Background: an optimization exercise with open tools, aiming at small area, a short achievable clock period and few clock cycles per item. Do not read the settings as production practice.
Where RTL was checked, it was by simulation tests only, not by an equivalence proof against the original.
The series may have gaps, and a smaller design here may also do less where the tests do not look.
Function not checked in runs 1 and 12: the RTL went through the layout flow alone.
Power figures rest on the tool's default switching activity, not on a simulated workload.

--- flow/design.v: outline only ---
// module mmult: 1774 lines
module mmult(
    input clk,
    input reset_n,
    input enable,
    input [0:9*8-1] A_mat,
    input [0:9*8-1] B_mat,
    output valid,
    output [0:9*17-1] C_mat
);
  // ...
==> flow/flow/run.sh <==
#!/bin/bash
# Standard layout, with these changes: Yosys's "abc -fast" pre-pass is skipped
# (so the full adders extract with clean polarity), the port buffers are the
# smallest plain buffer instead of the delay buffer buffer_ports picks, and
# timing repair aims for 6.9 ns of setup slack instead of 0.
export SYNTH_ARGS=-noabc
export BUFFER_PORTS_ARGS="-buffer_cell sky130_fd_sc_hd__buf_1"
export SETUP_SLACK_MARGIN=6.9
bash standard.sh > standard.log 2>&1
==> flow/standard.sh <==
#!/bin/bash
# synth_recipe.tcl (not shown) runs the flow's synth.tcl, then flattens the netlist and writes it again
# the make line also repeats each setting of config.mk as NAME=value (left out here)
make -C /OpenROAD-flow-scripts/flow DESIGN_CONFIG=/design/flow/config.mk WORK_HOME=/design/flow/orfs CLKGATE_MAP_FILE= SYNTH_SCRIPT=/design/flow/synth_recipe.tcl "${@:-finish}"
==> flow/config.mk <==
export PLATFORM = sky130hd
export DESIGN_NAME = mmult
export DESIGN_NICKNAME = mmult
export VERILOG_FILES = /design/flow/design.v
export SDC_FILE = /design/flow/constraint.sdc
export NUM_CORES = 4
export LEC_CHECK = 0
export CAP_MARGIN = 20
export CORE_MARGIN = 2
export CORE_UTILIZATION = 40
export CTS_CLUSTER_DIAMETER = 150
export CTS_CLUSTER_SIZE = 20
export SLEW_MARGIN = 20
==> flow/constraint.sdc <==
create_clock -name core_clock -period 11.0 [get_ports {clk}]
set_input_delay 2.2000 -clock core_clock [delete_from_list [all_inputs] [get_ports {clk}]]
set_output_delay 2.2000 -clock core_clock [all_outputs]
set_load 0.01 [all_outputs]
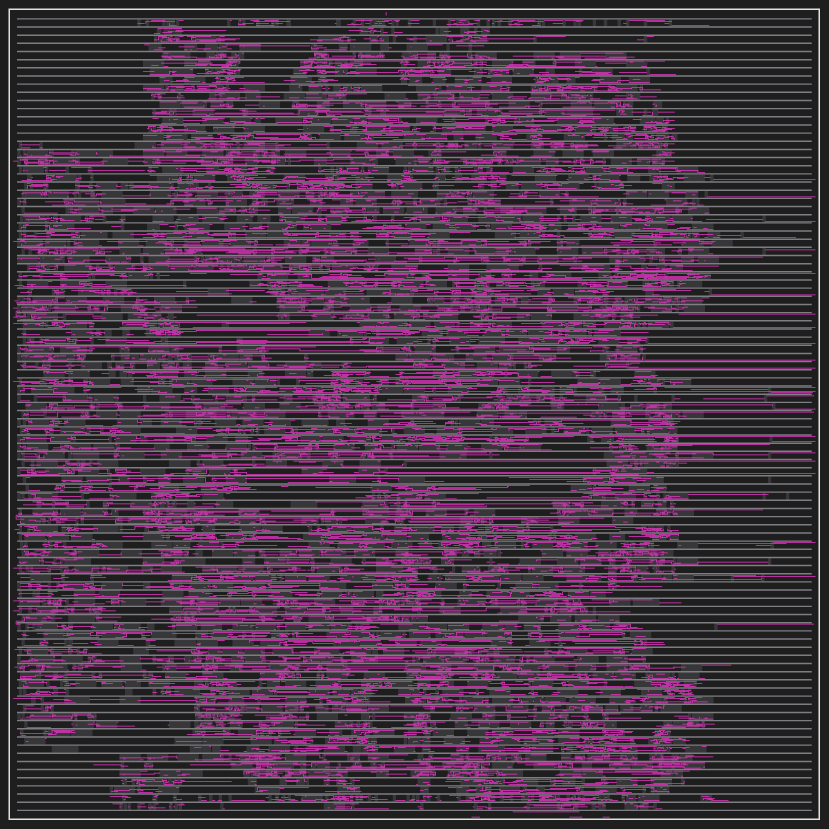
*The metal 1 layer, run 1*
Scale: 3 px per µm. Supply wires on this layer in grey. Cells faint in the background.
nets with wire on the layer	3441
share of all routed wire	45%
main direction	horizontal

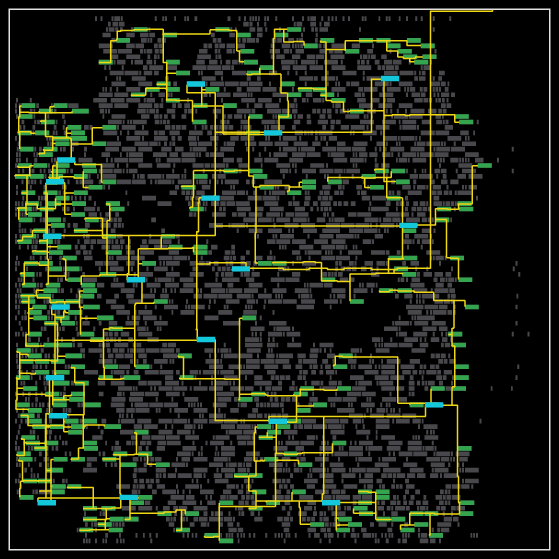
*Clock network drawn from the DEF, run 1*
Scale: 2 px per µm.
[clock wires] yellow | length: 4730 µm
[clock drivers] cyan | count: 19
[flip-flops] green | count: 308
routed clock nets	20

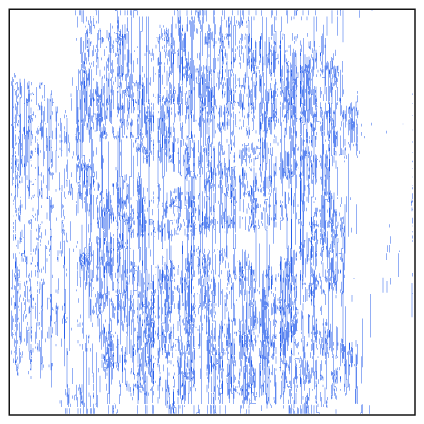
*Metal 2, run 1*
Scale: 1.5 px per µm.
nets with wire on the layer	3241
wire length on this layer	37.1 mm
share of all routed wire	46%
routed vias: 20899
GR Util met2: 0.348

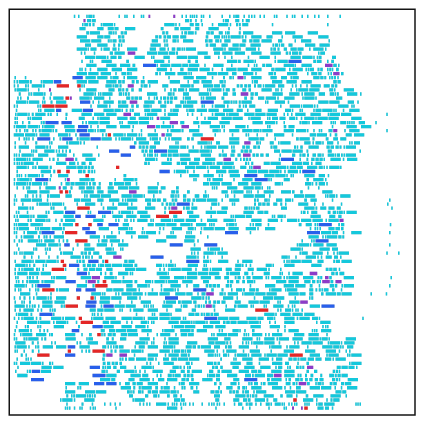
*Drive-strength map, run 1*
Scale: 1.5 px per µm.
size	colour	cells	share
_6 and larger	blue	71	2.3%
_3 and _4 cells	red	40	1.3%
_0 and _1 cells	cyan	2879	95%
_2 cells	purple	46	1.5%
count of non-CTS buffers in the layout: 370
setup ws final: 6.94 ns
Synth-to-Final Area Change: 9.84%

==> results.txt, run 1 <==
status=no timing/DRC/antenna violations; Area after DPL=29500 µm²; TritonCTS Buffers=19; mux cell area share after synthesis=0.00674; # setup viols final=0; port buffer count=300; CTS root buffer=clkbuf_16; syn nets=3776; Initial DRC Count=1105; Synth Area in Simple Gates=0.161; Worst-Margin Slew=1.05 ns; main flop type after synthesis=dfxtp_1; reg2reg setup slack=7.04 ns; H-tree Lvls=1; Pleak=0.0146 µW; fillers=6886; Pwr Total=7460 µW; combinational family with the most area after synthesis=adder cells; clock latency (worst-skew pair)=0.55 ns; starting density of the core=0.403; Post-synth EDFFs=0; layout cells sized above 1=0.0517; area leader, netlist=fa_1; worst path required time=8.80 ns; initial antenna violation count=0; area share of the largest cell type after synthesis=0.319; post-synthesis sequential area ratio=0.219; remaining antenna violation count=0; Sum Neg Setup Slack=0 ns; Cells after Synth=2908; final period utilization=0.369; Post-Syn Area=28200 µm²; Max Fclk=0.246 GHz; worst min path class=reg2reg; Largest register FFs=153; CP Max Fanout=3; Hold Vio Cnt, Final=0; ys async rst share=0; Cell variety after synth=42; VDD IR max=120 µV; die area=72600 µm²; Post-route DRC=0; vias per cell=5.26; die span in x=270 µm; XOR/XNOR Fraction of Synth Area=0.0382; worst setup path class=reg2out; Synth warnings=1; design area=31000 µm²; hold depth=2; GRT overflow=0; CP arrival=1.86 ns; Overall Global Routing Usage=0.214; post-synthesis adder-cell area fraction=0.440; Worst Skew=0.0374 ns; Hold WS=0.449 ns; MaxCap Viol Count=0; ant diodes=0; Die Y=270 µm; # rows=97; DR WL/cell=20.3 µm; Sink Count=308; normalized max-slew margin=0.301; Core ar.=69900 µm²; CP endpoint kind=output pin; router iterations before antenna repair=5; total wire length=80.7 mm; Tmin final=4.06 ns; CTS tree=yes; compound-cell area share of the yosys netlist=0.0834; I/O pin cnt=301; FF-to-FF path depth=12; Power Dens Cells=241 nW/µm²; Synth Area per Inst=9.70 µm²; Synth Register Bits=308; Clock Path Buffers=3
## run 1: timing repair
item	in CTS	in global routing
hold buffers	0	0
endpoints found under the setup margin	50	36
pin swaps	3	3
setup buffers	0	4
gates resized for setup	52	117
cloned	0	12
## run 1: report_power, final
part | switching (µW) | leakage (µW) | internal [µW]
Clock | 418 | 0.000241 | 313
Sequential | 213 | 0.00256 | 1330
Combinational | 2840 | 0.0118 | 2350
Total | 3470 | 0.0146 | 3990
## run 1: logic make-up (layout without fill, tap and decap cells)
kind of cell	after synthesis	in the layout
muxes	19	19
xor gates and xnor gates	123	123
and+or+nand+nor	1084	1084
adders and majority gates	721	721
AOI/OAI and AO/OA	375	375
DFF	308	308
buffers and inverters	278	406
## run 1: final cells by class
type	instances	area, µm²	area share
Inverter	16	60.1	0.00194
Timing Repair Buffer	370	2280	0.0737
Clock inverter	1	16.3	0.000525
Sequential cell	308	6210	0.201
Clock buffer	19	475	0.0154
Multi-Input combinational cell	2322	20700	0.670
Tap cell	940	1180	0.0380
## run 1: cells in the mapped netlist (all sizes together) (20+ instances only)
master,n
a211oi,30
a21o,44
a21oi,164
and3,65
buf,147
clkbuf,115
dfxtp,308
fa,450
ha,271
nand2,84
nand2b,20
nand3,24
nand4,27
nor2,800
o21ai,47
xnor2,62
xor2,61
## run 1: metal layers
layer | vias up | GRT usage | wire length [µm]
met5 | - | 0 | 0
met4 | 0 | 0.0588 | 2090
met3 | 92 | 0.0376 | 5430
met2 | 622 | 0.348 | 37100
met1 | 10423 | 0.295 | 36100
li1 | 9762 | - | -
## run 1: cells in the final DEF (no fill, tap or decap), types with 21 or more instances in the layout
master     instances
a211oi_1          21
a21o_1            44
a21oi_1          162
and3_1            65
buf_1            290
buf_12            28
buf_4             22
clkbuf_16         31
dfxtp_1          295
fa_1             450
ha_1             257
nand2_1           83
nand3_1           24
nand4_1           27
nor2_1           798
o21ai_0           47
xnor2_1           59
xor2_1            58
## run 1: through the flow
step | cells | utilization | setup WS [ns]
final | 3976 | 0.443 | 6.94
after CTS | 3960 | 0.432 | 6.88
after floorplan | 2908 | - | 7.08
after global routing | 3976 | 0.443 | 6.83
after detailed placement | 3940 | 0.422 | 6.12
after global placement | 3940 | 0.422 | 6.12
## run 1: worst max-delay path, stage by stage (launching register included)
cell and delay, ns:
dfxtp_1 0.36, ha_1 0.21, ha_1 0.24, nand3_1 0.15
xnor2_2 0.19, buf_4 0.16
--- run 2: outline of the changes from run 1 ---
flow/design.v: 1774 -> 1635 lines; modules unchanged: 0
  mmult: edited, 1774 -> 1635 lines
==> flow/flow/run.sh (replaced) <==
#!/bin/bash
# Standard layout (standard.sh), with these changes:
# - Yosys's "abc -fast" pre-pass is skipped, so the full adders extract with
#   clean polarity (no inverters between them);
# - the port buffers are the smallest plain buffer instead of the delay buffer
#   buffer_ports picks;
# - timing repair aims for 0 ns of setup slack in floorplan and 6.8 ns after
#   placement, instead of 0. The clock, period and constraints are unchanged.
set -e
export SYNTH_ARGS=-noabc
export BUFFER_PORTS_ARGS="-buffer_cell sky130_fd_sc_hd__buf_1"
export SETUP_SLACK_MARGIN=0
bash standard.sh synth floorplan > standard_synth_floorplan.log 2>&1
export SETUP_SLACK_MARGIN=6.8

bash standard.sh > standard.log 2>&1
--- a/flow/config.mk
+++ b/flow/config.mk
@@ -9,5 +9,3 @@
 export CORE_MARGIN = 2
 export CORE_UTILIZATION = 40
-export CTS_CLUSTER_DIAMETER = 150
-export CTS_CLUSTER_SIZE = 20
 export SLEW_MARGIN = 20
==> run 2 against run 1 <==
  * Final cell count grew 4.3%
  * Register-to-register slack lost 0.18 ns
  * Via count grew 3.8%
  * First-iteration DRC count grew 8.3%
  * Critical path type is now reg2reg
  * Critical endpoint is now C_mat[70]
==> results.txt, run 2 <==
status=no timing/DRC/antenna violations; I/O pin cnt=301 (unchanged); GRT overflow=0 (unchanged); H-tree Lvls=2 (+1); Die Y=272 µm (+0.80%); # rows=98 (+1.0%); CTS tree=yes; Pwr Total=9320 µW (+25%); Max Fclk=0.241 GHz (-1.9%); Power Dens Cells=277 nW/µm² (+15%); Post-synth EDFFs=24 (+24); most frequent cell after synthesis=and2_1; area share of the largest cell type after synthesis=0.308 (-0.0114); Area after DPL=30700 µm² (+4.1%); pre-CTS setup slack=5.98 ns (-0.139 ns); Largest register FFs=153 (unchanged); DR WL/cell=20.4 µm (+0.30%); ys async rst share=0 (unchanged); die area=73800 µm² (+1.6%); FF-to-FF path depth=13 (+1); Post-route DRC=0 (unchanged); final period utilization=0.376 (+0.00704); final core utilization=0.472 (+0.0289); Sum Neg Setup Slack=0 ns (unchanged); syn nets=3711 (-1.7%); initial antenna violation count=4 (+4); Tmin final=4.14 ns (+0.0774 ns); layout cells sized above 1=0.0942 (+0.0425); hold depth=2 (unchanged); top cells by count, synth=606 x and2_1, 441 x fa_1, 367 x nand2_1; worst min path class=reg2reg; Overall Global Routing Usage=0.220 (+0.00527); VDD IR max=147 µV (+23%); die span in x=272 µm (+0.80%); CP endpoint kind=flop; Worst Skew=0.0263 ns (-0.0111 ns); post-synthesis sequential area ratio=0.217 (-0.00141); Clock Path Buffers=3 (unchanged); worst setup path class=reg2reg; Hold Vio Cnt, Final=0 (unchanged); MaxCap Viol Count=0 (unchanged); Synth Register Bits=299 (-2.9%); Worst-Margin Slew=0.695 ns (-0.354 ns); reg2reg setup slack=6.86 ns (-0.18 ns)
Testbench counts for the RTL of run 2, summed over its fixed seeds: cycles 2,048, items 512.
==> run 2: cell type report <==
cell class,count,area (µm²)
antenna,1,2.50
inverter,19,78.8
clock inverter,14,205
fill,6736,37600
tap,950,1190
timing repair buffer,372,2210
multi-input combinational,2434,22500
sequential,299,6310
clock buffer,56,1110
==> run 2: kinds of logic (layout without fill, tap and decap cells) <==
group / count (synthesis) / after routing / share of synthesized area
DFF: 299 / 299 / 0.217
other: 0 / 1 / 0
adders and majority gates: 658 / 658 / 0.403
xor gates and xnor gates: 91 / 91 / 0.0278
buffers and inverters: 174 / 461 / 0.0235
and+or+nand+nor: 1311 / 1312 / 0.238
muxes: 21 / 21 / 0.00733
AOI/OAI and AO/OA: 352 / 352 / 0.0834
==> run 2: critical path, cell delays in order, from the launching register on <==
cell	delay (ns)
dfxtp_4	0.37
buf_12	0.15
and2_1	0.16
fa_1	0.45
fa_2	0.58
fa_1	0.42
fa_1	0.42
ha_4	0.31
a21o_1	0.21
a311oi_2	0.25
o21ai_1	0.12
a221oi_2	0.31
xor2_1	0.17
nor2_1	0.05
==> run 2: power breakdown <==
part	switching [µW]	total [µW]	internal [µW]
Clock	549	1330	785
Sequential	194	1480	1290
Combinational	3570	6500	2930
Total	4310	9320	5010
==> run 2: layer usage <==
layer,wire [µm],vias up,track usage
met5,0,-,0
met3,5060,108,0.0407
met2,40000,565,0.362
li1,-,10127,-
met4,2160,0,0.0619
met1,37200,10887,0.295
==> run 2: repair_timing <==
item,4_1_cts,5_1_grt
endpoints found under the setup margin,181,72
setup buffers,4,17
pin swaps,5,51
gates cloned,1,11
hold buffers,0,0
gates resized for setup,76,208
==> run 2: through the flow <==
step                hold WS [ns]  cells
floorplan                  0.392   2906
finish                     0.396   4145
detailed placement         0.399   4041
CTS                        0.394   4116
global route               0.409   4144
global placement           0.394   4041
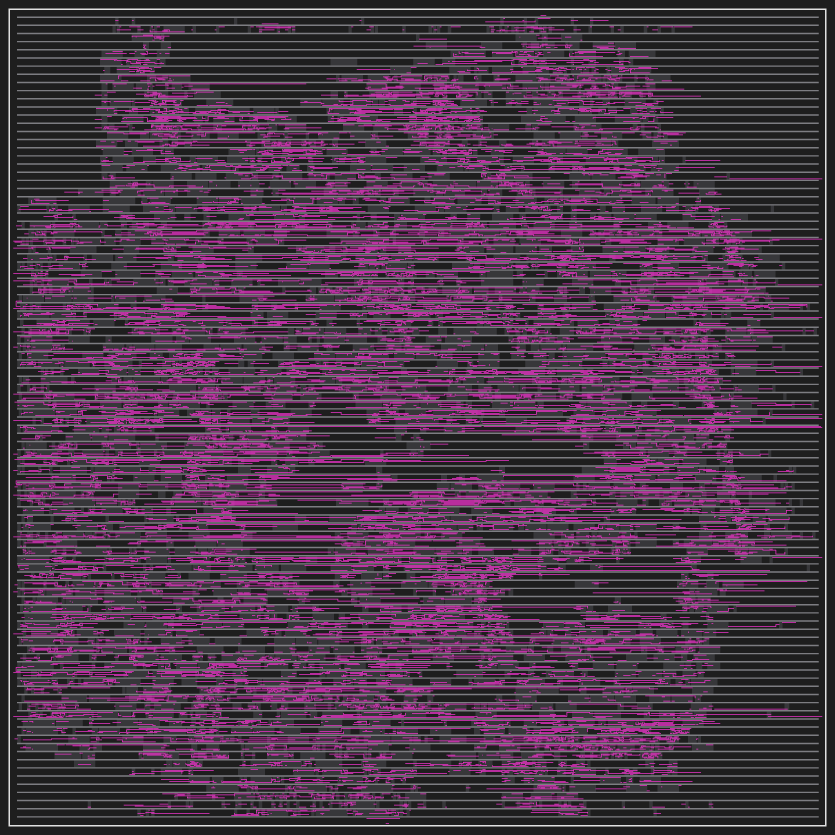
*The metal 1 layer, run 2*
Scale: 3 px per µm. Supply wires on this layer in grey. Cells faint in the background.
routed vias: 21687
total wire length: 84.4 mm
met1 usage: 0.295

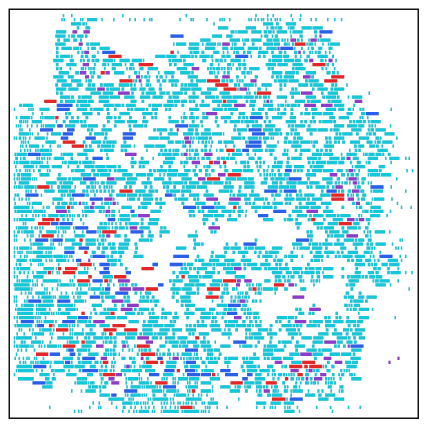
*Drive-strength map, run 2*
Scale: 1.5 px per µm.
size	colour	cells	share	most used
_3 and _4 cells	red	87	2.7%	ha_4
_2 cells	purple	112	3.5%	fa_2
_6 and larger	blue	102	3.2%	clkbuf_16
_0 and _1 cells	cyan	2893	91%	and2_1

## Run 3: what changed since run 2
==> flow/flow/run.sh (replaced) <==
#!/bin/bash
# Standard layout (standard.sh), with these changes:
# - Yosys's "abc -fast" pre-pass is skipped, so the full adders extract with
#   clean polarity (no inverters between them);
# - the port buffers are the smallest plain buffer instead of the delay buffer
#   buffer_ports picks;
# - timing repair aims for 0 ns of setup slack in floorplan and 7.5 ns after
#   placement, instead of 0. The clock, period and constraints are unchanged.
# After placement the repair only uses these moves: unbuffer,sizeup,swap.
set -e
export SYNTH_ARGS=-noabc
export BUFFER_PORTS_ARGS="-buffer_cell sky130_fd_sc_hd__buf_1"
export SETUP_SLACK_MARGIN=0
bash standard.sh synth floorplan > standard_synth_floorplan.log 2>&1
export SETUP_SLACK_MARGIN=7.5
export SETUP_MOVE_SEQUENCE=unbuffer,sizeup,swap
bash standard.sh > standard.log 2>&1
==> run 3 against run 2 <==
  * Largest power group unchanged
  * Total power rose by 16%
  * Critical path type unchanged
  * Hold slack improved by 0.00051 ns
  * Still clean
  * Critical endpoint is now C_mat[105]
  * Clock skew rose by 0.00080 ns
  * Routed wire length fell by 4.3%
==> results.txt, run 3 <==
routed vias=21558 (-0.59%); final period utilization=0.375 (-0.00136); I/O pin cnt=301 (unchanged); top cells by count, synth=606 x and2_1, 441 x fa_1, 367 x nand2_1; DR WL/cell=19.6 µm (-3.5%); slowest stage delay, CP=0.54 ns (-0.04 ns); VDD IR max=169 µV (+14%); CTS tree=yes; CTS Hold Bufs=0 (unchanged); total wire length=80.8 mm (-4.3%); most frequent cell after synthesis=and2_1; worst min path class=reg2reg; reg2reg setup slack=6.87 ns (about the same); Post-route DRC=0 (unchanged); GRT overflow=0 (unchanged); CP Depth=13 (unchanged); hold depth=2 (unchanged); GR Util met2=0.371 (+0.00913); status=no timing/DRC/antenna violations; Switching Fraction=0.463 (about the same); Worst path slowest cell=fa_1; met1 usage=0.294 (-0.000980); ys async rst share=0 (unchanged); die area=73800 µm² (unchanged); Net Sw Power=4990 µW (+16%); placed cell count=4041 (unchanged); Tmin final=4.13 ns (-0.0150 ns); Largest register FFs=153 (unchanged); CP endpoint kind=flop; post-route insts no fill=4113 (-0.77%); # Post-CTS Setup Buffers=0 (-4); Comb pwr share=0.738 (+0.040); fillers=6584 (-2.3%); Hold Vio Cnt, Final=0 (unchanged); final core utilization=0.493 (+0.0208); Overall Global Routing Usage=0.222 (+0.00223); Sum Neg Setup Slack=0 ns (unchanged); Die Y=272 µm (unchanged); Seq pwr share=0.139 (-0.020); Power Dens Cells=307 nW/µm² (+11%); die span in x=272 µm (unchanged); Clock Path Buffers=3 (unchanged); CP most frequent cell=fa_1; syn nets=3711 (unchanged); Post-synth EDFFs=24 (unchanged); Synth Register Bits=299 (unchanged); post-synthesis sequential area ratio=0.217 (unchanged); H-tree Lvls=2 (unchanged); most used routing layer=met2
[run 3: cell counts after synthesis]
No cell type changed its count.
[run 3: final cells by class]
type | instances | area, µm² | area share
Timing Repair Buffer | 340 | 1880 | 0.0536
Multi-Input combinational cell | 2433 | 24300 | 0.693
Antenna cell | 2 | 5.00 | 0.000143
Sequential cell | 299 | 6310 | 0.180
Clock buffer | 56 | 1110 | 0.0317
Inverter | 19 | 87.6 | 0.00249
Clock inverter | 14 | 205 | 0.00584
Tap cell | 950 | 1190 | 0.0339
[run 3: worst register-to-register path, stage by stage (launching register included)]
cell,delay (ns)
dfxtp_2,0.33
buf_12,0.16
and2_4,0.20
fa_2,0.37
fa_1,0.46
fa_1,0.54
fa_1,0.47
ha_4,0.36
a21oi_4,0.24
o21ai_2,0.10
a2111oi_4,0.40
o22ai_2,0.14
xnor2_1,0.17
nor2_1,0.05
[run 3: through the flow]
step	instance area [µm²]	setup WS, ns	hold WS [ns]	power, µW
final	35100	6.87	0.397	10800
after global routing	35100	6.77	0.410	11700
after CTS	34400	6.93	0.394	10200
after detailed placement	30700	5.98	0.399	7110
after global placement	30700	6.01	0.394	7090
after floorplan	28700	6.84	0.392	5860
[run 3: what timing repair did]
item                                    CTS  global route
pin swaps                               307           213
endpoints found under the setup margin  235           105
gates resized for setup                 571           163
[run 3: kinds of logic (layout without fill, tap and decap cells)]
kind of cell             after synthesis  in the layout  share of synthesized area
AO/OA/AOI/OAI                        352            352                     0.0834
buffers and inverters                174            429                     0.0235
AND/OR/NAND/NOR                     1311           1311                      0.238
flip-flops                           299            299                      0.217
adder cells (fa/ha/maj)              658            658                      0.403
other                                  0              2                          0
multiplexers                          21             21                    0.00733
XOR/XNOR                              91             91                     0.0278
[run 3: per-layer routing]
layer | up-vias | routed length, µm | part of all wire
met3 | 118 | 4070 | 0.050
met2 | 479 | 38700 | 0.48
met4 | 0 | 2300 | 0.028
met1 | 10904 | 35700 | 0.44
met5 | - | 0 | 0
li1 | 10057 | - | -
[run 3: power by group through the flow]
| stage | clock network [µW] | registers (µW) | logic (µW) |
|---|---|---|---|
| final | 1330 | 1500 | 7960 |
| after global routing | 1420 | 1520 | 8750 |
| after CTS | 1370 | 1500 | 7350 |
| after detailed placement | 0 | 1510 | 5600 |
| after global placement | 0 | 1510 | 5580 |
| after floorplan | 0 | 1480 | 4380 |
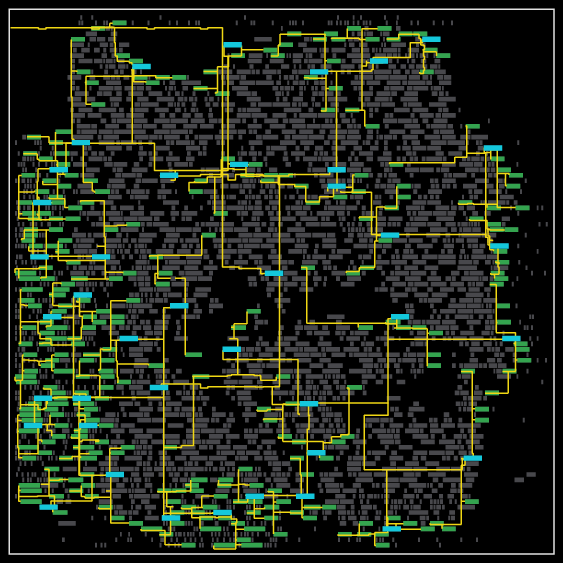
*Clock network drawn from the DEF, run 3*
Scale: 2 px per µm.
power share of the clock group: 0.124
clock latency (worst-skew pair): 0.59 ns
Worst Skew: 0.0271 ns

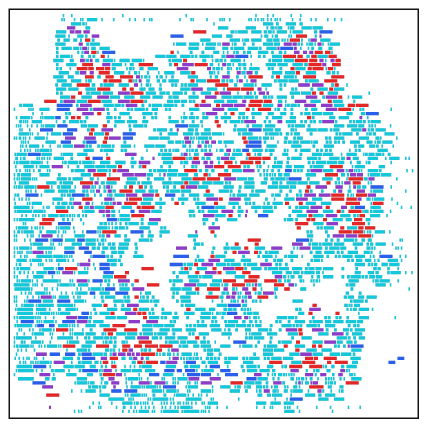
*Drive-strength map, run 3*
Scale: 1.5 px per µm.
size	colour	cells	share	most used
_0 and _1 cells	cyan	2559	81%	and2_1
_2 cells	purple	248	7.8%	fa_2
_6 and larger	blue	95	3.0%	clkbuf_16
_3 and _4 cells	red	259	8.2%	and2_4
design area: 35100 µm²
setup ws final: 6.87 ns

## Run 4: what changed since run 3
==> flow/run.sh (new file) <==
#!/bin/bash
# synth_recipe.tcl (not shown) runs the flow's synth.tcl, then flattens the netlist and writes it again
# the make line also repeats each setting of config.mk as NAME=value (left out here)
make -C /OpenROAD-flow-scripts/flow DESIGN_CONFIG=/design/flow/config.mk WORK_HOME=/design/flow/orfs CLKGATE_MAP_FILE= SYNTH_SCRIPT=/design/flow/synth_recipe.tcl finish
removed: flow/flow/run.sh
removed: flow/standard.sh
==> run 4 against run 3 <==
  * Combinational power shrank 28%
  * Synthesized area grew 4.6%
  * Routed wire length shrank 3.0%
  * Global-route usage shrank 1.4 points
  * First-iteration DRC count shrank 12%
  * Clock power grew 9.8%
  * Highest routed layer unchanged
  * Hold slack gained 0.014 ns
  * Still clean
  * Final area grew 0.78%
  * Sequential cell count is the same
==> results.txt, run 4 <==
Worst path slowest cell=dfxtp_1; Die Y=278 µm (+2.2%); ys async rst share=0 (unchanged); PostCTS Resize Cnt=0 (-100%); DR WL/cell=16.9 µm (-14%); Sum Neg Setup Slack=0 ns (unchanged); Power Dens Cells=246 nW/µm² (-20%); H-tree Lvls=2 (unchanged); TritonCTS Buffers=41; Synth Register Bits=299 (unchanged); Overall Global Routing Usage=0.208 (-0.0137); power share of the clock group=0.168 (+0.044); design area=35400 µm² (+0.78%); Area after DPL=33900 µm² (+10%); reg2reg setup slack=5.86 ns (-1.02 ns); commonest non-fill, non-tap cells in the layout=607 x inv_1, 480 x nand2_1, 474 x and2_1, 441 x fa_1, 300 x clkdlybuf4s50_1; Tmin final=5.14 ns (+1.02 ns); post-route insts no fill=4637 (+13%); Net Sw Power=3960 µW (-21%); top cells by count, synth=608 x inv_1, 480 x nand2_1, 475 x and2_1; Post-route DRC=0 (unchanged); CTS root buffer=clkbuf_16; Post-synth EDFFs=24 (unchanged); Worst Skew=0.0376 ns (+0.0105 ns); total wire length=78.3 mm (-3.0%); Comb pwr share=0.660 (-0.078); CP most frequent cell=fa_1; final period utilization=0.468 (+0.0926); slowest stage delay, CP=1.05 ns (+0.51 ns); Initial DRC Count=897; main flop type after synthesis=dfxtp_1; Switching Fraction=0.455 (-0.00771); status=no timing/DRC/antenna violations; placed cell count=4562 (+13%); syn nets=4212 (+14%); VDD IR max=133 µV (-21%); hold depth=2 (unchanged); die area=77200 µm² (+4.5%); remaining antenna violation count=0; die span in x=278 µm (+2.2%); Seq pwr share=0.172 (+0.033); CTS tree=yes; routed vias=22433 (+4.1%); Clock Path Buffers=3 (unchanged); clock latency (worst-skew pair)=0.59 ns (about the same); final core utilization=0.476 (-0.0167); # Post-CTS Setup Buffers=0 (unchanged); post-synthesis sequential area ratio=0.208 (-0.00956); fillers=7238 (+9.9%); CTS Hold Bufs=0 (unchanged); CP endpoint kind=flop; Hold Vio Cnt, Final=0 (unchanged); I/O pin cnt=301 (unchanged); GRT overflow=0 (unchanged)
run 4: changes by cell type after synthesis, moves of 8 or more:
cell,before,now
a21o_1,34,44
and2_1,606,475
buf_2,15,0
inv_1,18,608
mux2i_1,21,7
nand2_1,367,480
nand2b_1,25,12
nand4_1,16,6
nor3_1,36,21
o211ai_1,15,6
o31ai_1,15,7
xor2_1,38,59
run 4: logic make-up after synthesis:
family,synth area share
AOI/OAI and AO/OA,0.0732
xor gates and xnor gates,0.0316
adders and majority gates,0.385
buffers and inverters,0.0947
DFF,0.208
muxes,0.00234
and+or+nand+nor,0.205
run 4: cell type report:
| class | instances | area [µm²] | area share |
|---|---|---|---|
| Sequential cell | 299 | 6230 | 0.176 |
| Multi-Input combinational cell | 2356 | 20900 | 0.591 |
| Timing Repair Buffer | 331 | 3260 | 0.0920 |
| Clock buffer | 59 | 1210 | 0.0343 |
| Clock inverter | 15 | 273 | 0.00771 |
| Tap cell | 969 | 1210 | 0.0343 |
| Inverter | 608 | 2290 | 0.0647 |
run 4: layer usage:
metal  track usage  vias to the layer above  routed length (µm)
met5             0                        -                   0
met2         0.341                      430               36200
met3        0.0392                       91                3710
met1         0.283                    11045               36500
met4        0.0517                        0                1870
li1              -                    10867                   -
run 4: worst max-delay path, delay by kind of cell, from the launching register on:
kind,cells,cell delay [ns]
DFF,1,1.05
xor gates and xnor gates,1,0.17
buffers and inverters,2,0.11
AOI/OAI and AO/OA,4,1.17
adders and majority gates,5,2.12
and+or+nand+nor,3,0.37
run 4: power by group through the flow:
| stage | Sequential, µW | Combinational (µW) | Clock [µW] |
|---|---|---|---|
| 3_5_place_dp | 1530 | 5720 | 0 |
| 5_1_grt | 1520 | 6580 | 1540 |
| 6_report | 1500 | 5750 | 1460 |
| 2_1_floorplan | 1470 | 4350 | 0 |
| 3_3_place_gp | 1530 | 5690 | 0 |
| 4_1_cts | 1510 | 5770 | 1500 |
run 4: per-stage QoR:
step	worst slack, ns	power, µW	hold WS (ns)
CTS	5.79	8780	0.413
global route	5.59	9650	0.426
detailed placement	5.78	7250	0.398
finish	5.86	8700	0.411
floorplan	6.58	5820	0.392
global placement	5.84	7220	0.396
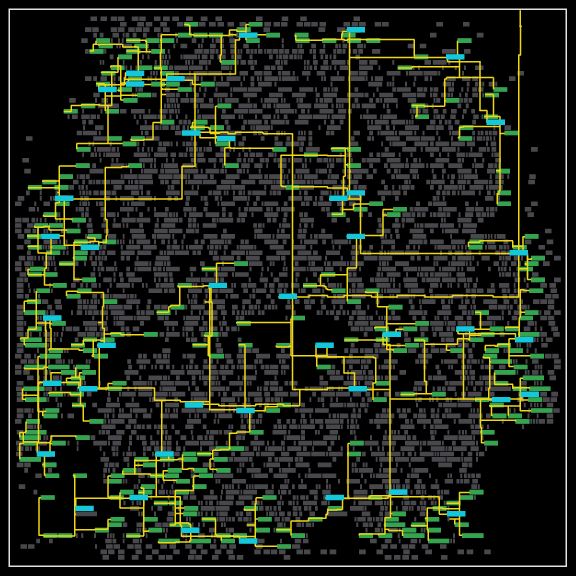
*Clock network drawn from the DEF, run 4*
Scale: 2 px per µm.
[clock wires] yellow | length: 5350 µm
[clock drivers] cyan | count: 41
[flip-flops] green | count: 299
routed clock nets	42

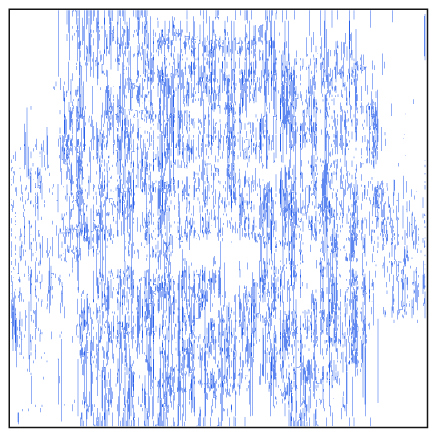
*Metal 2, run 4*
Scale: 1.5 px per µm.
longest straight run	106 µm
share of all routed wire	46%

## Run 5: what changed since run 4
==> flow/flow/run.sh (new file) <==
#!/bin/bash
# Standard layout, with these changes: Yosys's "abc -fast" pre-pass is skipped
# (so the full adders extract with clean polarity), the port buffers are the
# smallest plain buffer instead of the delay buffer buffer_ports picks, and
# timing repair aims for 7.0 ns of setup slack instead of 0.
export SYNTH_ARGS=-noabc
export BUFFER_PORTS_ARGS="-buffer_cell sky130_fd_sc_hd__buf_1"
export SETUP_SLACK_MARGIN=7.0
bash standard.sh > standard.log 2>&1
==> flow/standard.sh (new file) <==
#!/bin/bash
# synth_recipe.tcl (not shown) runs the flow's synth.tcl, then flattens the netlist and writes it again
# the make line also repeats each setting of config.mk as NAME=value (left out here)
make -C /OpenROAD-flow-scripts/flow DESIGN_CONFIG=/design/flow/config.mk WORK_HOME=/design/flow/orfs CLKGATE_MAP_FILE= SYNTH_SCRIPT=/design/flow/synth_recipe.tcl "${@:-finish}"
removed: flow/run.sh
==> run 5 against run 4 <==
  * Still clean on timing, DRC and antenna
  * Synthesized cell count fell by 15%
  * Die area fell by 4.3%
  * Combinational power rose by 34%
  * Clock power fell by 12%
  * Fmax rose by 26%
  * Clock-buffer cell count fell by 10
  * Sequential power barely moved
  * Clock skew fell by 0.017 ns
  * Largest cell class unchanged
==> results.txt, run 5 <==
remaining antenna violation count=0 (unchanged); post-synthesis adder-cell area fraction=0.403 (+0.0177); Seq pwr share=0.142 (-0.030); Worst path slowest cell=fa_1; Die Y=272 µm (-2.2%); main flop type after synthesis=dfxtp_1; TritonCTS Buffers=37 (-9.8%); GRT overflow=0 (unchanged); Net Sw Power=4730 µW (+19%); H-tree Lvls=2 (unchanged); XOR/XNOR Fraction of Synth Area=0.0278 (-0.00374); most used routing layer=met2; delay-heaviest family, CP=adder cells; setup ws final=6.92 ns (+1.07 ns); status=no timing/DRC/antenna violations; Post-synth EDFFs=24 (unchanged); VDD IR max=181 µV (+36%); Tmin final=4.08 ns (-1.07 ns); top cells by count, synth=606 x and2_1, 441 x fa_1, 367 x nand2_1; final core utilization=0.497 (+0.0212); hold depth=2 (unchanged); Power Dens Cells=295 nW/µm² (+20%); I/O pin cnt=301 (unchanged); Synth Register Bits=299 (unchanged); slowest stage delay, CP=0.53 ns (-0.52 ns); Worst Skew=0.0204 ns (-0.0172 ns); CTS Hold Bufs=0 (unchanged); CP Depth=12 (-3); Clock Path Buffers=3 (unchanged); ys async rst share=0 (unchanged); DR WL/cell=21.3 µm (+26%); power share of the clock group=0.122 (-0.046); Area after DPL=30700 µm² (-9.4%); Overall Global Routing Usage=0.231 (+0.0226); grt met3 use=0.0487 (+0.00940); layout cells sized above 1=0.160; GR Util met2=0.385 (+0.0435); die span in x=272 µm (-2.2%); Comb pwr share=0.736 (+0.076); Post-route DRC=0 (unchanged); mux cell area share after synthesis=0.00733 (+0.00500); final period utilization=0.371 (-0.0970); Hold Vio Cnt, Final=0 (unchanged); Initial DRC Count=1236 (+38%); Hold WS=0.402 ns (-0.00849 ns); combinational family with the most area after synthesis=adder cells; CP endpoint kind=flop; worst path bufs/invs=1 (-1); commonest non-fill, non-tap cells in the layout=589 x and2_1, 363 x fa_1, 360 x nand2_1, 298 x buf_1, 240 x dfxtp_1; Switching Fraction=0.452 (-0.00263)
run 5: final cells by class:
type	instances	area (µm²)
clock buffers	49	1010
fillers	6568	35800
repair buffers	449	3170
inverters	19	83.8
flip-flops and latches	299	6360
multi-input cells	2433	23400
well taps	950	1190
diodes	4	10.0
clock inverters	19	233
run 5: cell families (layout without fill, tap and decap cells):
logic type	after synthesis	count (layout)
AND/OR/NAND/NOR	1311	1311
adder cells (fa/ha/maj)	658	658
AO/OA/AOI/OAI	352	352
flip-flops	299	299
buffers and inverters	174	536
XOR/XNOR	91	91
multiplexers	21	21
other	0	4
run 5: timing repair:
action	4_1_cts	5_1_grt
endpoints found under the setup margin	167	61
gates resized for setup	264	240
buffers inserted	29	60
gates cloned	6	16
pin swaps	63	161
run 5: metrics by stage:
step           cells  power, µW
5_1_grt         4221      11300
4_1_cts         4142       9370
6_report        4222      10500
2_1_floorplan   2906       5870
3_3_place_gp    4039       7080
3_5_place_dp    4039       7090
run 5: worst register-to-register path: stages (launching register included):
cell	delay (ns)
dfxtp_4	0.38
buf_12	0.16
and2_1	0.17
fa_1	0.52
fa_2	0.38
fa_1	0.53
fa_1	0.45
ha_4	0.34
nand4_1	0.17
a211oi_2	0.29
o2111ai_1	0.16
a31oi_1	0.22
mux2i_1	0.23
run 5: power groups by stage:
| stage | Combinational (µW) | Clock (µW) | Sequential [µW] |
|---|---|---|---|
| after floorplan | 4390 | 0 | 1480 |
| after global placement | 5560 | 0 | 1520 |
| after detailed placement | 5580 | 0 | 1510 |
| after CTS | 6560 | 1320 | 1490 |
| after global routing | 8400 | 1360 | 1510 |
| final | 7690 | 1280 | 1480 |
run 5: metal layers:
layer / up-vias / share of wire
met1: 11139 / 0.44
li1: 10262 / -
met5: - / 0
met3: 108 / 0.064
met4: 0 / 0.024
met2: 616 / 0.48
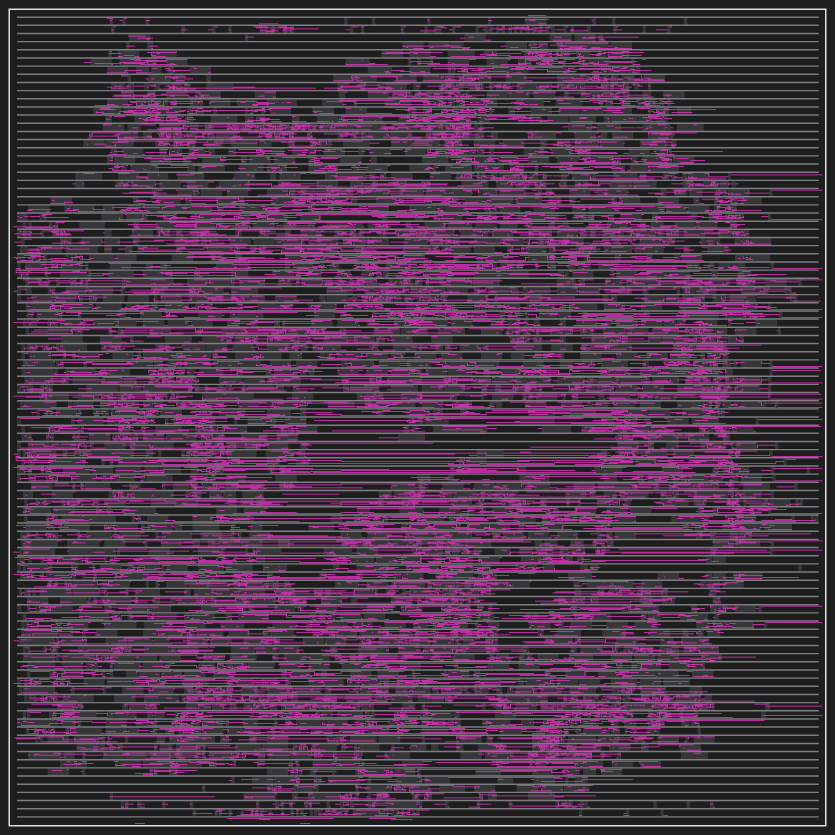
*The metal 1 layer, run 5*
Scale: 3 px per µm. Supply wires on this layer in grey. Cells faint in the background.
routed vias: 22125
met1 usage: 0.304
total wire length: 89.8 mm

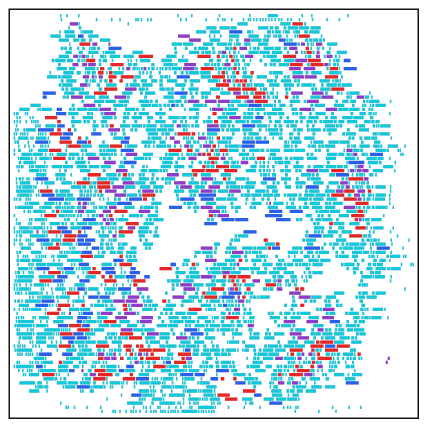
*Drive-strength map, run 5*
Scale: 1.5 px per µm.
size	colour	cells	share	most used
_2 cells	purple	182	5.6%	fa_2
_0 and _1 cells	cyan	2745	84%	and2_1
_3 and _4 cells	red	216	6.6%	buf_4
_6 and larger	blue	125	3.8%	clkbuf_16

## Run 6: what changed since run 5
==> flow/flow/run.sh (replaced) <==
#!/bin/bash
# Standard layout, with these changes: Yosys's "abc -fast" pre-pass is skipped
# (so the full adders extract with clean polarity), the port buffers are the
# smallest plain buffer instead of the delay buffer buffer_ports picks, and
# timing repair aims for 6.0 ns of setup slack instead of 0.
export SYNTH_ARGS=-noabc
export BUFFER_PORTS_ARGS="-buffer_cell sky130_fd_sc_hd__buf_1"
export SETUP_SLACK_MARGIN=6.0
bash standard.sh > standard.log 2>&1
==> run 6 against run 5 <==
  * First-iteration DRC count shrank 5.4%
  * Routed wire length shrank 13%
  * Non-clock buffer count shrank 109
  * Worst setup slack lost 0.65 ns
  * Critical endpoint is now C_mat[34]
  * Clock power grew 4%
  * Synthesized area is the same
  * Still clean
  * Critical path type unchanged
  * Fmax shrank 14%
  * Die area is the same
  * Synthesized cell count is the same
  * Register-to-register slack lost 0.65 ns
==> results.txt, run 6 <==
DR WL/cell=19.0 µm (-11%); # Post-CTS Setup Buffers=0 (-100%); router iterations before antenna repair=5; final period utilization=0.430 (+0.0593); worst path bufs/invs=0 (-1); post-route insts no fill=4113 (-2.6%); Power Dens Cells=264 nW/µm² (-11%); remaining antenna violation count=0 (unchanged); Sink Count=299; CP Depth=11 (-1); Worst path slowest cell=dfxtp_1; ys async rst share=0 (unchanged); Synth Area per Inst=9.86 µm²; main flop type after synthesis=dfxtp_1; delay-heaviest family, CP=adder cells; placed cell count=4041 (+0.050%); leading cell type in the layout, fill and taps excluded=and2_1; Max Fclk=0.211 GHz; CTS root buffer=clkbuf_16; VDD IR max=146 µV (-19%); H-tree Lvls=2 (unchanged); setup ws final=6.27 ns (-0.653 ns); commonest non-fill, non-tap cells in the layout=605 x and2_1, 441 x fa_1, 367 x nand2_1, 298 x buf_1, 268 x dfxtp_1; Setup crit start kind=flop; GRT overflow=0 (unchanged); layout cells sized above 1=0.0408 (-0.119); Tmin final=4.73 ns (+0.653 ns); # setup viols final=0; Initial DRC Count=1169 (-5.4%); fillers=6894 (+5.0%); slowest stage delay, CP=1.02 ns (+0.49 ns); hold depth=2 (unchanged); Post-Syn Area=28700 µm²; vias per cell=5.17; top cells by count, synth=606 x and2_1, 441 x fa_1, 367 x nand2_1; clk slew on worst S/H paths=0.06 ns; main area contributors after synthesis=fa_1 31%, dfxtp_1 19%, and2_1 13%; crit-path cells=and2_1, fa_1, fa_1, fa_1, fa_1, ha_1, nand2_1, or3_1, nor4b_2, o31a_1, nor3_1; I/O pin cnt=301 (unchanged); Synth-to-Final Area Change=11.7%; die span in x=272 µm (unchanged); TritonCTS Buffers=40 (+8.1%); die area=73800 µm²; Synth Register Bits=299 (unchanged); Post-synth EDFFs=24 (unchanged); CP endpoint kind=flop; Hold Vio Cnt, Final=0 (unchanged); status=no timing/DRC/antenna violations; Largest register FFs=153; Clock Path Buffers=3 (unchanged); reg2reg setup slack=6.27 ns; normalized max-slew margin=0.284; Overall Global Routing Usage=0.217 (-0.0135); Die Y=272 µm (unchanged); Post-route DRC=0 (unchanged)
[run 6: cell types whose count changed in the layout (fill, tap and decap cells not counted), moves of 28 or more]
cell and change:
dfxtp_1 +28, ha_1 +63, fa_2 -78, dfxtp_4 -35, fa_1 +78, buf_12 -33
ha_4 -54, buf_4 -35
[run 6: power by group]
part	internal, µW	switching, µW	leakage, µW
sequential	1290	192	0.00252
combinational	2400	3240	0.0114
clock	785	548	0.000640
[run 6: logic make-up after synthesis]
group,after synthesis,synth area share
DFF,299,0.217
and+or+nand+nor,1311,0.238
muxes,21,0.00733
adders and majority gates,658,0.403
AOI/OAI and AO/OA,352,0.0834
xor gates and xnor gates,91,0.0278
buffers and inverters,174,0.0235
[run 6: repair_timing]
action                                  CTS  global route
endpoints found under the setup margin    0             7
hold buffers                              0             0
resized for setup                         0             6
[run 6: metal layers]
metal,routed length (µm),up-vias,global-route usage
met5,0,-,0
met4,2260,0,0.0612
met3,4320,111,0.0424
met2,36400,495,0.356
met1,35200,10620,0.292
li1,-,10051,-
[run 6: per-stage QoR]
stage               utilization  power, µW  hold WS (ns)  area, µm²
floorplan                     -       5860         0.392      28700
global placement          0.431       7090         0.394      30700
detailed placement        0.431       7110         0.399      30700
CTS                       0.449       8510         0.399      32000
global route              0.449       9330         0.410      32000
finish                    0.449       8450         0.400      32000
[run 6: cell type report]
type | count | area [µm²] | share of cell area
Antenna cell | 2 | 5.00 | 0.000156
Tap cell | 950 | 1190 | 0.0371
Timing Repair Buffer | 340 | 1430 | 0.0446
Inverter | 19 | 78.8 | 0.00246
Clock inverter | 14 | 205 | 0.00641
Sequential cell | 299 | 6230 | 0.195
Multi-Input combinational cell | 2433 | 21800 | 0.680
Clock buffer | 56 | 1110 | 0.0347
[run 6: worst register-to-register path, delay by kind of cell (launching register included)]
kind / cells / cell delay, ns
fa+ha+maj: 5 / 2.26
simple gates: 5 / 1.15
flops: 1 / 1.02
compound gates: 1 / 0.16
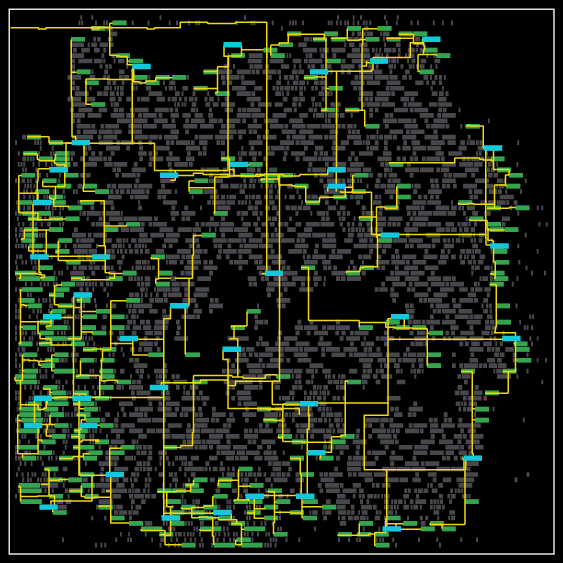
*Clock network drawn from the DEF, run 6*
Scale: 2 px per µm.
[clock drivers] cyan | count: 40
[clock wires] yellow | length: 5250 µm
[flip-flops] green | count: 299
flops lie	all over the die
routed clock nets	41
Worst Skew: 0.0270 ns
clk pwr: 1330 µW
power share of the clock group: 0.158

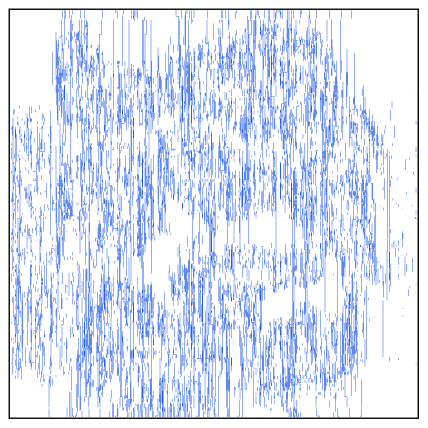
*Metal 2, run 6*
Scale: 1.5 px per µm.
wire length on this layer	36.4 mm
main direction	vertical
share of all routed wire	47%
longest straight run	103 µm
routed vias: 21277
total wire length: 78.2 mm
GR Util met2: 0.356

## Run 7: what changed since run 6
==> flow/flow/run.sh (replaced) <==
#!/bin/bash
# Standard layout, with these changes: Yosys's "abc -fast" pre-pass is skipped
# (so the full adders extract with clean polarity), the port buffers are the
# smallest plain buffer instead of the delay buffer buffer_ports picks, and
# timing repair aims for 6.5 ns of setup slack instead of 0.
export SYNTH_ARGS=-noabc
export BUFFER_PORTS_ARGS="-buffer_cell sky130_fd_sc_hd__buf_1"
export SETUP_SLACK_MARGIN=6.5
bash standard.sh > standard.log 2>&1
--- a/flow/config.mk
+++ b/flow/config.mk
@@ -7,5 +7,5 @@
 export LEC_CHECK = 0
 export CAP_MARGIN = 20
 export CORE_MARGIN = 2
-export CORE_UTILIZATION = 40
+export CORE_UTILIZATION = 60
 export SLEW_MARGIN = 20
==> run 7 against run 6 <==
  * Final area down 1.4%
  * Critical path depth grew 2
  * Final cell count is 8.5% lower
  * Fmax increased by 9.3%
  * Clock skew is 0.0075 ns lower
  * Routed wire length down 3.1%
  * Sequential share of layout area is 0.50 points higher
  * Register-to-register slack better by 0.40 ns
  * Synthesized area unchanged
  * Hold slack gained 0.012 ns
  * Worst setup slack better by 0.40 ns
  * Clock power shrank 6%
  * Critical path type unchanged
==> results.txt, run 7 <==
total wire length=75.8 mm (-3.1%); Largest register FFs=153 (unchanged); Max Fclk=0.231 GHz (+9.3%); Initial DRC Count=1250 (+6.9%); Post-Syn Area=28700 µm² (unchanged); main area contributors after synthesis=fa_1 31%, dfxtp_1 19%, and2_1 13%; Worst Skew=0.0195 ns (-0.00750 ns); ant diodes=0 (-2); Overall Global Routing Usage=0.313 (+0.0956); DR WL/cell=20.1 µm (+5.9%); post-route insts no fill=3763 (-8.5%); Die Y=223 µm (-18%); Tmin final=4.33 ns (-0.403 ns); # setup viols final=0 (unchanged); hold depth=2 (unchanged); TritonCTS Buffers=36 (-10%); Synth Area per Inst=9.86 µm² (unchanged); ys async rst share=0 (unchanged); placed cell count=3694 (-8.6%); H-tree Lvls=2 (unchanged); router iterations before antenna repair=6 (+1); status=no timing/DRC/antenna violations; clk slew on worst S/H paths=0.06 ns (about the same); CP endpoint kind=flop; Clock Path Buffers=3 (unchanged); remaining antenna violation count=0 (unchanged); VDD IR max=180 µV (+23%); CTS root buffer=clkbuf_16; vias per cell=5.74 (+11%); GRT overflow=0 (unchanged); top cells by count, synth=606 x and2_1, 441 x fa_1, 367 x nand2_1; Power Dens Cells=268 nW/µm² (+1.6%); Post-synth EDFFs=24 (unchanged); Setup crit start kind=flop; final period utilization=0.393 (-0.0366); CTS Hold Bufs=0 (unchanged); reg2reg setup slack=6.67 ns (+0.40 ns); die span in x=223 µm (-18%); layout cells sized above 1=0.0445 (+0.00366); Synth Register Bits=299 (unchanged); commonest non-fill, non-tap cells in the layout=605 x and2_1, 441 x fa_1, 367 x nand2_1, 300 x buf_1, 250 x dfxtp_1; main flop type after synthesis=dfxtp_1; MaxCap Viol Count=0; I/O pin cnt=301 (unchanged); normalized max-slew margin=0.312 (+0.0284); die area=49500 µm² (-33%); routed vias=21609 (+1.6%); Post-route DRC=0 (unchanged); fillers=3946 (-43%); leading cell type in the layout, fill and taps excluded=and2_1; Sink Count=299 (unchanged)
[run 7: cell counts after synthesis]
Identical to the previous run, type by type.
[run 7: what timing repair did]
action                     in CTS  in global routing
gates cloned                    0                  1
gates resized for setup        24                 37
setup endpoints to repair      52                 41
pin swaps                       0                  1
buffers inserted                0                  2
[run 7: layer usage]
layer / track usage / routed length (µm) / vias up
met5: 0 / 13 / -
met4: 0.0957 / 2110 / 2
met3: 0.0603 / 5290 / 118
met2: 0.518 / 36300 / 694
met1: 0.418 / 32100 / 10793
li1: - / - / 10002
[run 7: through the flow]
| stage | utilization | worst slack [ns] | cell area (µm²) | total power [µW] | hold slack [ns] |
|---|---|---|---|---|---|
| detailed placement | 0.636 | 6.05 | 30200 | 7110 | 0.401 |
| finish | 0.665 | 6.67 | 31600 | 8460 | 0.412 |
| floorplan | - | 6.84 | 28700 | 5860 | 0.392 |
| global placement | 0.636 | 6.11 | 30200 | 7030 | 0.397 |
| CTS | 0.662 | 6.49 | 31400 | 8420 | 0.413 |
| global route | 0.665 | 6.51 | 31600 | 9240 | 0.432 |
[run 7: where the power goes]
part           internal (µW)  switching (µW)  total [µW]
logic                   2420            3290        5710
clock network            736             515        1250
registers               1290             208        1500
[run 7: cell families (layout without fill, tap and decap cells)]
logic type / after synthesis / in the layout / share of synthesized area
xor gates and xnor gates: 91 / 91 / 0.0278
adders and majority gates: 658 / 658 / 0.403
muxes: 21 / 21 / 0.00733
DFF: 299 / 299 / 0.217
buffers and inverters: 174 / 415 / 0.0235
AOI/OAI and AO/OA: 352 / 352 / 0.0834
and+or+nand+nor: 1311 / 1312 / 0.238
[run 7: layout make-up]
cell class                 instances  area [µm²]  area share
multi-input combinational       2434       21800       0.691
tap                              615         769      0.0244
sequential                       299        6300       0.200
timing repair buffer             330        1390      0.0439
clock inverter                    16         190     0.00603
inverter                          19        78.8     0.00250
clock buffer                      50        1030      0.0328
[run 7: worst max-delay path, cell delays in order (launching register included)]
cell and delay, ns:
dfxtp_1 0.29, buf_4 0.21, and2_1 0.22, fa_1 0.44, fa_1 0.48, fa_1 0.56, fa_1 0.41, ha_2 0.35
a21o_1 0.22, a311oi_1 0.25, o21ai_0 0.13, a221oi_1 0.35, xor2_1 0.18, nor2_1 0.06
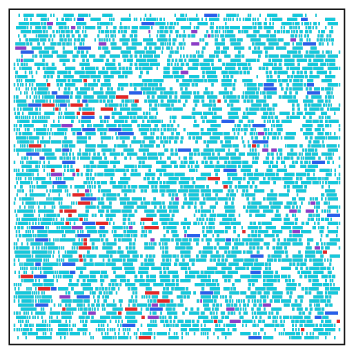
*Drive-strength map, run 7*
Scale: 1.5 px per µm.
setup ws final: 6.67 ns
count of non-CTS buffers in the layout: 330
design area: 31600 µm²
Synth-to-Final Area Change: 10.1%

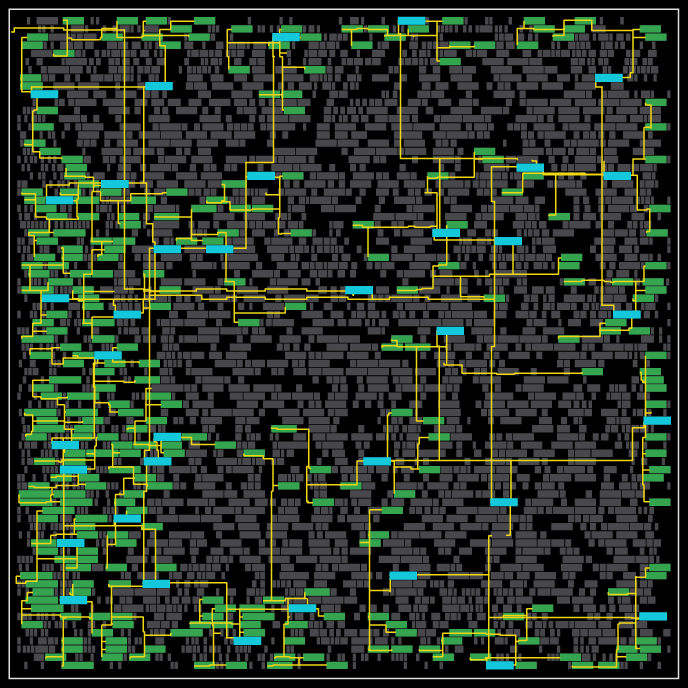
*Clock network drawn from the DEF, run 7*
Scale: 3 px per µm.
power share of the clock group: 0.148
clk pwr: 1250 µW
clock latency (worst-skew pair): 0.58 ns

## Run 8: what changed since run 7
--- a/flow/config.mk
+++ b/flow/config.mk
@@ -7,5 +7,6 @@
 export LEC_CHECK = 0
 export CAP_MARGIN = 20
 export CORE_MARGIN = 2
-export CORE_UTILIZATION = 60
+export CORE_UTILIZATION = 40
+export CTS_BUF_LIST = sky130_fd_sc_hd__clkbuf_4
 export SLEW_MARGIN = 20
==> run 8 against run 7 <==
  * Still clean on timing, DRC and antenna
  * Register-to-register slack about the same
  * Final area is 1.5% higher
  * Utilization is 22 points lower
  * Sequential cell count unchanged
  * Clock power fell by 9.6%
  * Largest power group unchanged
  * Via count up 0.64%
  * Non-clock buffer count increased by 10
  * Worst setup slack got worse by 0.0092 ns
  * Synthesized cell count unchanged
  * Hold slack worse by 0.028 ns
  * Fmax decreased by 0.21%
  * First-iteration DRC count is 18% lower
==> results.txt, run 8 <==
syn nets=3711; Power Dens Cells=259 nW/µm² (-3.3%); Die Y=272 µm (+22%); routed vias=21747 (+0.64%); MaxCap Viol Count=0 (unchanged); Post-route DRC=0 (unchanged); GP Congestion=0.854; leading cell type in the layout, fill and taps excluded=and2_1; most frequent cell after synthesis=and2_1; FF-to-FF path depth=13; # setup viols final=0 (unchanged); main flop type after synthesis=dfxtp_1; Pleak=0.0147 µW; commonest non-fill, non-tap cells in the layout=605 x and2_1, 441 x fa_1, 367 x nand2_1, 298 x buf_1, 263 x dfxtp_1; Sum Neg Setup Slack=0 ns; Synth warnings=1; CP arrival=5.03 ns; Worst-Margin Slew=1.02 ns; clk slew on worst S/H paths=0.06 ns (about the same); CP endpoint kind=flop; Hold Vio Cnt, Final=0; Post-Syn Area=28700 µm² (unchanged); worst min path class=reg2reg; layout cells sized above 1=0.0725 (+0.0280); Largest register FFs=153 (unchanged); Initial DRC Count=1028 (-18%); CTS Hold Bufs=0 (unchanged); register area=6270 µm² (-0.54%); status=no timing/DRC/antenna violations; worst path bufs/invs=1 (unchanged); first-pass GRT wire length=127 mm; delay-heaviest family, CP=adder cells; slowest stage delay, CP=0.56 ns (about the same); largest net degree at the start of global routing=104; Max Fclk=0.231 GHz (-0.21%); CTS root buffer=clkbuf_4; post-route insts no fill=4211 (+12%); Post-synth EDFFs=24 (unchanged); port buffer count=300; worst path required time=11.69 ns; router iterations before antenna repair=5 (-1); number of global-route vias before repair=23112; Core ar.=71200 µm²; Synth Register Bits=299 (unchanged); ys async rst share=0 (unchanged); die span in x=272 µm (+22%); starting density of the core=0.402; initial antenna violation count=4; CP Depth=13 (unchanged); normalized max-slew margin=0.317 (+0.00485); Tmin final=4.34 ns (+0.00919 ns); Clock Path Buffers=3 (unchanged); CP Max Fanout=24; vias per cell=5.16 (-10%); placed cell count=4041 (+9.4%); Synth Area per Inst=9.86 µm² (unchanged); VDD IR max=116 µV (-36%); die area=73800 µm² (+49%); H-tree Lvls=3 (+1); Overall Global Routing Usage=0.219 (-0.0935); Sink Count=299 (unchanged); post-synthesis sequential area ratio=0.217; Cell variety after synth=75; fillers=6977 (+77%); final period utilization=0.394 (+0.000835); crit-path cells=buf_4, and2_1, fa_1, fa_1, fa_1, fa_1, ha_2, a21o_1, a311oi_1, o21ai_0, a221oi_2, xor2_1, nor2_1; remaining antenna violation count=0 (unchanged); Max Slew Vio Count=0; I/O pin cnt=301 (unchanged); unrepaired setup endpoints after global routing=true; DP Wirelength=57.5 mm; DR WL/cell=18.7 µm (-7.0%); Nets=3990; CTS tree=yes; reg2reg setup slack=6.66 ns (about the same); Setup crit start kind=flop; hold depth=2 (unchanged); Worst path slowest cell=fa_1; CP most frequent cell=fa_1; top cells by count, synth=606 x and2_1, 441 x fa_1, 367 x nand2_1; # rows=98; Multi-input gate area=21800 µm² (+0.13%); TritonCTS Buffers=92 (+160%); Worst Skew=0.0645 ns (+0.0449 ns); total wire length=78.8 mm (+4.0%); Cells after Synth=2906; area share of the largest cell type after synthesis=0.308; area leader, netlist=fa_1; main area contributors after synthesis=fa_1 31%, dfxtp_1 19%, and2_1 13%; worst setup path class=reg2reg; GRT overflow=0 (unchanged)
-- run 8: cell type report --
cell class / instances / area share
Timing Repair Buffer: 340 / 0.0465
Multi-Input combinational cell: 2433 / 0.681
Clock inverter: 35 / 0.00625
Antenna cell: 4 / 0.000312
Tap cell: 950 / 0.0371
Clock buffer: 131 / 0.0307
Sequential cell: 299 / 0.196
Inverter: 19 / 0.00246
-- run 8: repair_timing --
action	CTS	global route
cloned	0	0
endpoints found under the setup margin	52	30
resized for setup	13	43
setup buffers	0	0
-- run 8: cells by family after synthesis --
group                      share of synthesized area
adders and majority gates                      0.403
AOI/OAI and AO/OA                             0.0834
and+or+nand+nor                                0.238
DFF                                            0.217
muxes                                        0.00733
xor gates and xnor gates                      0.0278
buffers and inverters                         0.0235
-- run 8: metal layers --
metal,part of all wire,global-route usage,up-vias
li1,-,-,10234
met1,0.45,0.290,10827
met2,0.47,0.356,553
met3,0.059,0.0483,133
met4,0.028,0.0719,0
met5,0,0,-
-- run 8: stage by stage --
stage / total power, µW / setup slack [ns] / hold slack (ns) / util / cell area [µm²]
floorplan: 5860 / 6.84 / 0.392 / - / 28700
global placement: 7090 / 6.01 / 0.394 / 0.431 / 30700
detailed placement: 7110 / 5.98 / 0.399 / 0.431 / 30700
CTS: 8310 / 6.47 / 0.387 / 0.448 / 31900
global route: 9210 / 6.47 / 0.420 / 0.450 / 32000
finish: 8300 / 6.66 / 0.384 / 0.450 / 32000
-- run 8: tightest hold or removal path: stages, from the launching register on --
cell and delay (ns):
dfxtp_1 0.31, nand2_1 0.05, nand2_1 0.05
-- run 8: report_power, final --
part | internal (µW) | leakage (µW) | switching [µW]
sequential | 1290 | 0.00253 | 193
combinational | 2430 | 0.0114 | 3270
clock | 559 | 0.000701 | 567
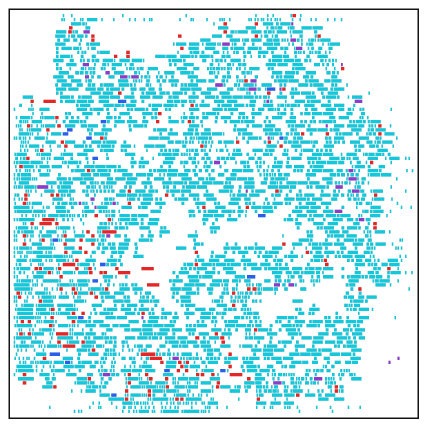
*Drive-strength map, run 8*
Scale: 1.5 px per µm.
count of non-CTS buffers in the layout: 340
Synth-to-Final Area Change: 11.8%
setup ws final: 6.66 ns

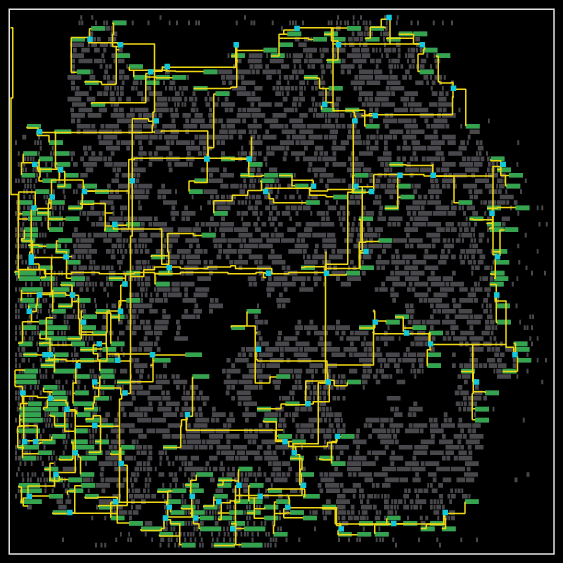
*Clock network drawn from the DEF, run 8*
Scale: 2 px per µm.
clock latency (worst-skew pair): 0.90 ns
clk pwr: 1130 µW
power share of the clock group: 0.136

## Run 9: what changed since run 8
--- a/flow/config.mk
+++ b/flow/config.mk
@@ -5,8 +5,8 @@
 export SDC_FILE = /design/flow/constraint.sdc
 export NUM_CORES = 4
 export LEC_CHECK = 0
+export ABC_AREA = 1
 export CAP_MARGIN = 20
 export CORE_MARGIN = 2
 export CORE_UTILIZATION = 40
-export CTS_BUF_LIST = sky130_fd_sc_hd__clkbuf_4
 export SLEW_MARGIN = 20
==> run 9 against run 8 <==
  * Hold slack better by 0.021 ns
  * First-iteration DRC count grew 38%
  * Non-clock buffer count rose by 8
  * Routed wire length grew 9.4%
  * Largest cell class unchanged
==> results.txt, run 9 <==
Max Slew Vio Count=0 (unchanged); CTS Hold Bufs=0 (unchanged); most frequent cell after synthesis=nand2_1; hold depth=2 (unchanged); router iterations before antenna repair=7 (+2); worst setup path class=reg2reg; Cell variety after synth=28 (-63%); Core ar.=77500 µm² (+8.7%); I/O pin cnt=301 (unchanged); mux cell area share after synthesis=0 (-0.00733); worst path required time=11.50 ns (-0.19 ns); Overall Global Routing Usage=0.220 (+0.000900); design area=35000 µm² (+9.3%); PostCTS Resize Cnt=0 (-13); Sum Neg Setup Slack=0 ns (unchanged); first-pass GRT wire length=142 mm (+11%); combinational family with the most area after synthesis=adder cells; CP Max Fanout=16 (-33%); port buffer count=300 (unchanged); VDD IR max=130 µV (+13%); setup ws final=6.82 ns (+0.155 ns); remaining antenna violation count=0 (unchanged); Synth Area per Inst=7.21 µm² (-27%); Die Y=284 µm (+4.5%); final core utilization=0.452 (+0.00250); Max Fclk=0.239 GHz (+3.7%); H-tree Lvls=2 (-1); Pleak=0.0220 µW (+50%); GRT overflow=0 (unchanged); pre-CTS setup slack=6.06 ns (+0.0787 ns); # setup viols final=0 (unchanged); Synth Register Bits=299 (unchanged); largest net degree at the start of global routing=154 (+48%); Worst-Margin Slew=0.974 ns (-0.0502 ns); number of global-route vias before repair=26701 (+16%); leading cell type in the layout, fill and taps excluded=nand2_1; area leader, netlist=fa_1; DR WL/cell=15.2 µm (-19%); status=no timing/DRC/antenna violations; Sink Count=299 (unchanged); compound-cell area share of the yosys netlist=0.0351 (-0.0482); area share of the largest cell type after synthesis=0.282 (-0.0263); post-synthesis sequential area ratio=0.199 (-0.0186); CP endpoint kind=flop; GP Congestion=0.871 (+2.1%)
-- run 9: worst max-delay path: stages, from the launching register on --
cell and delay, ns:
dfxtp_1 0.61, buf_4 0.35, nand2_1 0.08, inv_1 0.09, fa_1 0.43, fa_1 0.43, fa_1 0.54, fa_1 0.44
ha_1 0.37, nand2_1 0.09, nand2_1 0.08, nand2_1 0.06, nand2_1 0.06, a21oi_1 0.21, nand3_1 0.10, nand2_1 0.07
nor2_1 0.05
-- run 9: stage by stage --
stage	power (µW)	cells	hold slack, ns
after floorplan	6260	4347	0.396
after global placement	7680	5599	0.399
after detailed placement	7770	5599	0.402
after CTS	9290	5673	0.409
after global routing	10400	5673	0.428
final	9200	5673	0.405
-- run 9: kinds of logic after synthesis --
group	Yosys count
adders and majority gates	658
buffers and inverters	1154
xor gates and xnor gates	1
and+or+nand+nor	2017
AOI/OAI and AO/OA	218
DFF	299
-- run 9: where the power goes --
group          leakage, µW  internal (µW)  total (µW)  switching [µW]
sequential         0.00253           1300        1500             200
combinational       0.0188           2240        6240            4000
clock             0.000698            882        1460             581
-- run 9: per-layer routing --
| metal | vias to the layer above | part of all wire | routed length, µm | GRT usage |
|---|---|---|---|---|
| li1 | 13079 | - | - | - |
| met1 | 12038 | 0.44 | 38200 | 0.283 |
| met2 | 485 | 0.49 | 42100 | 0.388 |
| met3 | 102 | 0.051 | 4390 | 0.0364 |
| met4 | 0 | 0.018 | 1560 | 0.0467 |
| met5 | - | 0 | 0 | 0 |
-- run 9: layout make-up --
| class | instances | area, µm² |
|---|---|---|
| multi-input cells | 2894 | 20700 |
| repair buffers | 348 | 1490 |
| fillers | 7879 | 42400 |
| clock buffers | 53 | 1130 |
| flip-flops and latches | 299 | 6230 |
| inverters | 1018 | 3830 |
| well taps | 1040 | 1300 |
| clock inverters | 21 | 350 |
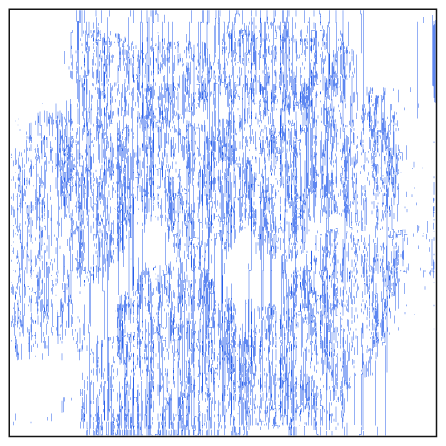
*Metal 2, run 9*
Scale: 1.5 px per µm.
routed vias: 25704
GR Util met2: 0.388

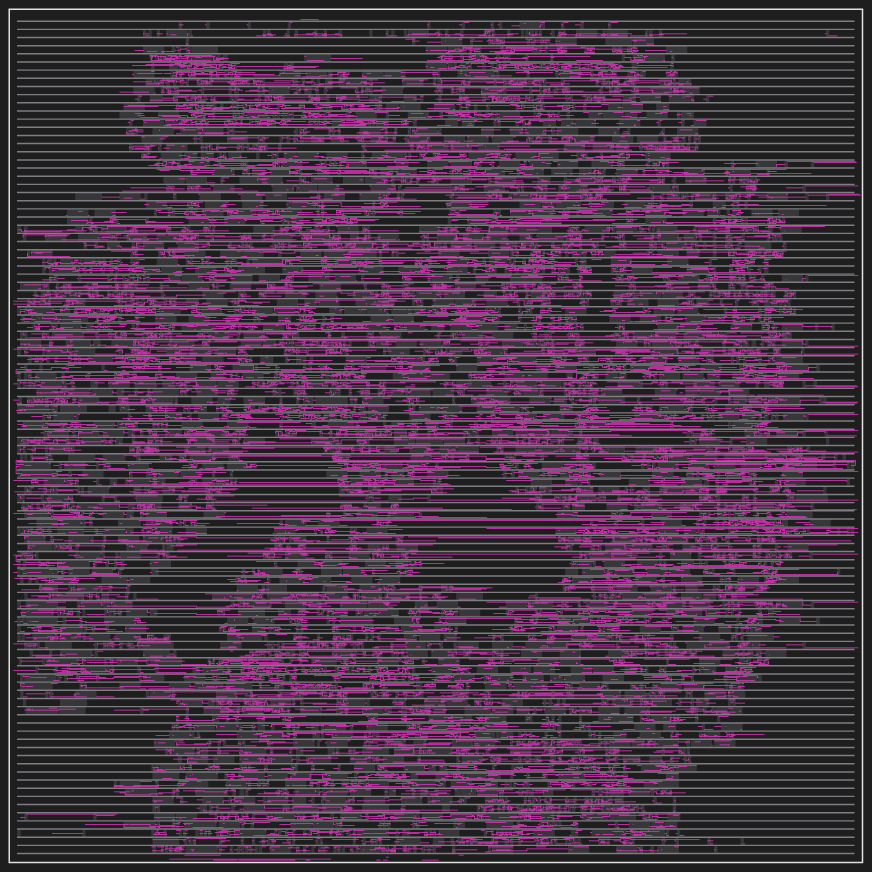
*The metal 1 layer, run 9*
Scale: 3 px per µm. Supply wires on this layer in grey. Cells faint in the background.
nets with wire on the layer	5037
longest straight run	124 µm
share of all routed wire	44%
wire length on this layer	38.2 mm

## Run 10: what changed since run 9
--- a/flow/config.mk
+++ b/flow/config.mk
@@ -5,7 +5,6 @@
 export SDC_FILE = /design/flow/constraint.sdc
 export NUM_CORES = 4
 export LEC_CHECK = 0
-export ABC_AREA = 1
 export CAP_MARGIN = 20
 export CORE_MARGIN = 2
 export CORE_UTILIZATION = 40
==> run 10 against run 9 <==
  * Critical path type unchanged
  * Final cell count fell by 27%
  * Routed wire length shrank 9.1%
  * Synthesized area down 8.5%
  * Combinational power down 8.7%
  * Sequential share of layout area up 1.7 points
==> results.txt, run 10 <==
hold depth=2 (unchanged); compound-cell area share of the yosys netlist=0.0834 (+0.0482); CP endpoint kind=flop; Sum Neg Setup Slack=0 ns (unchanged); Pleak=0.0146 µW (-34%); most frequent cell after synthesis=and2_1; CTS Hold Bufs=0 (unchanged); DR WL/cell=19.1 µm (+25%); Max Slew Vio Count=0 (unchanged); # setup viols final=0 (unchanged); mux cell area share after synthesis=0.00733 (+0.00733); initial antenna violation count=2; area leader, netlist=fa_1; Synth Register Bits=299 (unchanged); Synth-to-Final Area Change=12.3%; Synth Area per Inst=9.86 µm² (+37%); CTS tree=yes; Overall Global Routing Usage=0.217 (-0.00292); CP Max Fanout=24 (+8); Cell variety after synth=75 (+170%); Clock Path Buffers=3; router iterations before antenna repair=5 (-2); remaining antenna violation count=0 (unchanged); vias per cell=5.18; combinational family with the most area after synthesis=adder cells; worst setup path class=reg2reg; final period utilization=0.390; largest net degree at the start of global routing=104 (-32%); Worst-Margin Slew=0.750 ns (-0.225 ns); GRT overflow=0 (unchanged); VDD IR max=146 µV (+12%); post-synthesis sequential area ratio=0.217 (+0.0186); Power Dens Cells=264 nW/µm²; number of global-route vias before repair=22639 (-15%); Core ar.=71200 µm² (-8.0%); leading cell type in the layout, fill and taps excluded=and2_1; port buffer count=300 (unchanged); Die Y=272 µm (-4.3%); clock latency (worst-skew pair)=0.59 ns; commonest non-fill, non-tap cells in the layout=605 x and2_1, 441 x fa_1, 367 x nand2_1, 298 x buf_1, 262 x dfxtp_1; status=no timing/DRC/antenna violations; H-tree Lvls=2 (unchanged); I/O pin cnt=301 (unchanged); Largest register FFs=153; Sink Count=299 (unchanged); first-pass GRT wire length=127 mm (-11%); design area=32200 µm² (-8.2%); worst path required time=11.43 ns (-0.07 ns)
-- run 10: cell count changes after synthesis, moves of 31 or more --
cell	previous run	this run
clkbuf_1	98	135
a211oi_1	0	31
xnor2_1	0	53
a21o_1	0	34
nand2_2	34	0
inv_1	1016	18
xor2_1	1	38
nand2_1	1598	367
and2_1	17	606
nand3_1	75	28
nor2_1	221	166
a21oi_1	163	88
-- run 10: metal layers --
layer	track usage	routed length (µm)	vias to the layer above
met5	0	0	-
met2	0.356	36600	521
met1	0.292	35100	10617
met3	0.0424	4510	113
met4	0.0612	2240	0
li1	-	-	10049
-- run 10: report_power, final --
group	internal [µW]	switching, µW
combinational	2430	3270
clock	785	546
sequential	1290	193
-- run 10: critical path, stage by stage (launching register included) --
cell and delay, ns:
dfxtp_1 0.29, buf_4 0.21, and2_1 0.22, fa_1 0.45, fa_1 0.47, fa_1 0.56, fa_1 0.41, ha_2 0.36
a21o_1 0.22, a311oi_1 0.23, o21ai_0 0.17, a221oi_2 0.32, xor2_1 0.17, nor2_1 0.05
-- run 10: metrics by stage --
| step | hold WS, ns | util | cells | power, µW | setup WS [ns] |
|---|---|---|---|---|---|
| 6_report | 0.399 | 0.452 | 4113 | 8510 | 6.71 |
| 5_1_grt | 0.409 | 0.452 | 4111 | 9390 | 6.48 |
| 4_1_cts | 0.396 | 0.449 | 4111 | 8510 | 6.49 |
| 3_5_place_dp | 0.399 | 0.431 | 4041 | 7110 | 5.98 |
| 3_3_place_gp | 0.394 | 0.431 | 4041 | 7090 | 6.01 |
| 2_1_floorplan | 0.392 | - | 2906 | 5860 | 6.84 |
-- run 10: layout make-up --
| cell class | count | area (µm²) |
|---|---|---|
| Clock buffer | 56 | 1110 |
| Clock inverter | 14 | 205 |
| Antenna cell | 2 | 5.00 |
| Tap cell | 950 | 1190 |
| Inverter | 19 | 78.8 |
| Multi-Input combinational cell | 2433 | 21800 |
| Fill cell | 6878 | 39100 |
| Sequential cell | 299 | 6270 |
| Timing Repair Buffer | 340 | 1500 |
-- run 10: cells by family after synthesis --
logic type / after synthesis
XOR/XNOR: 91
flip-flops: 299
buffers and inverters: 174
multiplexers: 21
adder cells (fa/ha/maj): 658
AO/OA/AOI/OAI: 352
AND/OR/NAND/NOR: 1311
-- run 10: repair_timing --
| action | 4_1_cts | 5_1_grt |
|---|---|---|
| gates cloned | 0 | 0 |
| buffers inserted | 0 | 0 |
| setup endpoints to repair | 51 | 63 |
| gates resized for setup | 13 | 44 |
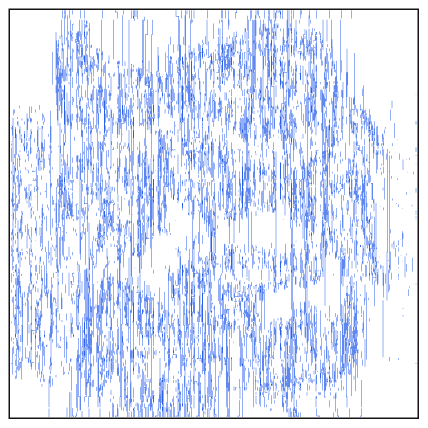
*Metal 2, run 10*
Scale: 1.5 px per µm.
wire length on this layer	36.6 mm
longest straight run	104 µm
share of all routed wire	47%
routed vias: 21300
total wire length: 78.4 mm
GR Util met2: 0.356

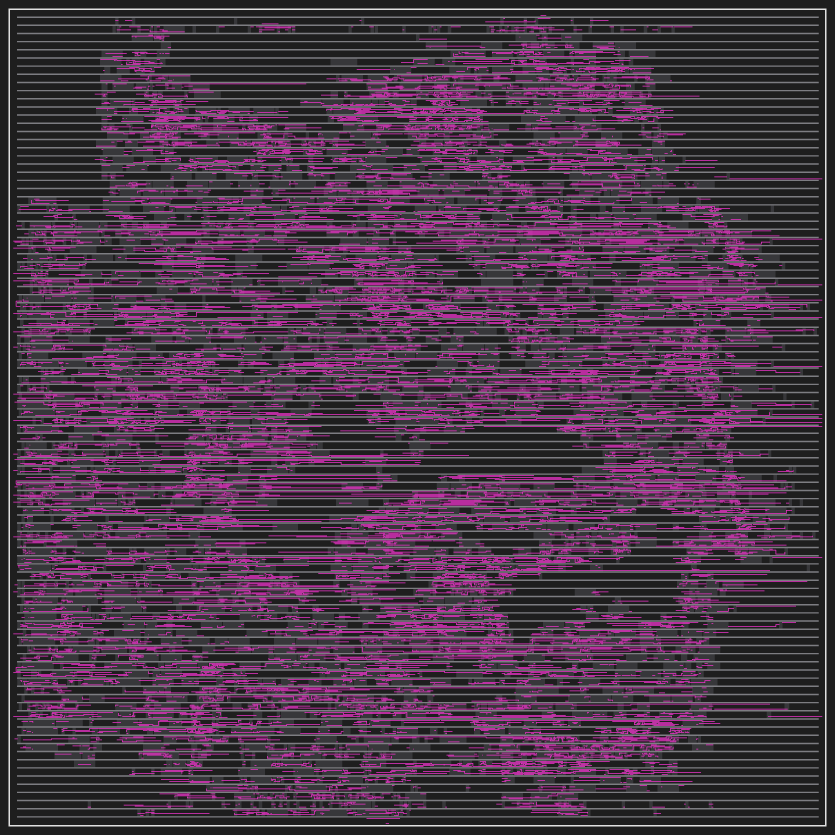
*The metal 1 layer, run 10*
Scale: 3 px per µm. Supply wires on this layer in grey. Cells faint in the background.
nets with wire on the layer	3469
share of all routed wire	45%
longest straight run	113 µm

## Run 11: what changed since run 10
==> flow/flow/run.sh (replaced) <==
#!/bin/bash
# Standard layout, with these changes: Yosys's "abc -fast" pre-pass is skipped
# (so the full adders extract with clean polarity), the port buffers are the
# smallest plain buffer instead of the delay buffer buffer_ports picks, and
# timing repair aims for 6.6 ns of setup slack instead of 0.
export SYNTH_ARGS=-noabc
export BUFFER_PORTS_ARGS="-buffer_cell sky130_fd_sc_hd__buf_1"
export SETUP_SLACK_MARGIN=6.6
bash standard.sh > standard.log 2>&1
==> run 11 against run 10 <==
  * Combinational power rose by 0.7%
  * Worst setup slack gained 0.046 ns
  * Utilization grew 0.18 points
  * Largest cell class unchanged
  * Global-route usage up 0.094 points
==> results.txt, run 11 <==
status=no timing/DRC/antenna violations; Core ar.=71200 µm² (unchanged); design area=32300 µm² (+0.40%); ys async rst share=0; Cell variety after synth=75 (unchanged); Max Slew Vio Count=0 (unchanged); Worst-Margin Slew=0.753 ns (+0.00377 ns); I/O pin cnt=301 (unchanged); clk slew on worst S/H paths=0.06 ns; Synth warnings=1; CTS Hold Bufs=0 (unchanged); starting density of the core=0.402; leading cell type in the layout, fill and taps excluded=and2_1; Synth Register Bits=299 (unchanged); normalized max-slew margin=0.498; Die Y=272 µm (unchanged); internal power=4530 µW (+0.64%); area leader, netlist=fa_1; Synth-to-Final Area Change=12.7%; Sum Neg Setup Slack=0 ns (unchanged); Largest register FFs=153 (unchanged); port buffer count=300 (unchanged); GP Congestion=0.854; worst setup path class=reg2reg; Comb pwr share=0.671 (about the same); Overall Global Routing Usage=0.218 (+0.000941); most frequent cell after synthesis=and2_1; Switching Fraction=0.470 (-0.000726); die area=73800 µm²; Power Dens Cells=265 nW/µm² (+0.11%); Clock Path Buffers=3 (unchanged); post-synthesis sequential area ratio=0.217 (unchanged); CP arrival=4.72 ns; Synth Area in Simple Gates=0.238; worst path required time=11.47 ns (+0.04 ns); commonest non-fill, non-tap cells in the layout=604 x and2_1, 441 x fa_1, 367 x nand2_1, 298 x buf_1, 262 x dfxtp_1; power share of the clock group=0.156 (about the same); GRT overflow=0 (unchanged); number of global-route vias before repair=22681 (+0.19%); DR WL/cell=19.2 µm (+0.75%); Post-route DRC=0; first-pass GRT wire length=127 mm (+0.38%); H-tree Lvls=2 (unchanged); VDD IR max=145 µV (-0.23%); CP Max Fanout=24 (unchanged); top cells by count, synth=606 x and2_1, 441 x fa_1, 367 x nand2_1; # rows=98; hold depth=2 (unchanged); combinational family with the most area after synthesis=adder cells; router iterations before antenna repair=5 (unchanged); Seq pwr share=0.173 (about the same); fillers=6876 (-0.029%); final period utilization=0.386 (-0.00420); Pleak=0.0147 µW (+0.30%); syn nets=3711; main area contributors after synthesis=fa_1 31%, dfxtp_1 19%, and2_1 13%; CP endpoint kind=flop; CTS tree=yes; Post-synth EDFFs=24; Sink Count=299 (unchanged); # setup viols final=0 (unchanged); compound-cell area share of the yosys netlist=0.0834 (unchanged); die span in x=272 µm; Net Sw Power=4020 µW (+0.35%); largest net degree at the start of global routing=104 (unchanged); reg2reg setup slack=6.75 ns; placed cell count=4041 (unchanged); Cells after Synth=2906; remaining antenna violation count=0 (unchanged); FF-to-FF path depth=13; post-route insts no fill=4117 (+0.097%); mux cell area share after synthesis=0.00733 (unchanged); initial antenna violation count=2 (unchanged); vias per cell=5.19 (+0.25%); MaxCap Viol Count=0; TritonCTS Buffers=40; Synth Area per Inst=9.86 µm² (unchanged)
-- run 11: cell families (layout without fill, tap and decap cells) --
kind of cell,after synthesis,after routing
compound gates,352,352
xor+xnor,91,91
fa+ha+maj,658,658
buf+inv,174,432
flops,299,299
mux,21,21
other cells,0,2
simple gates,1311,1312
-- run 11: what timing repair did --
| action | CTS | global route |
|---|---|---|
| buffers inserted | 0 | 3 |
| resized for setup | 24 | 59 |
| hold endpoints to repair | 0 | 0 |
| gates cloned | 1 | 0 |
| endpoints found under the setup margin | 63 | 138 |
| pin swaps | 1 | 1 |
-- run 11: cell type report --
| type | instances | area (µm²) | share of cell area |
|---|---|---|---|
| diodes | 2 | 5.00 | 0.000155 |
| flip-flops and latches | 299 | 6270 | 0.194 |
| multi-input cells | 2434 | 21900 | 0.677 |
| clock inverters | 14 | 205 | 0.00635 |
| clock buffers | 56 | 1110 | 0.0344 |
| repair buffers | 343 | 1580 | 0.0489 |
| inverters | 19 | 78.8 | 0.00244 |
| well taps | 950 | 1190 | 0.0368 |
-- run 11: power groups by stage --
stage                     clock (µW)  sequential, µW  combinational, µW
after global routing            1420            1510               6510
after global placement             0            1510               5580
after detailed placement           0            1510               5600
after CTS                       1370            1490               5650
final                           1330            1480               5740
after floorplan                    0            1480               4380
-- run 11: worst max-delay path, cell delays in order, from the launching register on --
cell      delay [ns]
dfxtp_1         0.31
buf_6           0.17
and2_1          0.21
fa_1            0.45
fa_1            0.59
fa_1            0.44
fa_1            0.45
ha_1            0.38
o21ai_0         0.11
o21bai_1        0.19
a21oi_1         0.10
o211ai_1        0.37
a31oi_1         0.18
mux2i_1         0.14
-- run 11: through the flow --
step / setup WS, ns / util / power (µW) / hold slack [ns]
global placement: 6.01 / 0.431 / 7090 / 0.394
floorplan: 6.84 / - / 5860 / 0.392
CTS: 6.57 / 0.450 / 8510 / 0.396
finish: 6.75 / 0.453 / 8550 / 0.397
detailed placement: 5.98 / 0.431 / 7110 / 0.399
global route: 6.54 / 0.453 / 9440 / 0.409
-- run 11: layer usage --
metal | share of wire | wire, µm | vias to the layer above | track usage
met2 | 0.47 | 37000 | 513 | 0.358
met4 | 0.030 | 2360 | 0 | 0.0612
met1 | 0.45 | 35400 | 10688 | 0.294
li1 | - | - | 10059 | -
met3 | 0.054 | 4270 | 113 | 0.0424
met5 | 0 | 0 | - | 0
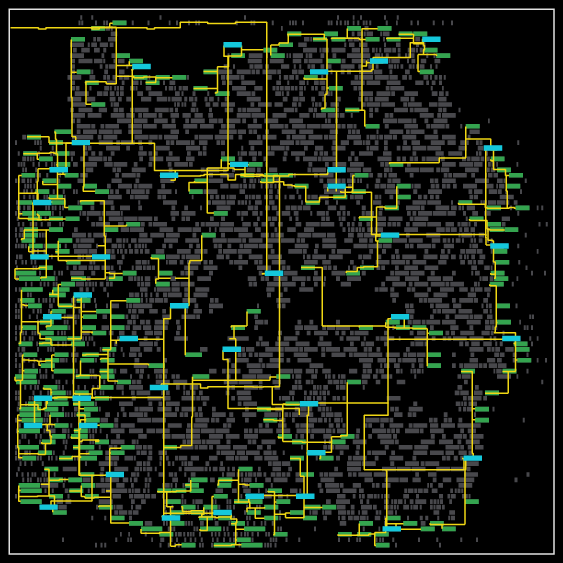
*Clock network drawn from the DEF, run 11*
Scale: 2 px per µm.
clock latency (worst-skew pair): 0.59 ns
Worst Skew: 0.0276 ns

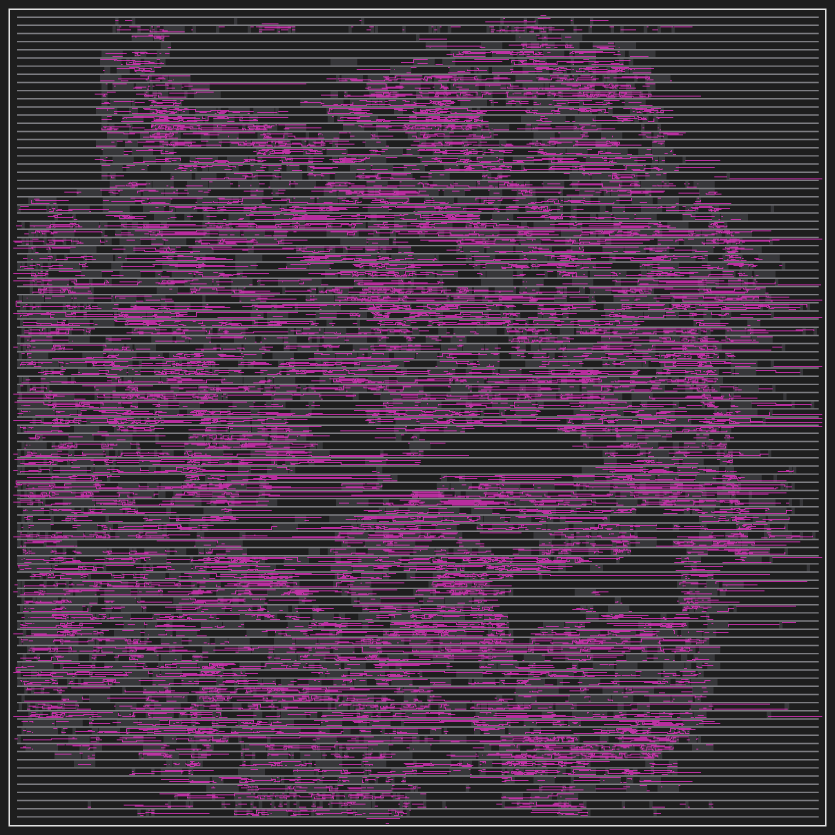
*The metal 1 layer, run 11*
Scale: 3 px per µm. Supply wires on this layer in grey. Cells faint in the background.
total wire length: 79.1 mm
routed vias: 21373
met1 usage: 0.294

## Run 12: what changed since run 11
--- a/flow/design.v
+++ b/flow/design.v
@@ -1627,7 +1627,7 @@
             C_mat <= 153'd0;
         end else begin
             A <= {A[8:23], 8'd0, A[32:47], 8'd0, A[56:71], 8'd0};
-            B[0:47] <= B[24:71];
+            B <= {B[24:71], 24'd0};
             if (!valid) cnt <= cnt + 2'd1;
             C_mat <= {c00_s, c01_s, c02_s, c10_s, c11_s, c12_s, c20_s, c21_s, c22_s};
         end
==> run 12 against run 11 <==
  * Die area down 0.35%
  * Final cell count up 1.2%
  * Still clean
  * Routed wire length up 4.2%
  * Critical path type unchanged
  * Final area up 0.24%
  * Total power up 0.38%
  * Sequential cell count unchanged
  * Clock power about the same
  * Clock-buffer cell count down 3
  * Non-clock buffer count up 3
  * Synthesized cell count up 1.9%
==> results.txt, run 12 <==
GP Congestion=0.896 (+4.9%); die area=73500 µm² (-0.35%); Post-route DRC=0 (unchanged); most frequent cell after synthesis=and2_1; TritonCTS Buffers=39 (-2.5%); Sum Neg Setup Slack=0 ns (unchanged); Post-synth EDFFs=0 (-100%); first-pass GRT wire length=128 mm (+0.77%); Cells after Synth=2962 (+1.9%); GRT overflow=0 (unchanged); remaining antenna violation count=0 (unchanged); Largest register FFs=153 (unchanged); Synth-to-Final Area Change=13.4%; area leader, netlist=fa_1; router iterations before antenna repair=5 (unchanged); Initial DRC Count=1124; design area=32400 µm² (+0.24%); Area after DPL=30600 µm²; Post-Syn Area=28600 µm²; Synth Area per Inst=9.64 µm² (-2.2%); CTS tree=yes; Setup crit start kind=flop; initial antenna violation count=8 (+6); hold depth=2 (unchanged); Tmin final=4.28 ns; worst min path class=reg2reg; Clock Path Buffers=3 (unchanged); ant diodes=0 (-2); normalized max-slew margin=0.516 (+0.0178); VDD IR max=156 µV (+7.2%); FF-to-FF path depth=13 (unchanged); vias per cell=5.16 (-0.52%); main flop type after synthesis=dfxtp_1; starting density of the core=0.406 (+0.00341); final core utilization=0.460 (+0.00655); reg2reg setup slack=6.72 ns (-0.04 ns); Die Y=271 µm (-0.17%); final period utilization=0.389 (+0.00327); CP endpoint kind=flop; clock latency (worst-skew pair)=0.57 ns (-0.02 ns); layout cells sized above 1=0.0552; Sink Count=299 (unchanged); CP Max Fanout=24 (unchanged); crit-path cells=buf_12, and2_1, fa_1, fa_1, fa_1, fa_1, ha_1, a211oi_1, o211ai_1, a41oi_2, o21ai_1, a31oi_1, mux2i_1; largest net degree at the start of global routing=86 (-17%); Max Fclk=0.234 GHz; Worst path slowest cell=fa_1; Cell variety after synth=65 (-13%); # rows=97 (-1.0%); Pleak=0.0148 µW (+0.97%); CP most frequent cell=fa_1; slowest stage delay, CP=0.54 ns (-0.05 ns); Synth Register Bits=299 (unchanged); main area contributors after synthesis=fa_1 31%, dfxtp_1 21%, and2_1 14%; worst path required time=11.50 ns (+0.03 ns); Max Slew Vio Count=0 (unchanged); Nets=4000; worst setup path class=reg2reg; area share of the largest cell type after synthesis=0.309; I/O pin cnt=301 (unchanged); Worst-Margin Slew=0.727 ns (-0.0268 ns); clk slew on worst S/H paths=0.07 ns (about the same); syn nets=3767 (+1.5%); H-tree Lvls=2 (unchanged); CP arrival=4.78 ns (+0.06 ns); number of global-route vias before repair=22123 (-2.5%); Power Dens Cells=265 nW/µm² (+0.14%); top cells by count, synth=631 x and2_1, 441 x fa_1, 371 x nand2_1; leading cell type in the layout, fill and taps excluded=and2_1; DR WL/cell=19.8 µm (+3.0%); DP Wirelength=60.2 mm; unrepaired setup endpoints after global routing=true; die span in x=271 µm (-0.17%); CP Depth=13 (unchanged); Worst Skew=0.0280 ns (+0.000369 ns); ys async rst share=0 (unchanged); Synth warnings=1 (unchanged); status=no timing/DRC/antenna violations; commonest non-fill, non-tap cells in the layout=631 x and2_1, 440 x fa_1, 370 x nand2_1, 298 x buf_1, 278 x dfxtp_1; MaxCap Viol Count=0 (unchanged); # setup viols final=0 (unchanged); Overall Global Routing Usage=0.222 (+0.00435); port buffer count=300 (unchanged); Pwr Total=8580 µW (+0.38%); CTS root buffer=clkbuf_16; delay-heaviest family, CP=adder cells; worst path bufs/invs=1 (unchanged); Core ar.=70400 µm² (-1.2%); Hold Vio Cnt, Final=0; post-synthesis sequential area ratio=0.210 (-0.00764)
run 12: cell count changes after synthesis, moves of 6 or more:
cell / previous run / this run
and2_1: 606 / 631
edfxtp_1: 24 / 0
xnor2_1: 53 / 47
o21ai_0: 70 / 86
a31oi_1: 11 / 18
dfxtp_1: 275 / 299
inv_1: 18 / 35
buf_2: 15 / 0
a211oi_1: 31 / 40
clkbuf_1: 135 / 147
nor2_1: 166 / 177
nand4_1: 16 / 10
run 12: timing repair:
item | 4_1_cts | 5_1_grt
buffers inserted | 2 | 7
pin swaps | 1 | 7
resized for setup | 44 | 84
endpoints found under the setup margin | 59 | 122
hold buffers | 0 | 0
run 12: logic make-up (layout without fill, tap and decap cells):
group                    Yosys count  after routing  share of synthesized area
AO/OA/AOI/OAI                    379            379                     0.0863
adder cells (fa/ha/maj)          658            658                      0.404
multiplexers                      20             20                    0.00701
flip-flops                       299            299                      0.210
buffers and inverters            189            452                     0.0248
AND/OR/NAND/NOR                 1334           1334                      0.243
XOR/XNOR                          83             83                     0.0255
run 12: layer usage:
metal	vias up	track usage	routed length, µm
met1	10626	0.304	36900
li1	10199	-	-
met2	587	0.368	38500
met3	92	0.0392	5030
met5	-	0	43
met4	6	0.0510	1920
run 12: tightest hold or removal path, cell delays in order, from the launching register on:
cell     delay (ns)
dfxtp_1        0.30
nand2_1        0.04
nand2_1        0.05
run 12: cell type report:
| cell class | count | area (µm²) |
|---|---|---|
| Inverter | 35 | 131 |
| Multi-Input combinational cell | 2474 | 22000 |
| Timing Repair Buffer | 346 | 1670 |
| Clock inverter | 18 | 213 |
| Sequential cell | 299 | 6050 |
| Fill cell | 6836 | 38000 |
| Clock buffer | 53 | 1090 |
| Tap cell | 940 | 1180 |
run 12: per-stage QoR:
step           hold slack (ns)  std cells  setup WS [ns]
5_1_grt                  0.420       4165           6.50
3_5_place_dp             0.398       4085           6.06
2_1_floorplan            0.392       2962           6.89
6_report                 0.410       4165           6.72
3_3_place_gp             0.395       4085           6.09
4_1_cts                  0.409       4158           6.60
run 12: power by group:
part | leakage (µW) | internal, µW | switching (µW) | total [µW]
Sequential | 0.00249 | 1270 | 224 | 1490
Combinational | 0.0117 | 2480 | 3290 | 5770
Clock | 0.000647 | 791 | 530 | 1320
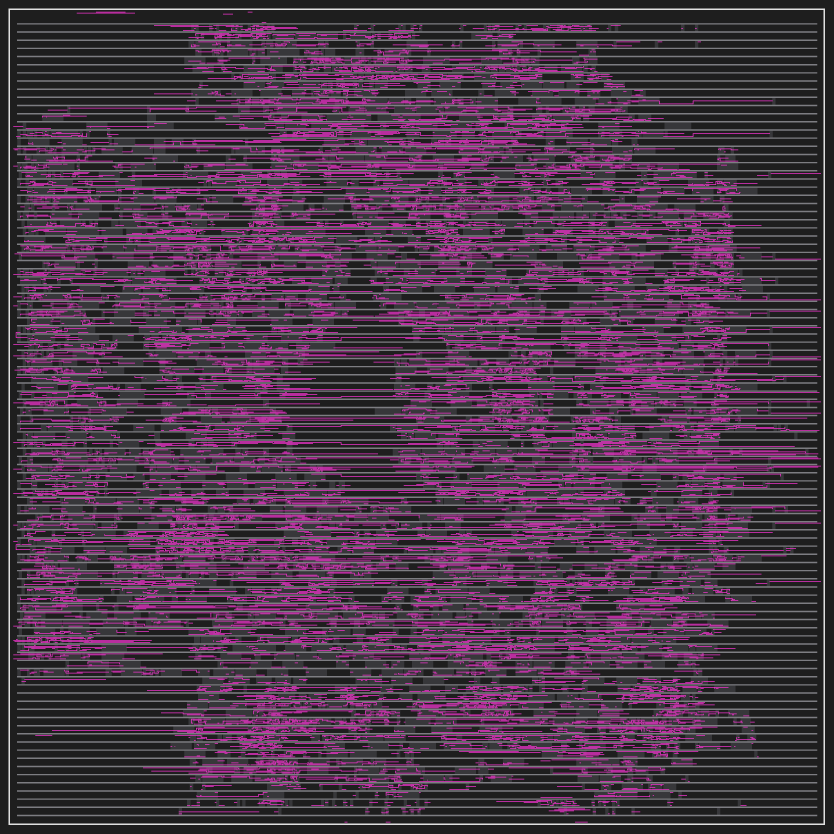
*The metal 1 layer, run 12*
Scale: 3 px per µm. Supply wires on this layer in grey. Cells faint in the background.
main direction	horizontal
wire length on this layer	36.9 mm
longest straight run	110 µm
nets with wire on the layer	3550
share of all routed wire	45%
met1 usage: 0.304
routed vias: 21510
total wire length: 82.4 mm

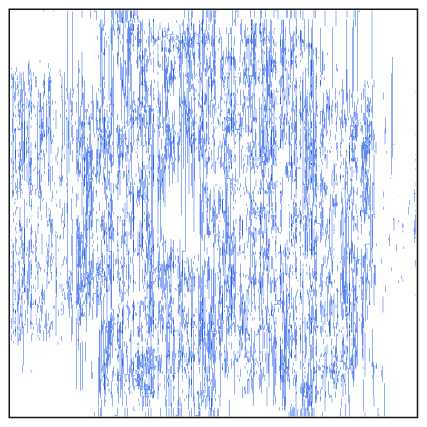
*Metal 2, run 12*
Scale: 1.5 px per µm.
GR Util met2: 0.368

## Run 13: what changed since run 12
--- a/flow/design.v
+++ b/flow/design.v
@@ -1627,7 +1627,7 @@
             C_mat <= 153'd0;
         end else begin
             A <= {A[8:23], 8'd0, A[32:47], 8'd0, A[56:71], 8'd0};
-            B <= {B[24:71], 24'd0};
+            B[0:47] <= B[24:71];
             if (!valid) cnt <= cnt + 2'd1;
             C_mat <= {c00_s, c01_s, c02_s, c10_s, c11_s, c12_s, c20_s, c21_s, c22_s};
         end
--- a/flow/config.mk
+++ b/flow/config.mk
@@ -8,4 +8,6 @@
 export CAP_MARGIN = 20
 export CORE_MARGIN = 2
 export CORE_UTILIZATION = 40
+export CTS_CLUSTER_DIAMETER = 150
+export CTS_CLUSTER_SIZE = 20
 export SLEW_MARGIN = 20
==> run 13 against run 12 <==
  * Clock-buffer cell count fell by 27
  * Hold slack got worse by 0.016 ns
  * Clock skew up 0.0018 ns
  * Highest routed layer is now met4
  * Routed wire length fell by 5.0%
  * Clock power down 43%
  * Global-route usage is 0.69 points lower
  * Register-to-register slack is essentially flat
  * Critical path type unchanged
==> results.txt, run 13 <==
Die Y=272 µm (+0.18%); Max Fclk=0.234 GHz (+0.22%); starting density of the core=0.402 (-0.00341); MaxCap Viol Count=0 (unchanged); Power Dens Cells=253 nW/µm² (-4.5%); CTS tree=yes; Max Slew Vio Count=0 (unchanged); DR WL/cell=19.2 µm (-2.9%); DP Wirelength=57.5 mm (-4.3%); final core utilization=0.442 (-0.0177); slowest stage delay, CP=0.53 ns (about the same); Post-Syn Area=28700 µm² (+0.35%); clock latency (worst-skew pair)=0.57 ns (about the same); CP arrival=4.72 ns (-0.06 ns); CP endpoint kind=flop; clk slew on worst S/H paths=0.11 ns (+0.04 ns); main flop type after synthesis=dfxtp_1; reg2reg setup slack=6.73 ns (about the same); Worst path slowest cell=fa_1; post-synthesis sequential area ratio=0.217 (+0.00764); GRT overflow=0 (unchanged); # rows=98 (+1.0%); initial antenna violation count=1 (-7); TritonCTS Buffers=19 (-51%); Pleak=0.0143 µW (-3.5%); area leader, netlist=fa_1; worst path bufs/invs=1 (unchanged); Overall Global Routing Usage=0.216 (-0.00692); Post-route DRC=0 (unchanged); syn nets=3711 (-1.5%); router iterations before antenna repair=6 (+1); Setup crit start kind=flop; number of global-route vias before repair=22449 (+1.5%); CTS root buffer=clkbuf_16; vias per cell=5.21 (+0.86%); Cell variety after synth=75 (+15%); largest net degree at the start of global routing=104 (+21%); Clock Path Buffers=3 (unchanged); Core ar.=71200 µm² (+1.2%); worst path required time=11.44 ns (-0.06 ns); crit-path cells=buf_6, and2_1, fa_1, fa_1, fa_1, fa_1, ha_1, o21ai_0, o21bai_1, a21oi_1, o211ai_1, a31oi_1, mux2i_1; FF-to-FF path depth=13 (unchanged); Largest register FFs=153 (unchanged); Sum Neg Setup Slack=0 ns (unchanged); status=no timing/DRC/antenna violations; port buffer count=300 (unchanged); CP most frequent cell=fa_1; commonest non-fill, non-tap cells in the layout=603 x and2_1, 441 x fa_1, 367 x nand2_1, 298 x buf_1, 262 x dfxtp_1; remaining antenna violation count=0 (unchanged); layout cells sized above 1=0.0410 (-0.0142); main area contributors after synthesis=fa_1 31%, dfxtp_1 19%, and2_1 13%; first-pass GRT wire length=126 mm (-1.5%); die area=73800 µm² (+0.35%); die span in x=272 µm (+0.18%); Initial DRC Count=1169 (+4.0%); fillers=6958 (+1.8%); CP Max Fanout=24 (unchanged); GP Congestion=0.854 (-4.7%); top cells by count, synth=606 x and2_1, 441 x fa_1, 367 x nand2_1; Synth Register Bits=299 (unchanged); Worst Skew=0.0299 ns (+0.00184 ns); unrepaired setup endpoints after global routing=true; VDD IR max=132 µV (-15%); area share of the largest cell type after synthesis=0.308 (-0.00109); ys async rst share=0 (unchanged); Cells after Synth=2906 (-1.9%); total wire length=78.3 mm (-5.0%); final period utilization=0.388 (-0.000845); Hold Vio Cnt, Final=0 (unchanged); I/O pin cnt=301 (unchanged); Synth warnings=1 (unchanged); most frequent cell after synthesis=and2_1; Synth Area per Inst=9.86 µm² (+2.3%); CP Depth=13 (unchanged); # setup viols final=0 (unchanged); hold depth=2 (unchanged); Sink Count=299 (unchanged); worst setup path class=reg2reg; routed vias=21231 (-1.3%); delay-heaviest family, CP=adder cells; H-tree Lvls=1 (-1); Worst-Margin Slew=0.747 ns (+0.0209 ns); leading cell type in the layout, fill and taps excluded=and2_1; Nets=3920 (-2.0%); CTS Hold Bufs=0 (unchanged); worst min path class=reg2reg; Tmin final=4.27 ns (-0.00929 ns); normalized max-slew margin=0.502 (-0.0139); Post-synth EDFFs=24 (+24)
Testbench counts for the RTL of run 13, summed over its fixed seeds: cycles 2,048, items 512.
## run 13: cell types whose count changed in the layout (fill, tap and decap cells not counted), sizes merged, moves of 10 or more
cell    previous run  this run
a211oi            41        31
and2             632       607
clkbuf            55        28
dfxtp            299       275
edfxtp             0        24
inv               39        22
nor2             177       166
o21ai             93        74
## run 13: area by class of cell
type	instances	area (µm²)	area share
Antenna cell	2	5.00	0.000159
Clock buffer	26	502	0.0159
Clock inverter	4	33.8	0.00107
Inverter	19	78.8	0.00250
Multi-Input combinational cell	2434	21900	0.694
Sequential cell	299	6270	0.199
Tap cell	950	1190	0.0377
Timing Repair Buffer	342	1550	0.0492
## run 13: tightest hold or removal path, cell delays in order (launching register included)
cell	delay, ns
dfxtp_1	0.30
nand2_1	0.04
nand2_1	0.04
## run 13: repair_timing
| item | CTS | global route |
|---|---|---|
| setup endpoints to repair | 63 | 139 |
| gates resized for setup | 22 | 59 |
| setup buffers | 0 | 2 |
| pin swaps | 1 | 1 |
| gates cloned | 1 | 0 |
## run 13: kinds of logic after synthesis
| kind of cell | Yosys count | synth area share |
|---|---|---|
| and+or+nand+nor | 1311 | 0.238 |
| DFF | 299 | 0.217 |
| muxes | 21 | 0.00733 |
| xor gates and xnor gates | 91 | 0.0278 |
| buffers and inverters | 174 | 0.0235 |
| adders and majority gates | 658 | 0.403 |
| AOI/OAI and AO/OA | 352 | 0.0834 |
## run 13: layer usage
| metal | up-vias | global-route usage | part of all wire |
|---|---|---|---|
| li1 | 9985 | - | - |
| met1 | 10647 | 0.295 | 0.45 |
| met2 | 503 | 0.356 | 0.47 |
| met3 | 96 | 0.0342 | 0.052 |
| met4 | 0 | 0.0552 | 0.027 |
| met5 | - | 0 | 0 |
## run 13: metrics by stage
stage | total power, µW | worst slack, ns | hold slack (ns) | std cells | cell area, µm²
after floorplan | 5860 | 6.84 | 0.392 | 2906 | 28700
after global placement | 7090 | 6.01 | 0.394 | 4041 | 30700
after detailed placement | 7110 | 5.98 | 0.399 | 4041 | 30700
after CTS | 7920 | 6.59 | 0.399 | 4072 | 31300
after global routing | 8850 | 6.55 | 0.423 | 4074 | 31500
final | 7980 | 6.73 | 0.393 | 4076 | 31500
## run 13: where the power goes
group | internal, µW | leakage [µW] | switching [µW]
Combinational | 2460 | 0.0115 | 3290
Clock | 326 | 0.000261 | 426
Sequential | 1280 | 0.00253 | 193
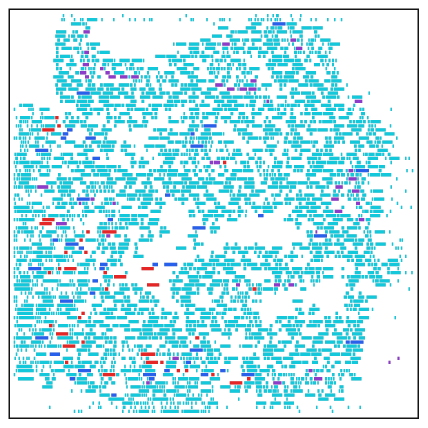
*Drive-strength map, run 13*
Scale: 1.5 px per µm.
size	colour	cells	share	most used
_3 and _4 cells	red	37	1.2%	buf_4
_2 cells	purple	47	1.5%	ha_2
_0 and _1 cells	cyan	2996	96%	and2_1
_6 and larger	blue	44	1.4%	clkbuf_16
setup ws final: 6.73 ns
Synth-to-Final Area Change: 9.93%
design area: 31500 µm²

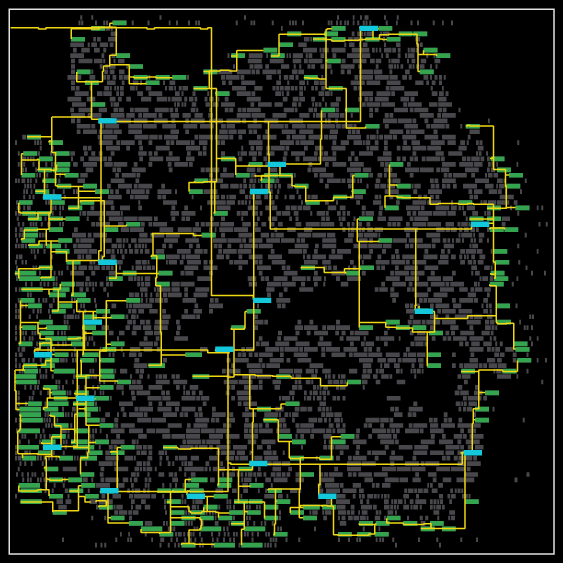
*Clock network drawn from the DEF, run 13*
Scale: 2 px per µm.
[clock drivers] cyan | count: 19
[clock wires] yellow | length: 4780 µm
[flip-flops] green | count: 299
routed clock nets	20
flops lie	all over the die

## Run 14: what changed since run 13
--- a/flow/config.mk
+++ b/flow/config.mk
@@ -8,6 +8,6 @@
 export CAP_MARGIN = 20
 export CORE_MARGIN = 2
 export CORE_UTILIZATION = 40
-export CTS_CLUSTER_DIAMETER = 150
-export CTS_CLUSTER_SIZE = 20
+export CTS_CLUSTER_DIAMETER = 100
+export CTS_CLUSTER_SIZE = 24
 export SLEW_MARGIN = 20
==> run 14 against run 13 <==
  * Final cell count increased by 0.29%
  * Synthesized area unchanged
  * First-iteration DRC count decreased by 0.77%
  * Critical path type is now in2reg
  * Utilization increased by 0.42 points
  * Largest power group unchanged
==> results.txt, run 14 <==
Sink Count=299 (unchanged); Synth warnings=1 (unchanged); Synth Register Bits=299 (unchanged); Nets=3925 (+0.13%); worst path required time=11.53 ns (+0.09 ns); slowest stage delay, CP=0.59 ns (+0.06 ns); largest net degree at the start of global routing=104 (unchanged); Multi-input gate area=21900 µm² (about the same); final period utilization=0.388 (-0.000838); number of global-route vias before repair=22471 (+0.098%); unrepaired setup endpoints after global routing=true; starting density of the core=0.402 (unchanged); commonest non-fill, non-tap cells in the layout=604 x and2_1, 441 x fa_1, 367 x nand2_1, 298 x buf_1, 262 x dfxtp_1; worst setup path class=in2reg; ys async rst share=0 (unchanged); Synth-to-Final Area Change=11.0%; layout cells sized above 1=0.0456 (+0.00461); I/O pin cnt=301 (unchanged); H-tree Lvls=1 (unchanged); main flop type after synthesis=dfxtp_1; CTS Hold Bufs=0 (unchanged); # rows=98 (unchanged); GRT overflow=0 (unchanged); Post-route DRC=0 (unchanged); VDD IR max=146 µV (+11%); Worst path slowest cell=and2_4; router iterations before antenna repair=5 (-1); reg2reg setup slack=6.75 ns (+0.02 ns); total wire length=78.2 mm (about the same); status=no timing/DRC/antenna violations; Largest register FFs=153 (unchanged); hold depth=2 (unchanged); remaining antenna violation count=0 (unchanged); area leader, netlist=fa_1; Hold WS=0.403 ns (+0.00922 ns); worst min path class=reg2reg; DP Wirelength=57.5 mm (unchanged); Core ar.=71200 µm² (unchanged); register area=6270 µm² (unchanged); Overall Global Routing Usage=0.215 (-0.000795); Initial DRC Count=1160 (-0.77%); crit-path cells=clkbuf_2, and2_4, inv_8, buf_6, or4_1, nand3_1; Die Y=272 µm (unchanged); Sum Neg Setup Slack=0 ns (unchanged)
-- run 14: cell type report --
cell class / count / area share
multi-input combinational: 2433 / 0.687
sequential: 299 / 0.197
timing repair buffer: 344 / 0.0494
tap: 950 / 0.0374
clock buffer: 27 / 0.0189
clock inverter: 15 / 0.00751
inverter: 19 / 0.00248
antenna: 1 / 0.0000787
-- run 14: critical path, delay by kind of cell --
family / cells / cell delay (ns)
AND/OR/NAND/NOR: 3 / 1.28
buffers and inverters: 3 / 1.22
-- run 14: cells by family after synthesis --
logic type               share of synthesized area
multiplexers                               0.00733
flip-flops                                   0.217
XOR/XNOR                                    0.0278
buffers and inverters                       0.0235
AO/OA/AOI/OAI                               0.0834
adder cells (fa/ha/maj)                      0.403
AND/OR/NAND/NOR                              0.238
-- run 14: stage by stage --
stage	util	area (µm²)	worst slack, ns
floorplan	-	28700	6.84
global placement	0.431	30700	6.01
detailed placement	0.431	30700	5.98
CTS	0.443	31600	6.60
global route	0.446	31800	6.53
finish	0.446	31800	6.74
-- run 14: where the power goes --
part / internal (µW) / leakage (µW) / switching, µW
clock: 434 / 0.000401 / 527
sequential: 1280 / 0.00253 / 191
combinational: 2450 / 0.0115 / 3280
-- run 14: repair_timing --
action                                  in CTS  in global routing
pin swaps                                    0                  2
endpoints found under the setup margin      62                141
setup buffers                                0                  4
resized for setup                           22                 56
-- run 14: metal layers --
metal / GRT usage / up-vias / part of all wire
li1: - / 10009 / -
met5: 0 / - / 0
met2: 0.355 / 479 / 0.47
met1: 0.293 / 10618 / 0.45
met3: 0.0370 / 83 / 0.055
met4: 0.0513 / 0 / 0.024
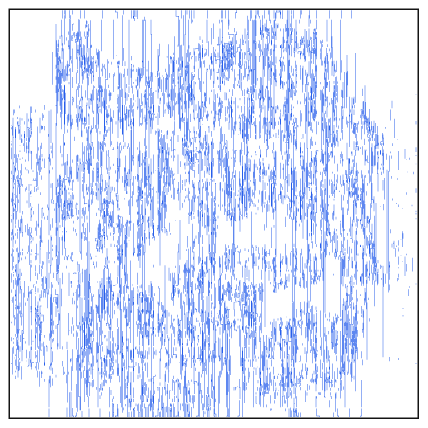
*Metal 2, run 14*
Scale: 1.5 px per µm.
main direction	vertical
nets with wire on the layer	3268
routed vias: 21189
GR Util met2: 0.355

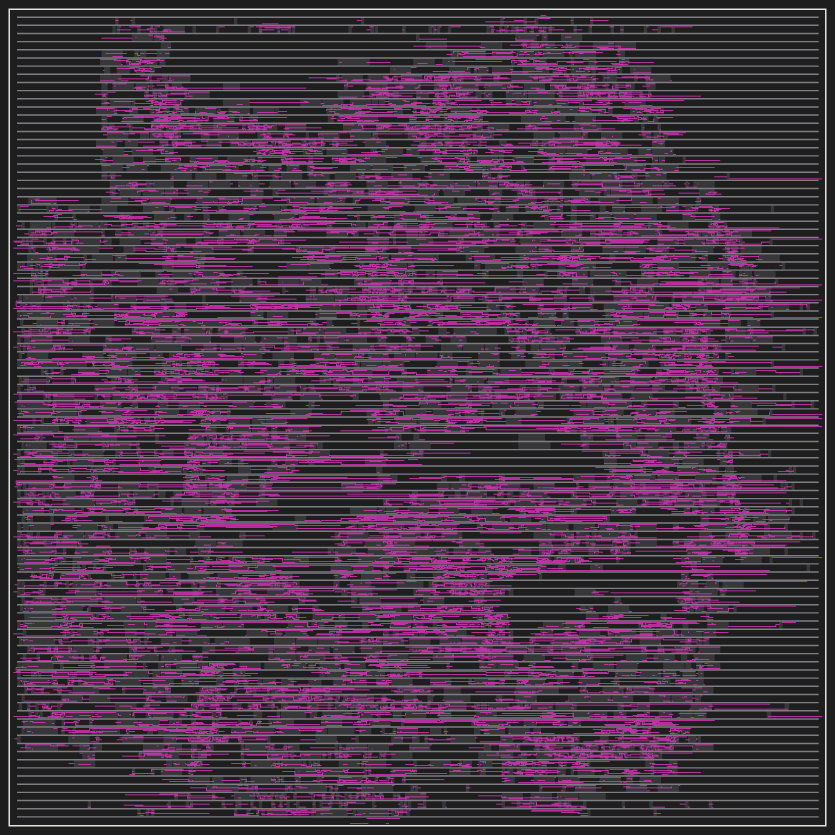
*The metal 1 layer, run 14*
Scale: 3 px per µm. Supply wires on this layer in grey. Cells faint in the background.
wire length on this layer	35.4 mm
longest straight run	113 µm

## Run 15: what changed since run 14
==> flow/flow/run.sh (replaced) <==
#!/bin/bash
# Standard layout, with these changes: Yosys's "abc -fast" pre-pass is skipped
# (so the full adders extract with clean polarity), the port buffers are the
# smallest plain buffer instead of the delay buffer buffer_ports picks, and
# timing repair aims for 7.5 ns of setup slack instead of 0,
# using only gate sizing and pin swaps.
export SYNTH_ARGS=-noabc
export BUFFER_PORTS_ARGS="-buffer_cell sky130_fd_sc_hd__buf_1"
export SETUP_SLACK_MARGIN=7.5
export SETUP_MOVE_SEQUENCE=unbuffer,sizeup,swap
bash standard.sh > standard.log 2>&1
--- a/flow/config.mk
+++ b/flow/config.mk
@@ -8,6 +8,4 @@
 export CAP_MARGIN = 20
 export CORE_MARGIN = 2
 export CORE_UTILIZATION = 40
-export CTS_CLUSTER_DIAMETER = 100
-export CTS_CLUSTER_SIZE = 24
 export SLEW_MARGIN = 20
==> run 15 against run 14 <==
  * Critical endpoint is now C_mat[85]
  * Final area rose by 9.6%
  * Sequential cell count stayed put
  * Fmax increased by 3.0%
==> results.txt, run 15 <==
unrepaired setup endpoints after global routing=true; Clock Path Buffers=3; Worst-Margin Slew=0.628 ns; setup ws final=6.86 ns (+0.125 ns); CP Max Fanout=24; total wire length=83.7 mm (+7.0%); Largest register FFs=153 (unchanged); Pleak=0.0149 µW; crit-path cells=and2_4, fa_1, fa_2, fa_1, fa_1, ha_4, a2111oi_4, o21ai_2, nand4_1, nand3_4, o31ai_4, mux2i_1; Synth Area per Inst=9.86 µm²; Area after DPL=31500 µm² (+2.7%); hold depth=2 (unchanged); leading cell type in the layout, fill and taps excluded=and2_1; status=no timing/DRC/antenna violations; # rows=98 (unchanged); fillers=6474; Nets=3916 (-0.23%); ys async rst share=0 (unchanged); H-tree Lvls=2 (+1); slowest stage delay, CP=0.59 ns (about the same); CP arrival=4.66 ns; Hold WS=0.399 ns (-0.00355 ns); commonest non-fill, non-tap cells in the layout=503 x and2_1, 359 x fa_1, 314 x nand2_1, 292 x buf_1, 231 x dfxtp_1; Die Y=272 µm (unchanged); pre-CTS setup slack=5.69 ns (-0.292 ns); Core ar.=71200 µm² (unchanged); layout cells sized above 1=0.195 (+0.150); main flop type after synthesis=dfxtp_1; CP most frequent cell=fa_1; syn nets=3711; worst path required time=11.52 ns (about the same); normalized max-slew margin=0.579; FF-to-FF path depth=12; # Post-CTS Setup Buffers=0 (unchanged); Power Dens Cells=308 nW/µm²; Synth warnings=1 (unchanged); die span in x=272 µm; GP Congestion=0.866; Worst path slowest cell=dfxtp_4; first-pass GRT wire length=133 mm; clk slew on worst S/H paths=0.06 ns; Setup crit start kind=flop; post-synthesis sequential area ratio=0.217; worst setup path class=reg2reg; Tmin final=4.14 ns; top cells by count, synth=606 x and2_1, 441 x fa_1, 367 x nand2_1; initial antenna violation count=7; reg2reg setup slack=6.86 ns (+0.11 ns); clock latency (worst-skew pair)=0.60 ns; port buffer count=300; Post-synth EDFFs=24; area share of the largest cell type after synthesis=0.308; Sink Count=299 (unchanged); Hold Vio Cnt, Final=0; CP Depth=12 (+6); Synth Register Bits=299 (unchanged); Cells after Synth=2906; Post-Syn Area=28700 µm²; vias per cell=5.26; Worst Skew=0.0360 ns; starting density of the core=0.402 (unchanged); main area contributors after synthesis=fa_1 31%, dfxtp_1 19%, and2_1 13%; Synth-to-Final Area Change=21.7%; worst min path class=reg2reg; CTS root buffer=clkbuf_16; routed vias=21551 (+1.7%); TritonCTS Buffers=39; design area=34900 µm² (+9.6%); VDD IR max=228 µV (+56%); worst path bufs/invs=0 (-3); CTS tree=yes; Max Fclk=0.242 GHz; Initial DRC Count=964 (-17%); # setup viols final=0; remaining antenna violation count=0 (unchanged); delay-heaviest family, CP=adder cells; I/O pin cnt=301 (unchanged); die area=73800 µm²; Overall Global Routing Usage=0.229 (+0.0144); CTS Hold Bufs=0 (unchanged); DP Wirelength=61.1 mm (+6.1%); Sum Neg Setup Slack=0 ns (unchanged); number of global-route vias before repair=23688 (+5.4%); Post-route DRC=0 (unchanged); Max Slew Vio Count=0; largest net degree at the start of global routing=136 (+31%); GRT overflow=0 (unchanged); final period utilization=0.376 (-0.0114); Cell variety after synth=75; MaxCap Viol Count=0; router iterations before antenna repair=5 (unchanged); most frequent cell after synthesis=and2_1; DR WL/cell=20.4 µm; area leader, netlist=fa_1; CP endpoint kind=flop
-- run 15: cell counts after synthesis --
Identical to the previous run, type by type.
-- run 15: metal layers --
metal,GRT usage,vias to the layer above,share of wire
li1,-,9990,-
met1,0.291,10878,0.43
met2,0.381,527,0.48
met3,0.0464,154,0.053
met4,0.0967,2,0.045
met5,0,-,0.00016
-- run 15: cell families (layout without fill, tap and decap cells) --
family | Yosys count | after routing | share of synthesized area
AO/OA/AOI/OAI | 352 | 352 | 0.0834
XOR/XNOR | 91 | 91 | 0.0278
adder cells (fa/ha/maj) | 658 | 658 | 0.403
buffers and inverters | 174 | 409 | 0.0235
flip-flops | 299 | 299 | 0.217
multiplexers | 21 | 21 | 0.00733
other | 0 | 3 | 0
AND/OR/NAND/NOR | 1311 | 1311 | 0.238
-- run 15: where the power goes --
group          total [µW]  leakage, µW  switching (µW)  internal, µW
Combinational        7810       0.0117            4160          3640
Clock                1370     0.000662             563           812
Sequential           1550      0.00254             263          1290
-- run 15: timing repair --
item	4_1_cts	5_1_grt
endpoints found under the setup margin	289	211
resized for setup	294	193
pin swaps	159	163
gates cloned	0	0
-- run 15: final cells by class --
type                            count  area, µm²  area share
Multi-Input combinational cell   2433      24400       0.699
Sequential cell                   299       6360       0.182
Clock inverter                     21        315     0.00904
Inverter                           19        100     0.00287
Antenna cell                        3       7.51    0.000215
Timing Repair Buffer              319       1460      0.0419
Tap cell                          950       1190      0.0341
Clock buffer                       50       1060      0.0303
-- run 15: worst min-delay path: stages (launching register included) --
cell and delay [ns]:
dfxtp_1 0.30, nand2_1 0.05, nand2_1 0.04
-- run 15: stage by stage --
stage | power [µW] | std cells | utilization
after floorplan | 6780 | 2906 | -
after global placement | 7900 | 4020 | 0.442
after detailed placement | 7990 | 4020 | 0.442
after CTS | 10300 | 4091 | 0.479
after global routing | 11600 | 4092 | 0.489
final | 10700 | 4094 | 0.490
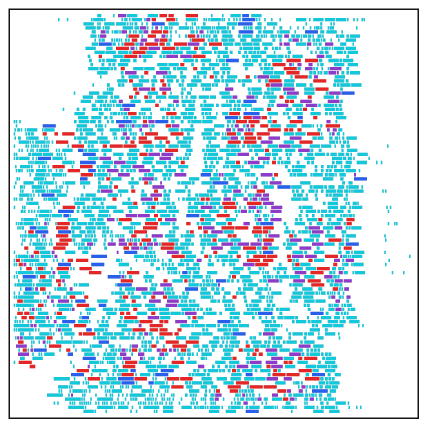
*Drive-strength map, run 15*
Scale: 1.5 px per µm.
size	colour	cells	share	most used
_0 and _1 cells	cyan	2528	80%	and2_1
_3 and _4 cells	red	296	9.4%	and2_4
_2 cells	purple	245	7.8%	fa_2
_6 and larger	blue	72	2.3%	clkbuf_16

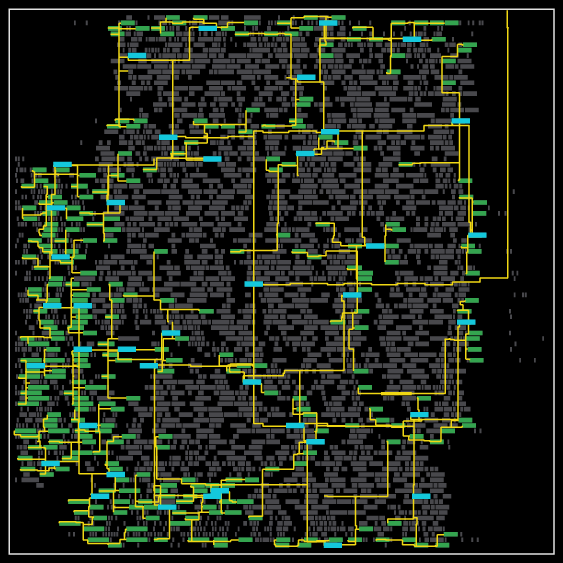
*Clock network drawn from the DEF, run 15*
Scale: 2 px per µm.
[clock drivers] cyan | count: 39
[clock wires] yellow | length: 5200 µm
[flip-flops] green | count: 299
flops lie	all over the die
routed clock nets	40


==> layout pictures side by side <==
Clock network drawn from the DEF.
Scale: 2 px per µm.
panel A
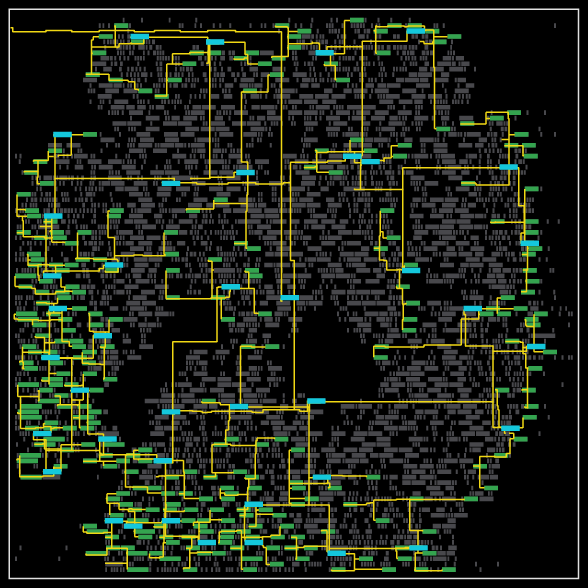
panel B
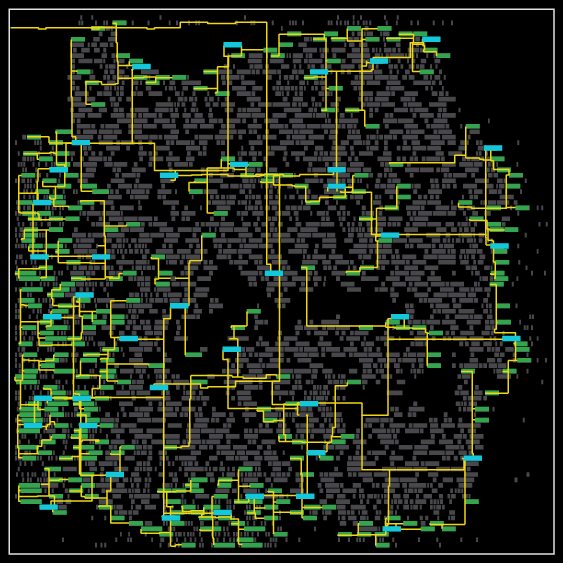
panel C
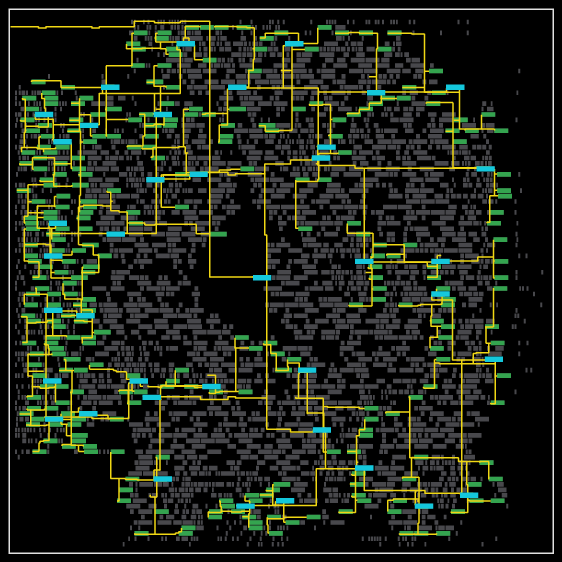
panel C: run 12
panel A: run 9
panel B: run 2

Key to panel B:
[clock drivers] cyan | count: 40
[clock wires] yellow | length: 5280 µm
[flip-flops] green | count: 299
routed clock nets	41
flops lie	all over the die


==> screenshots <==
Drive-strength map.
Scale: 1.5 px per µm.
Plate I
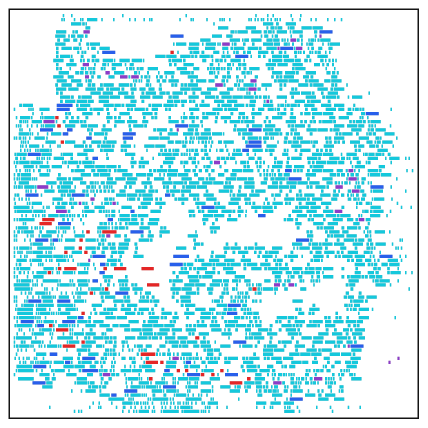
Plate II
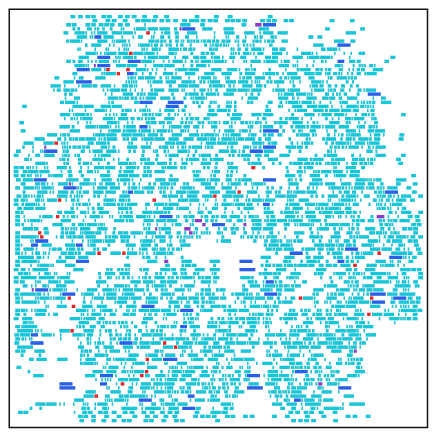
Plate III
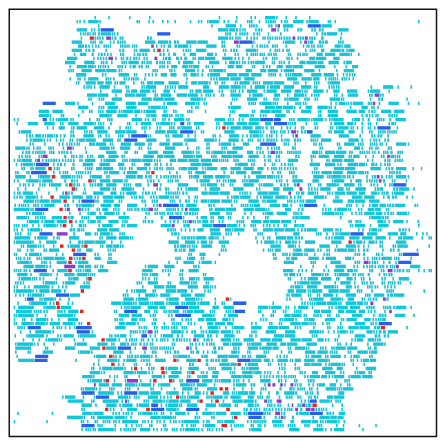
Plate IV
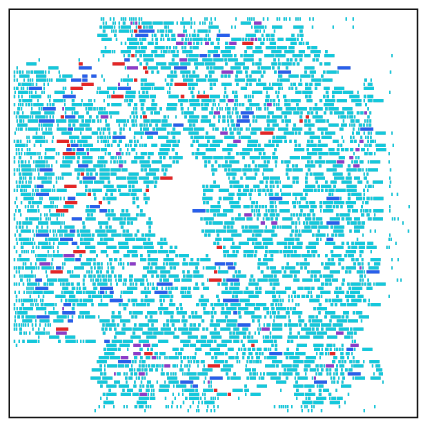
Of these, most cells: Plate III
Plate IV comes from run 12.
Plate III comes from run 9.
Plate II comes from run 4.
Plate I comes from run 10.

[re-timing with driven ports]
No port has a modelled driver above. Below, the same layouts with a new extraction and two added sets of constraints.
Step 1 sets driving cells, clkbuf_16 on the clock port and buf_2 on the other inputs (assumed; they add their load-dependent delay and slew).
Step 2, shift: input delay + t, output delay - t, t = (earliest + latest rising clock arrival at the registers) / 2. This alone moves slack from input paths to output paths.
Three values: ideal ports, drivers, drivers and shift; two values: the first two.
run | shift t [ns] | setup slack, ns | clock arrival spread, ns
run 1 | 0.604 | 6.937 / 6.866 / 6.424 | 0.038 / 0.038
run 2 | 0.643 | 6.859 / 6.859 / 6.365 | 0.028 / 0.028
run 3 | 0.640 | 6.874 / 6.874 / 6.654 | 0.030 / 0.030
run 4 | 0.641 | 5.856 / 5.856 / 5.811 | 0.040 / 0.040
run 5 | 0.624 | 6.923 / 6.923 / 6.511 | 0.022 / 0.022
run 6 | 0.642 | 6.270 / 6.270 / 5.994 | 0.029 / 0.030
run 7 | 0.624 | 6.674 / 6.674 / 6.248 | 0.020 / 0.020
run 8 | 0.928 | 6.664 / 6.664 / 5.939 | 0.072 / 0.072
run 9 | 0.655 | 6.820 / 6.820 / 6.356 | 0.047 / 0.047
run 10 | 0.640 | 6.707 / 6.707 / 6.134 | 0.030 / 0.030
run 11 | 0.641 | 6.753 / 6.753 / 6.264 | 0.030 / 0.030
run 12 | 0.625 | 6.717 / 6.717 / 6.342 | 0.029 / 0.029
run 13 | 0.617 | 6.727 / 6.727 / 6.266 | 0.033 / 0.033
run 14 | 0.639 | 6.736 / 6.747 / 6.137 | 0.031 / 0.031
run 15 | 0.653 | 6.861 / 6.861 / 6.766 | 0.040 / 0.041
After both steps setup and hold are still met in every run listed. For run 8, which loses most, drivers alone change the setup slack by 0.000 ns; drivers and shift together by -0.725 ns.
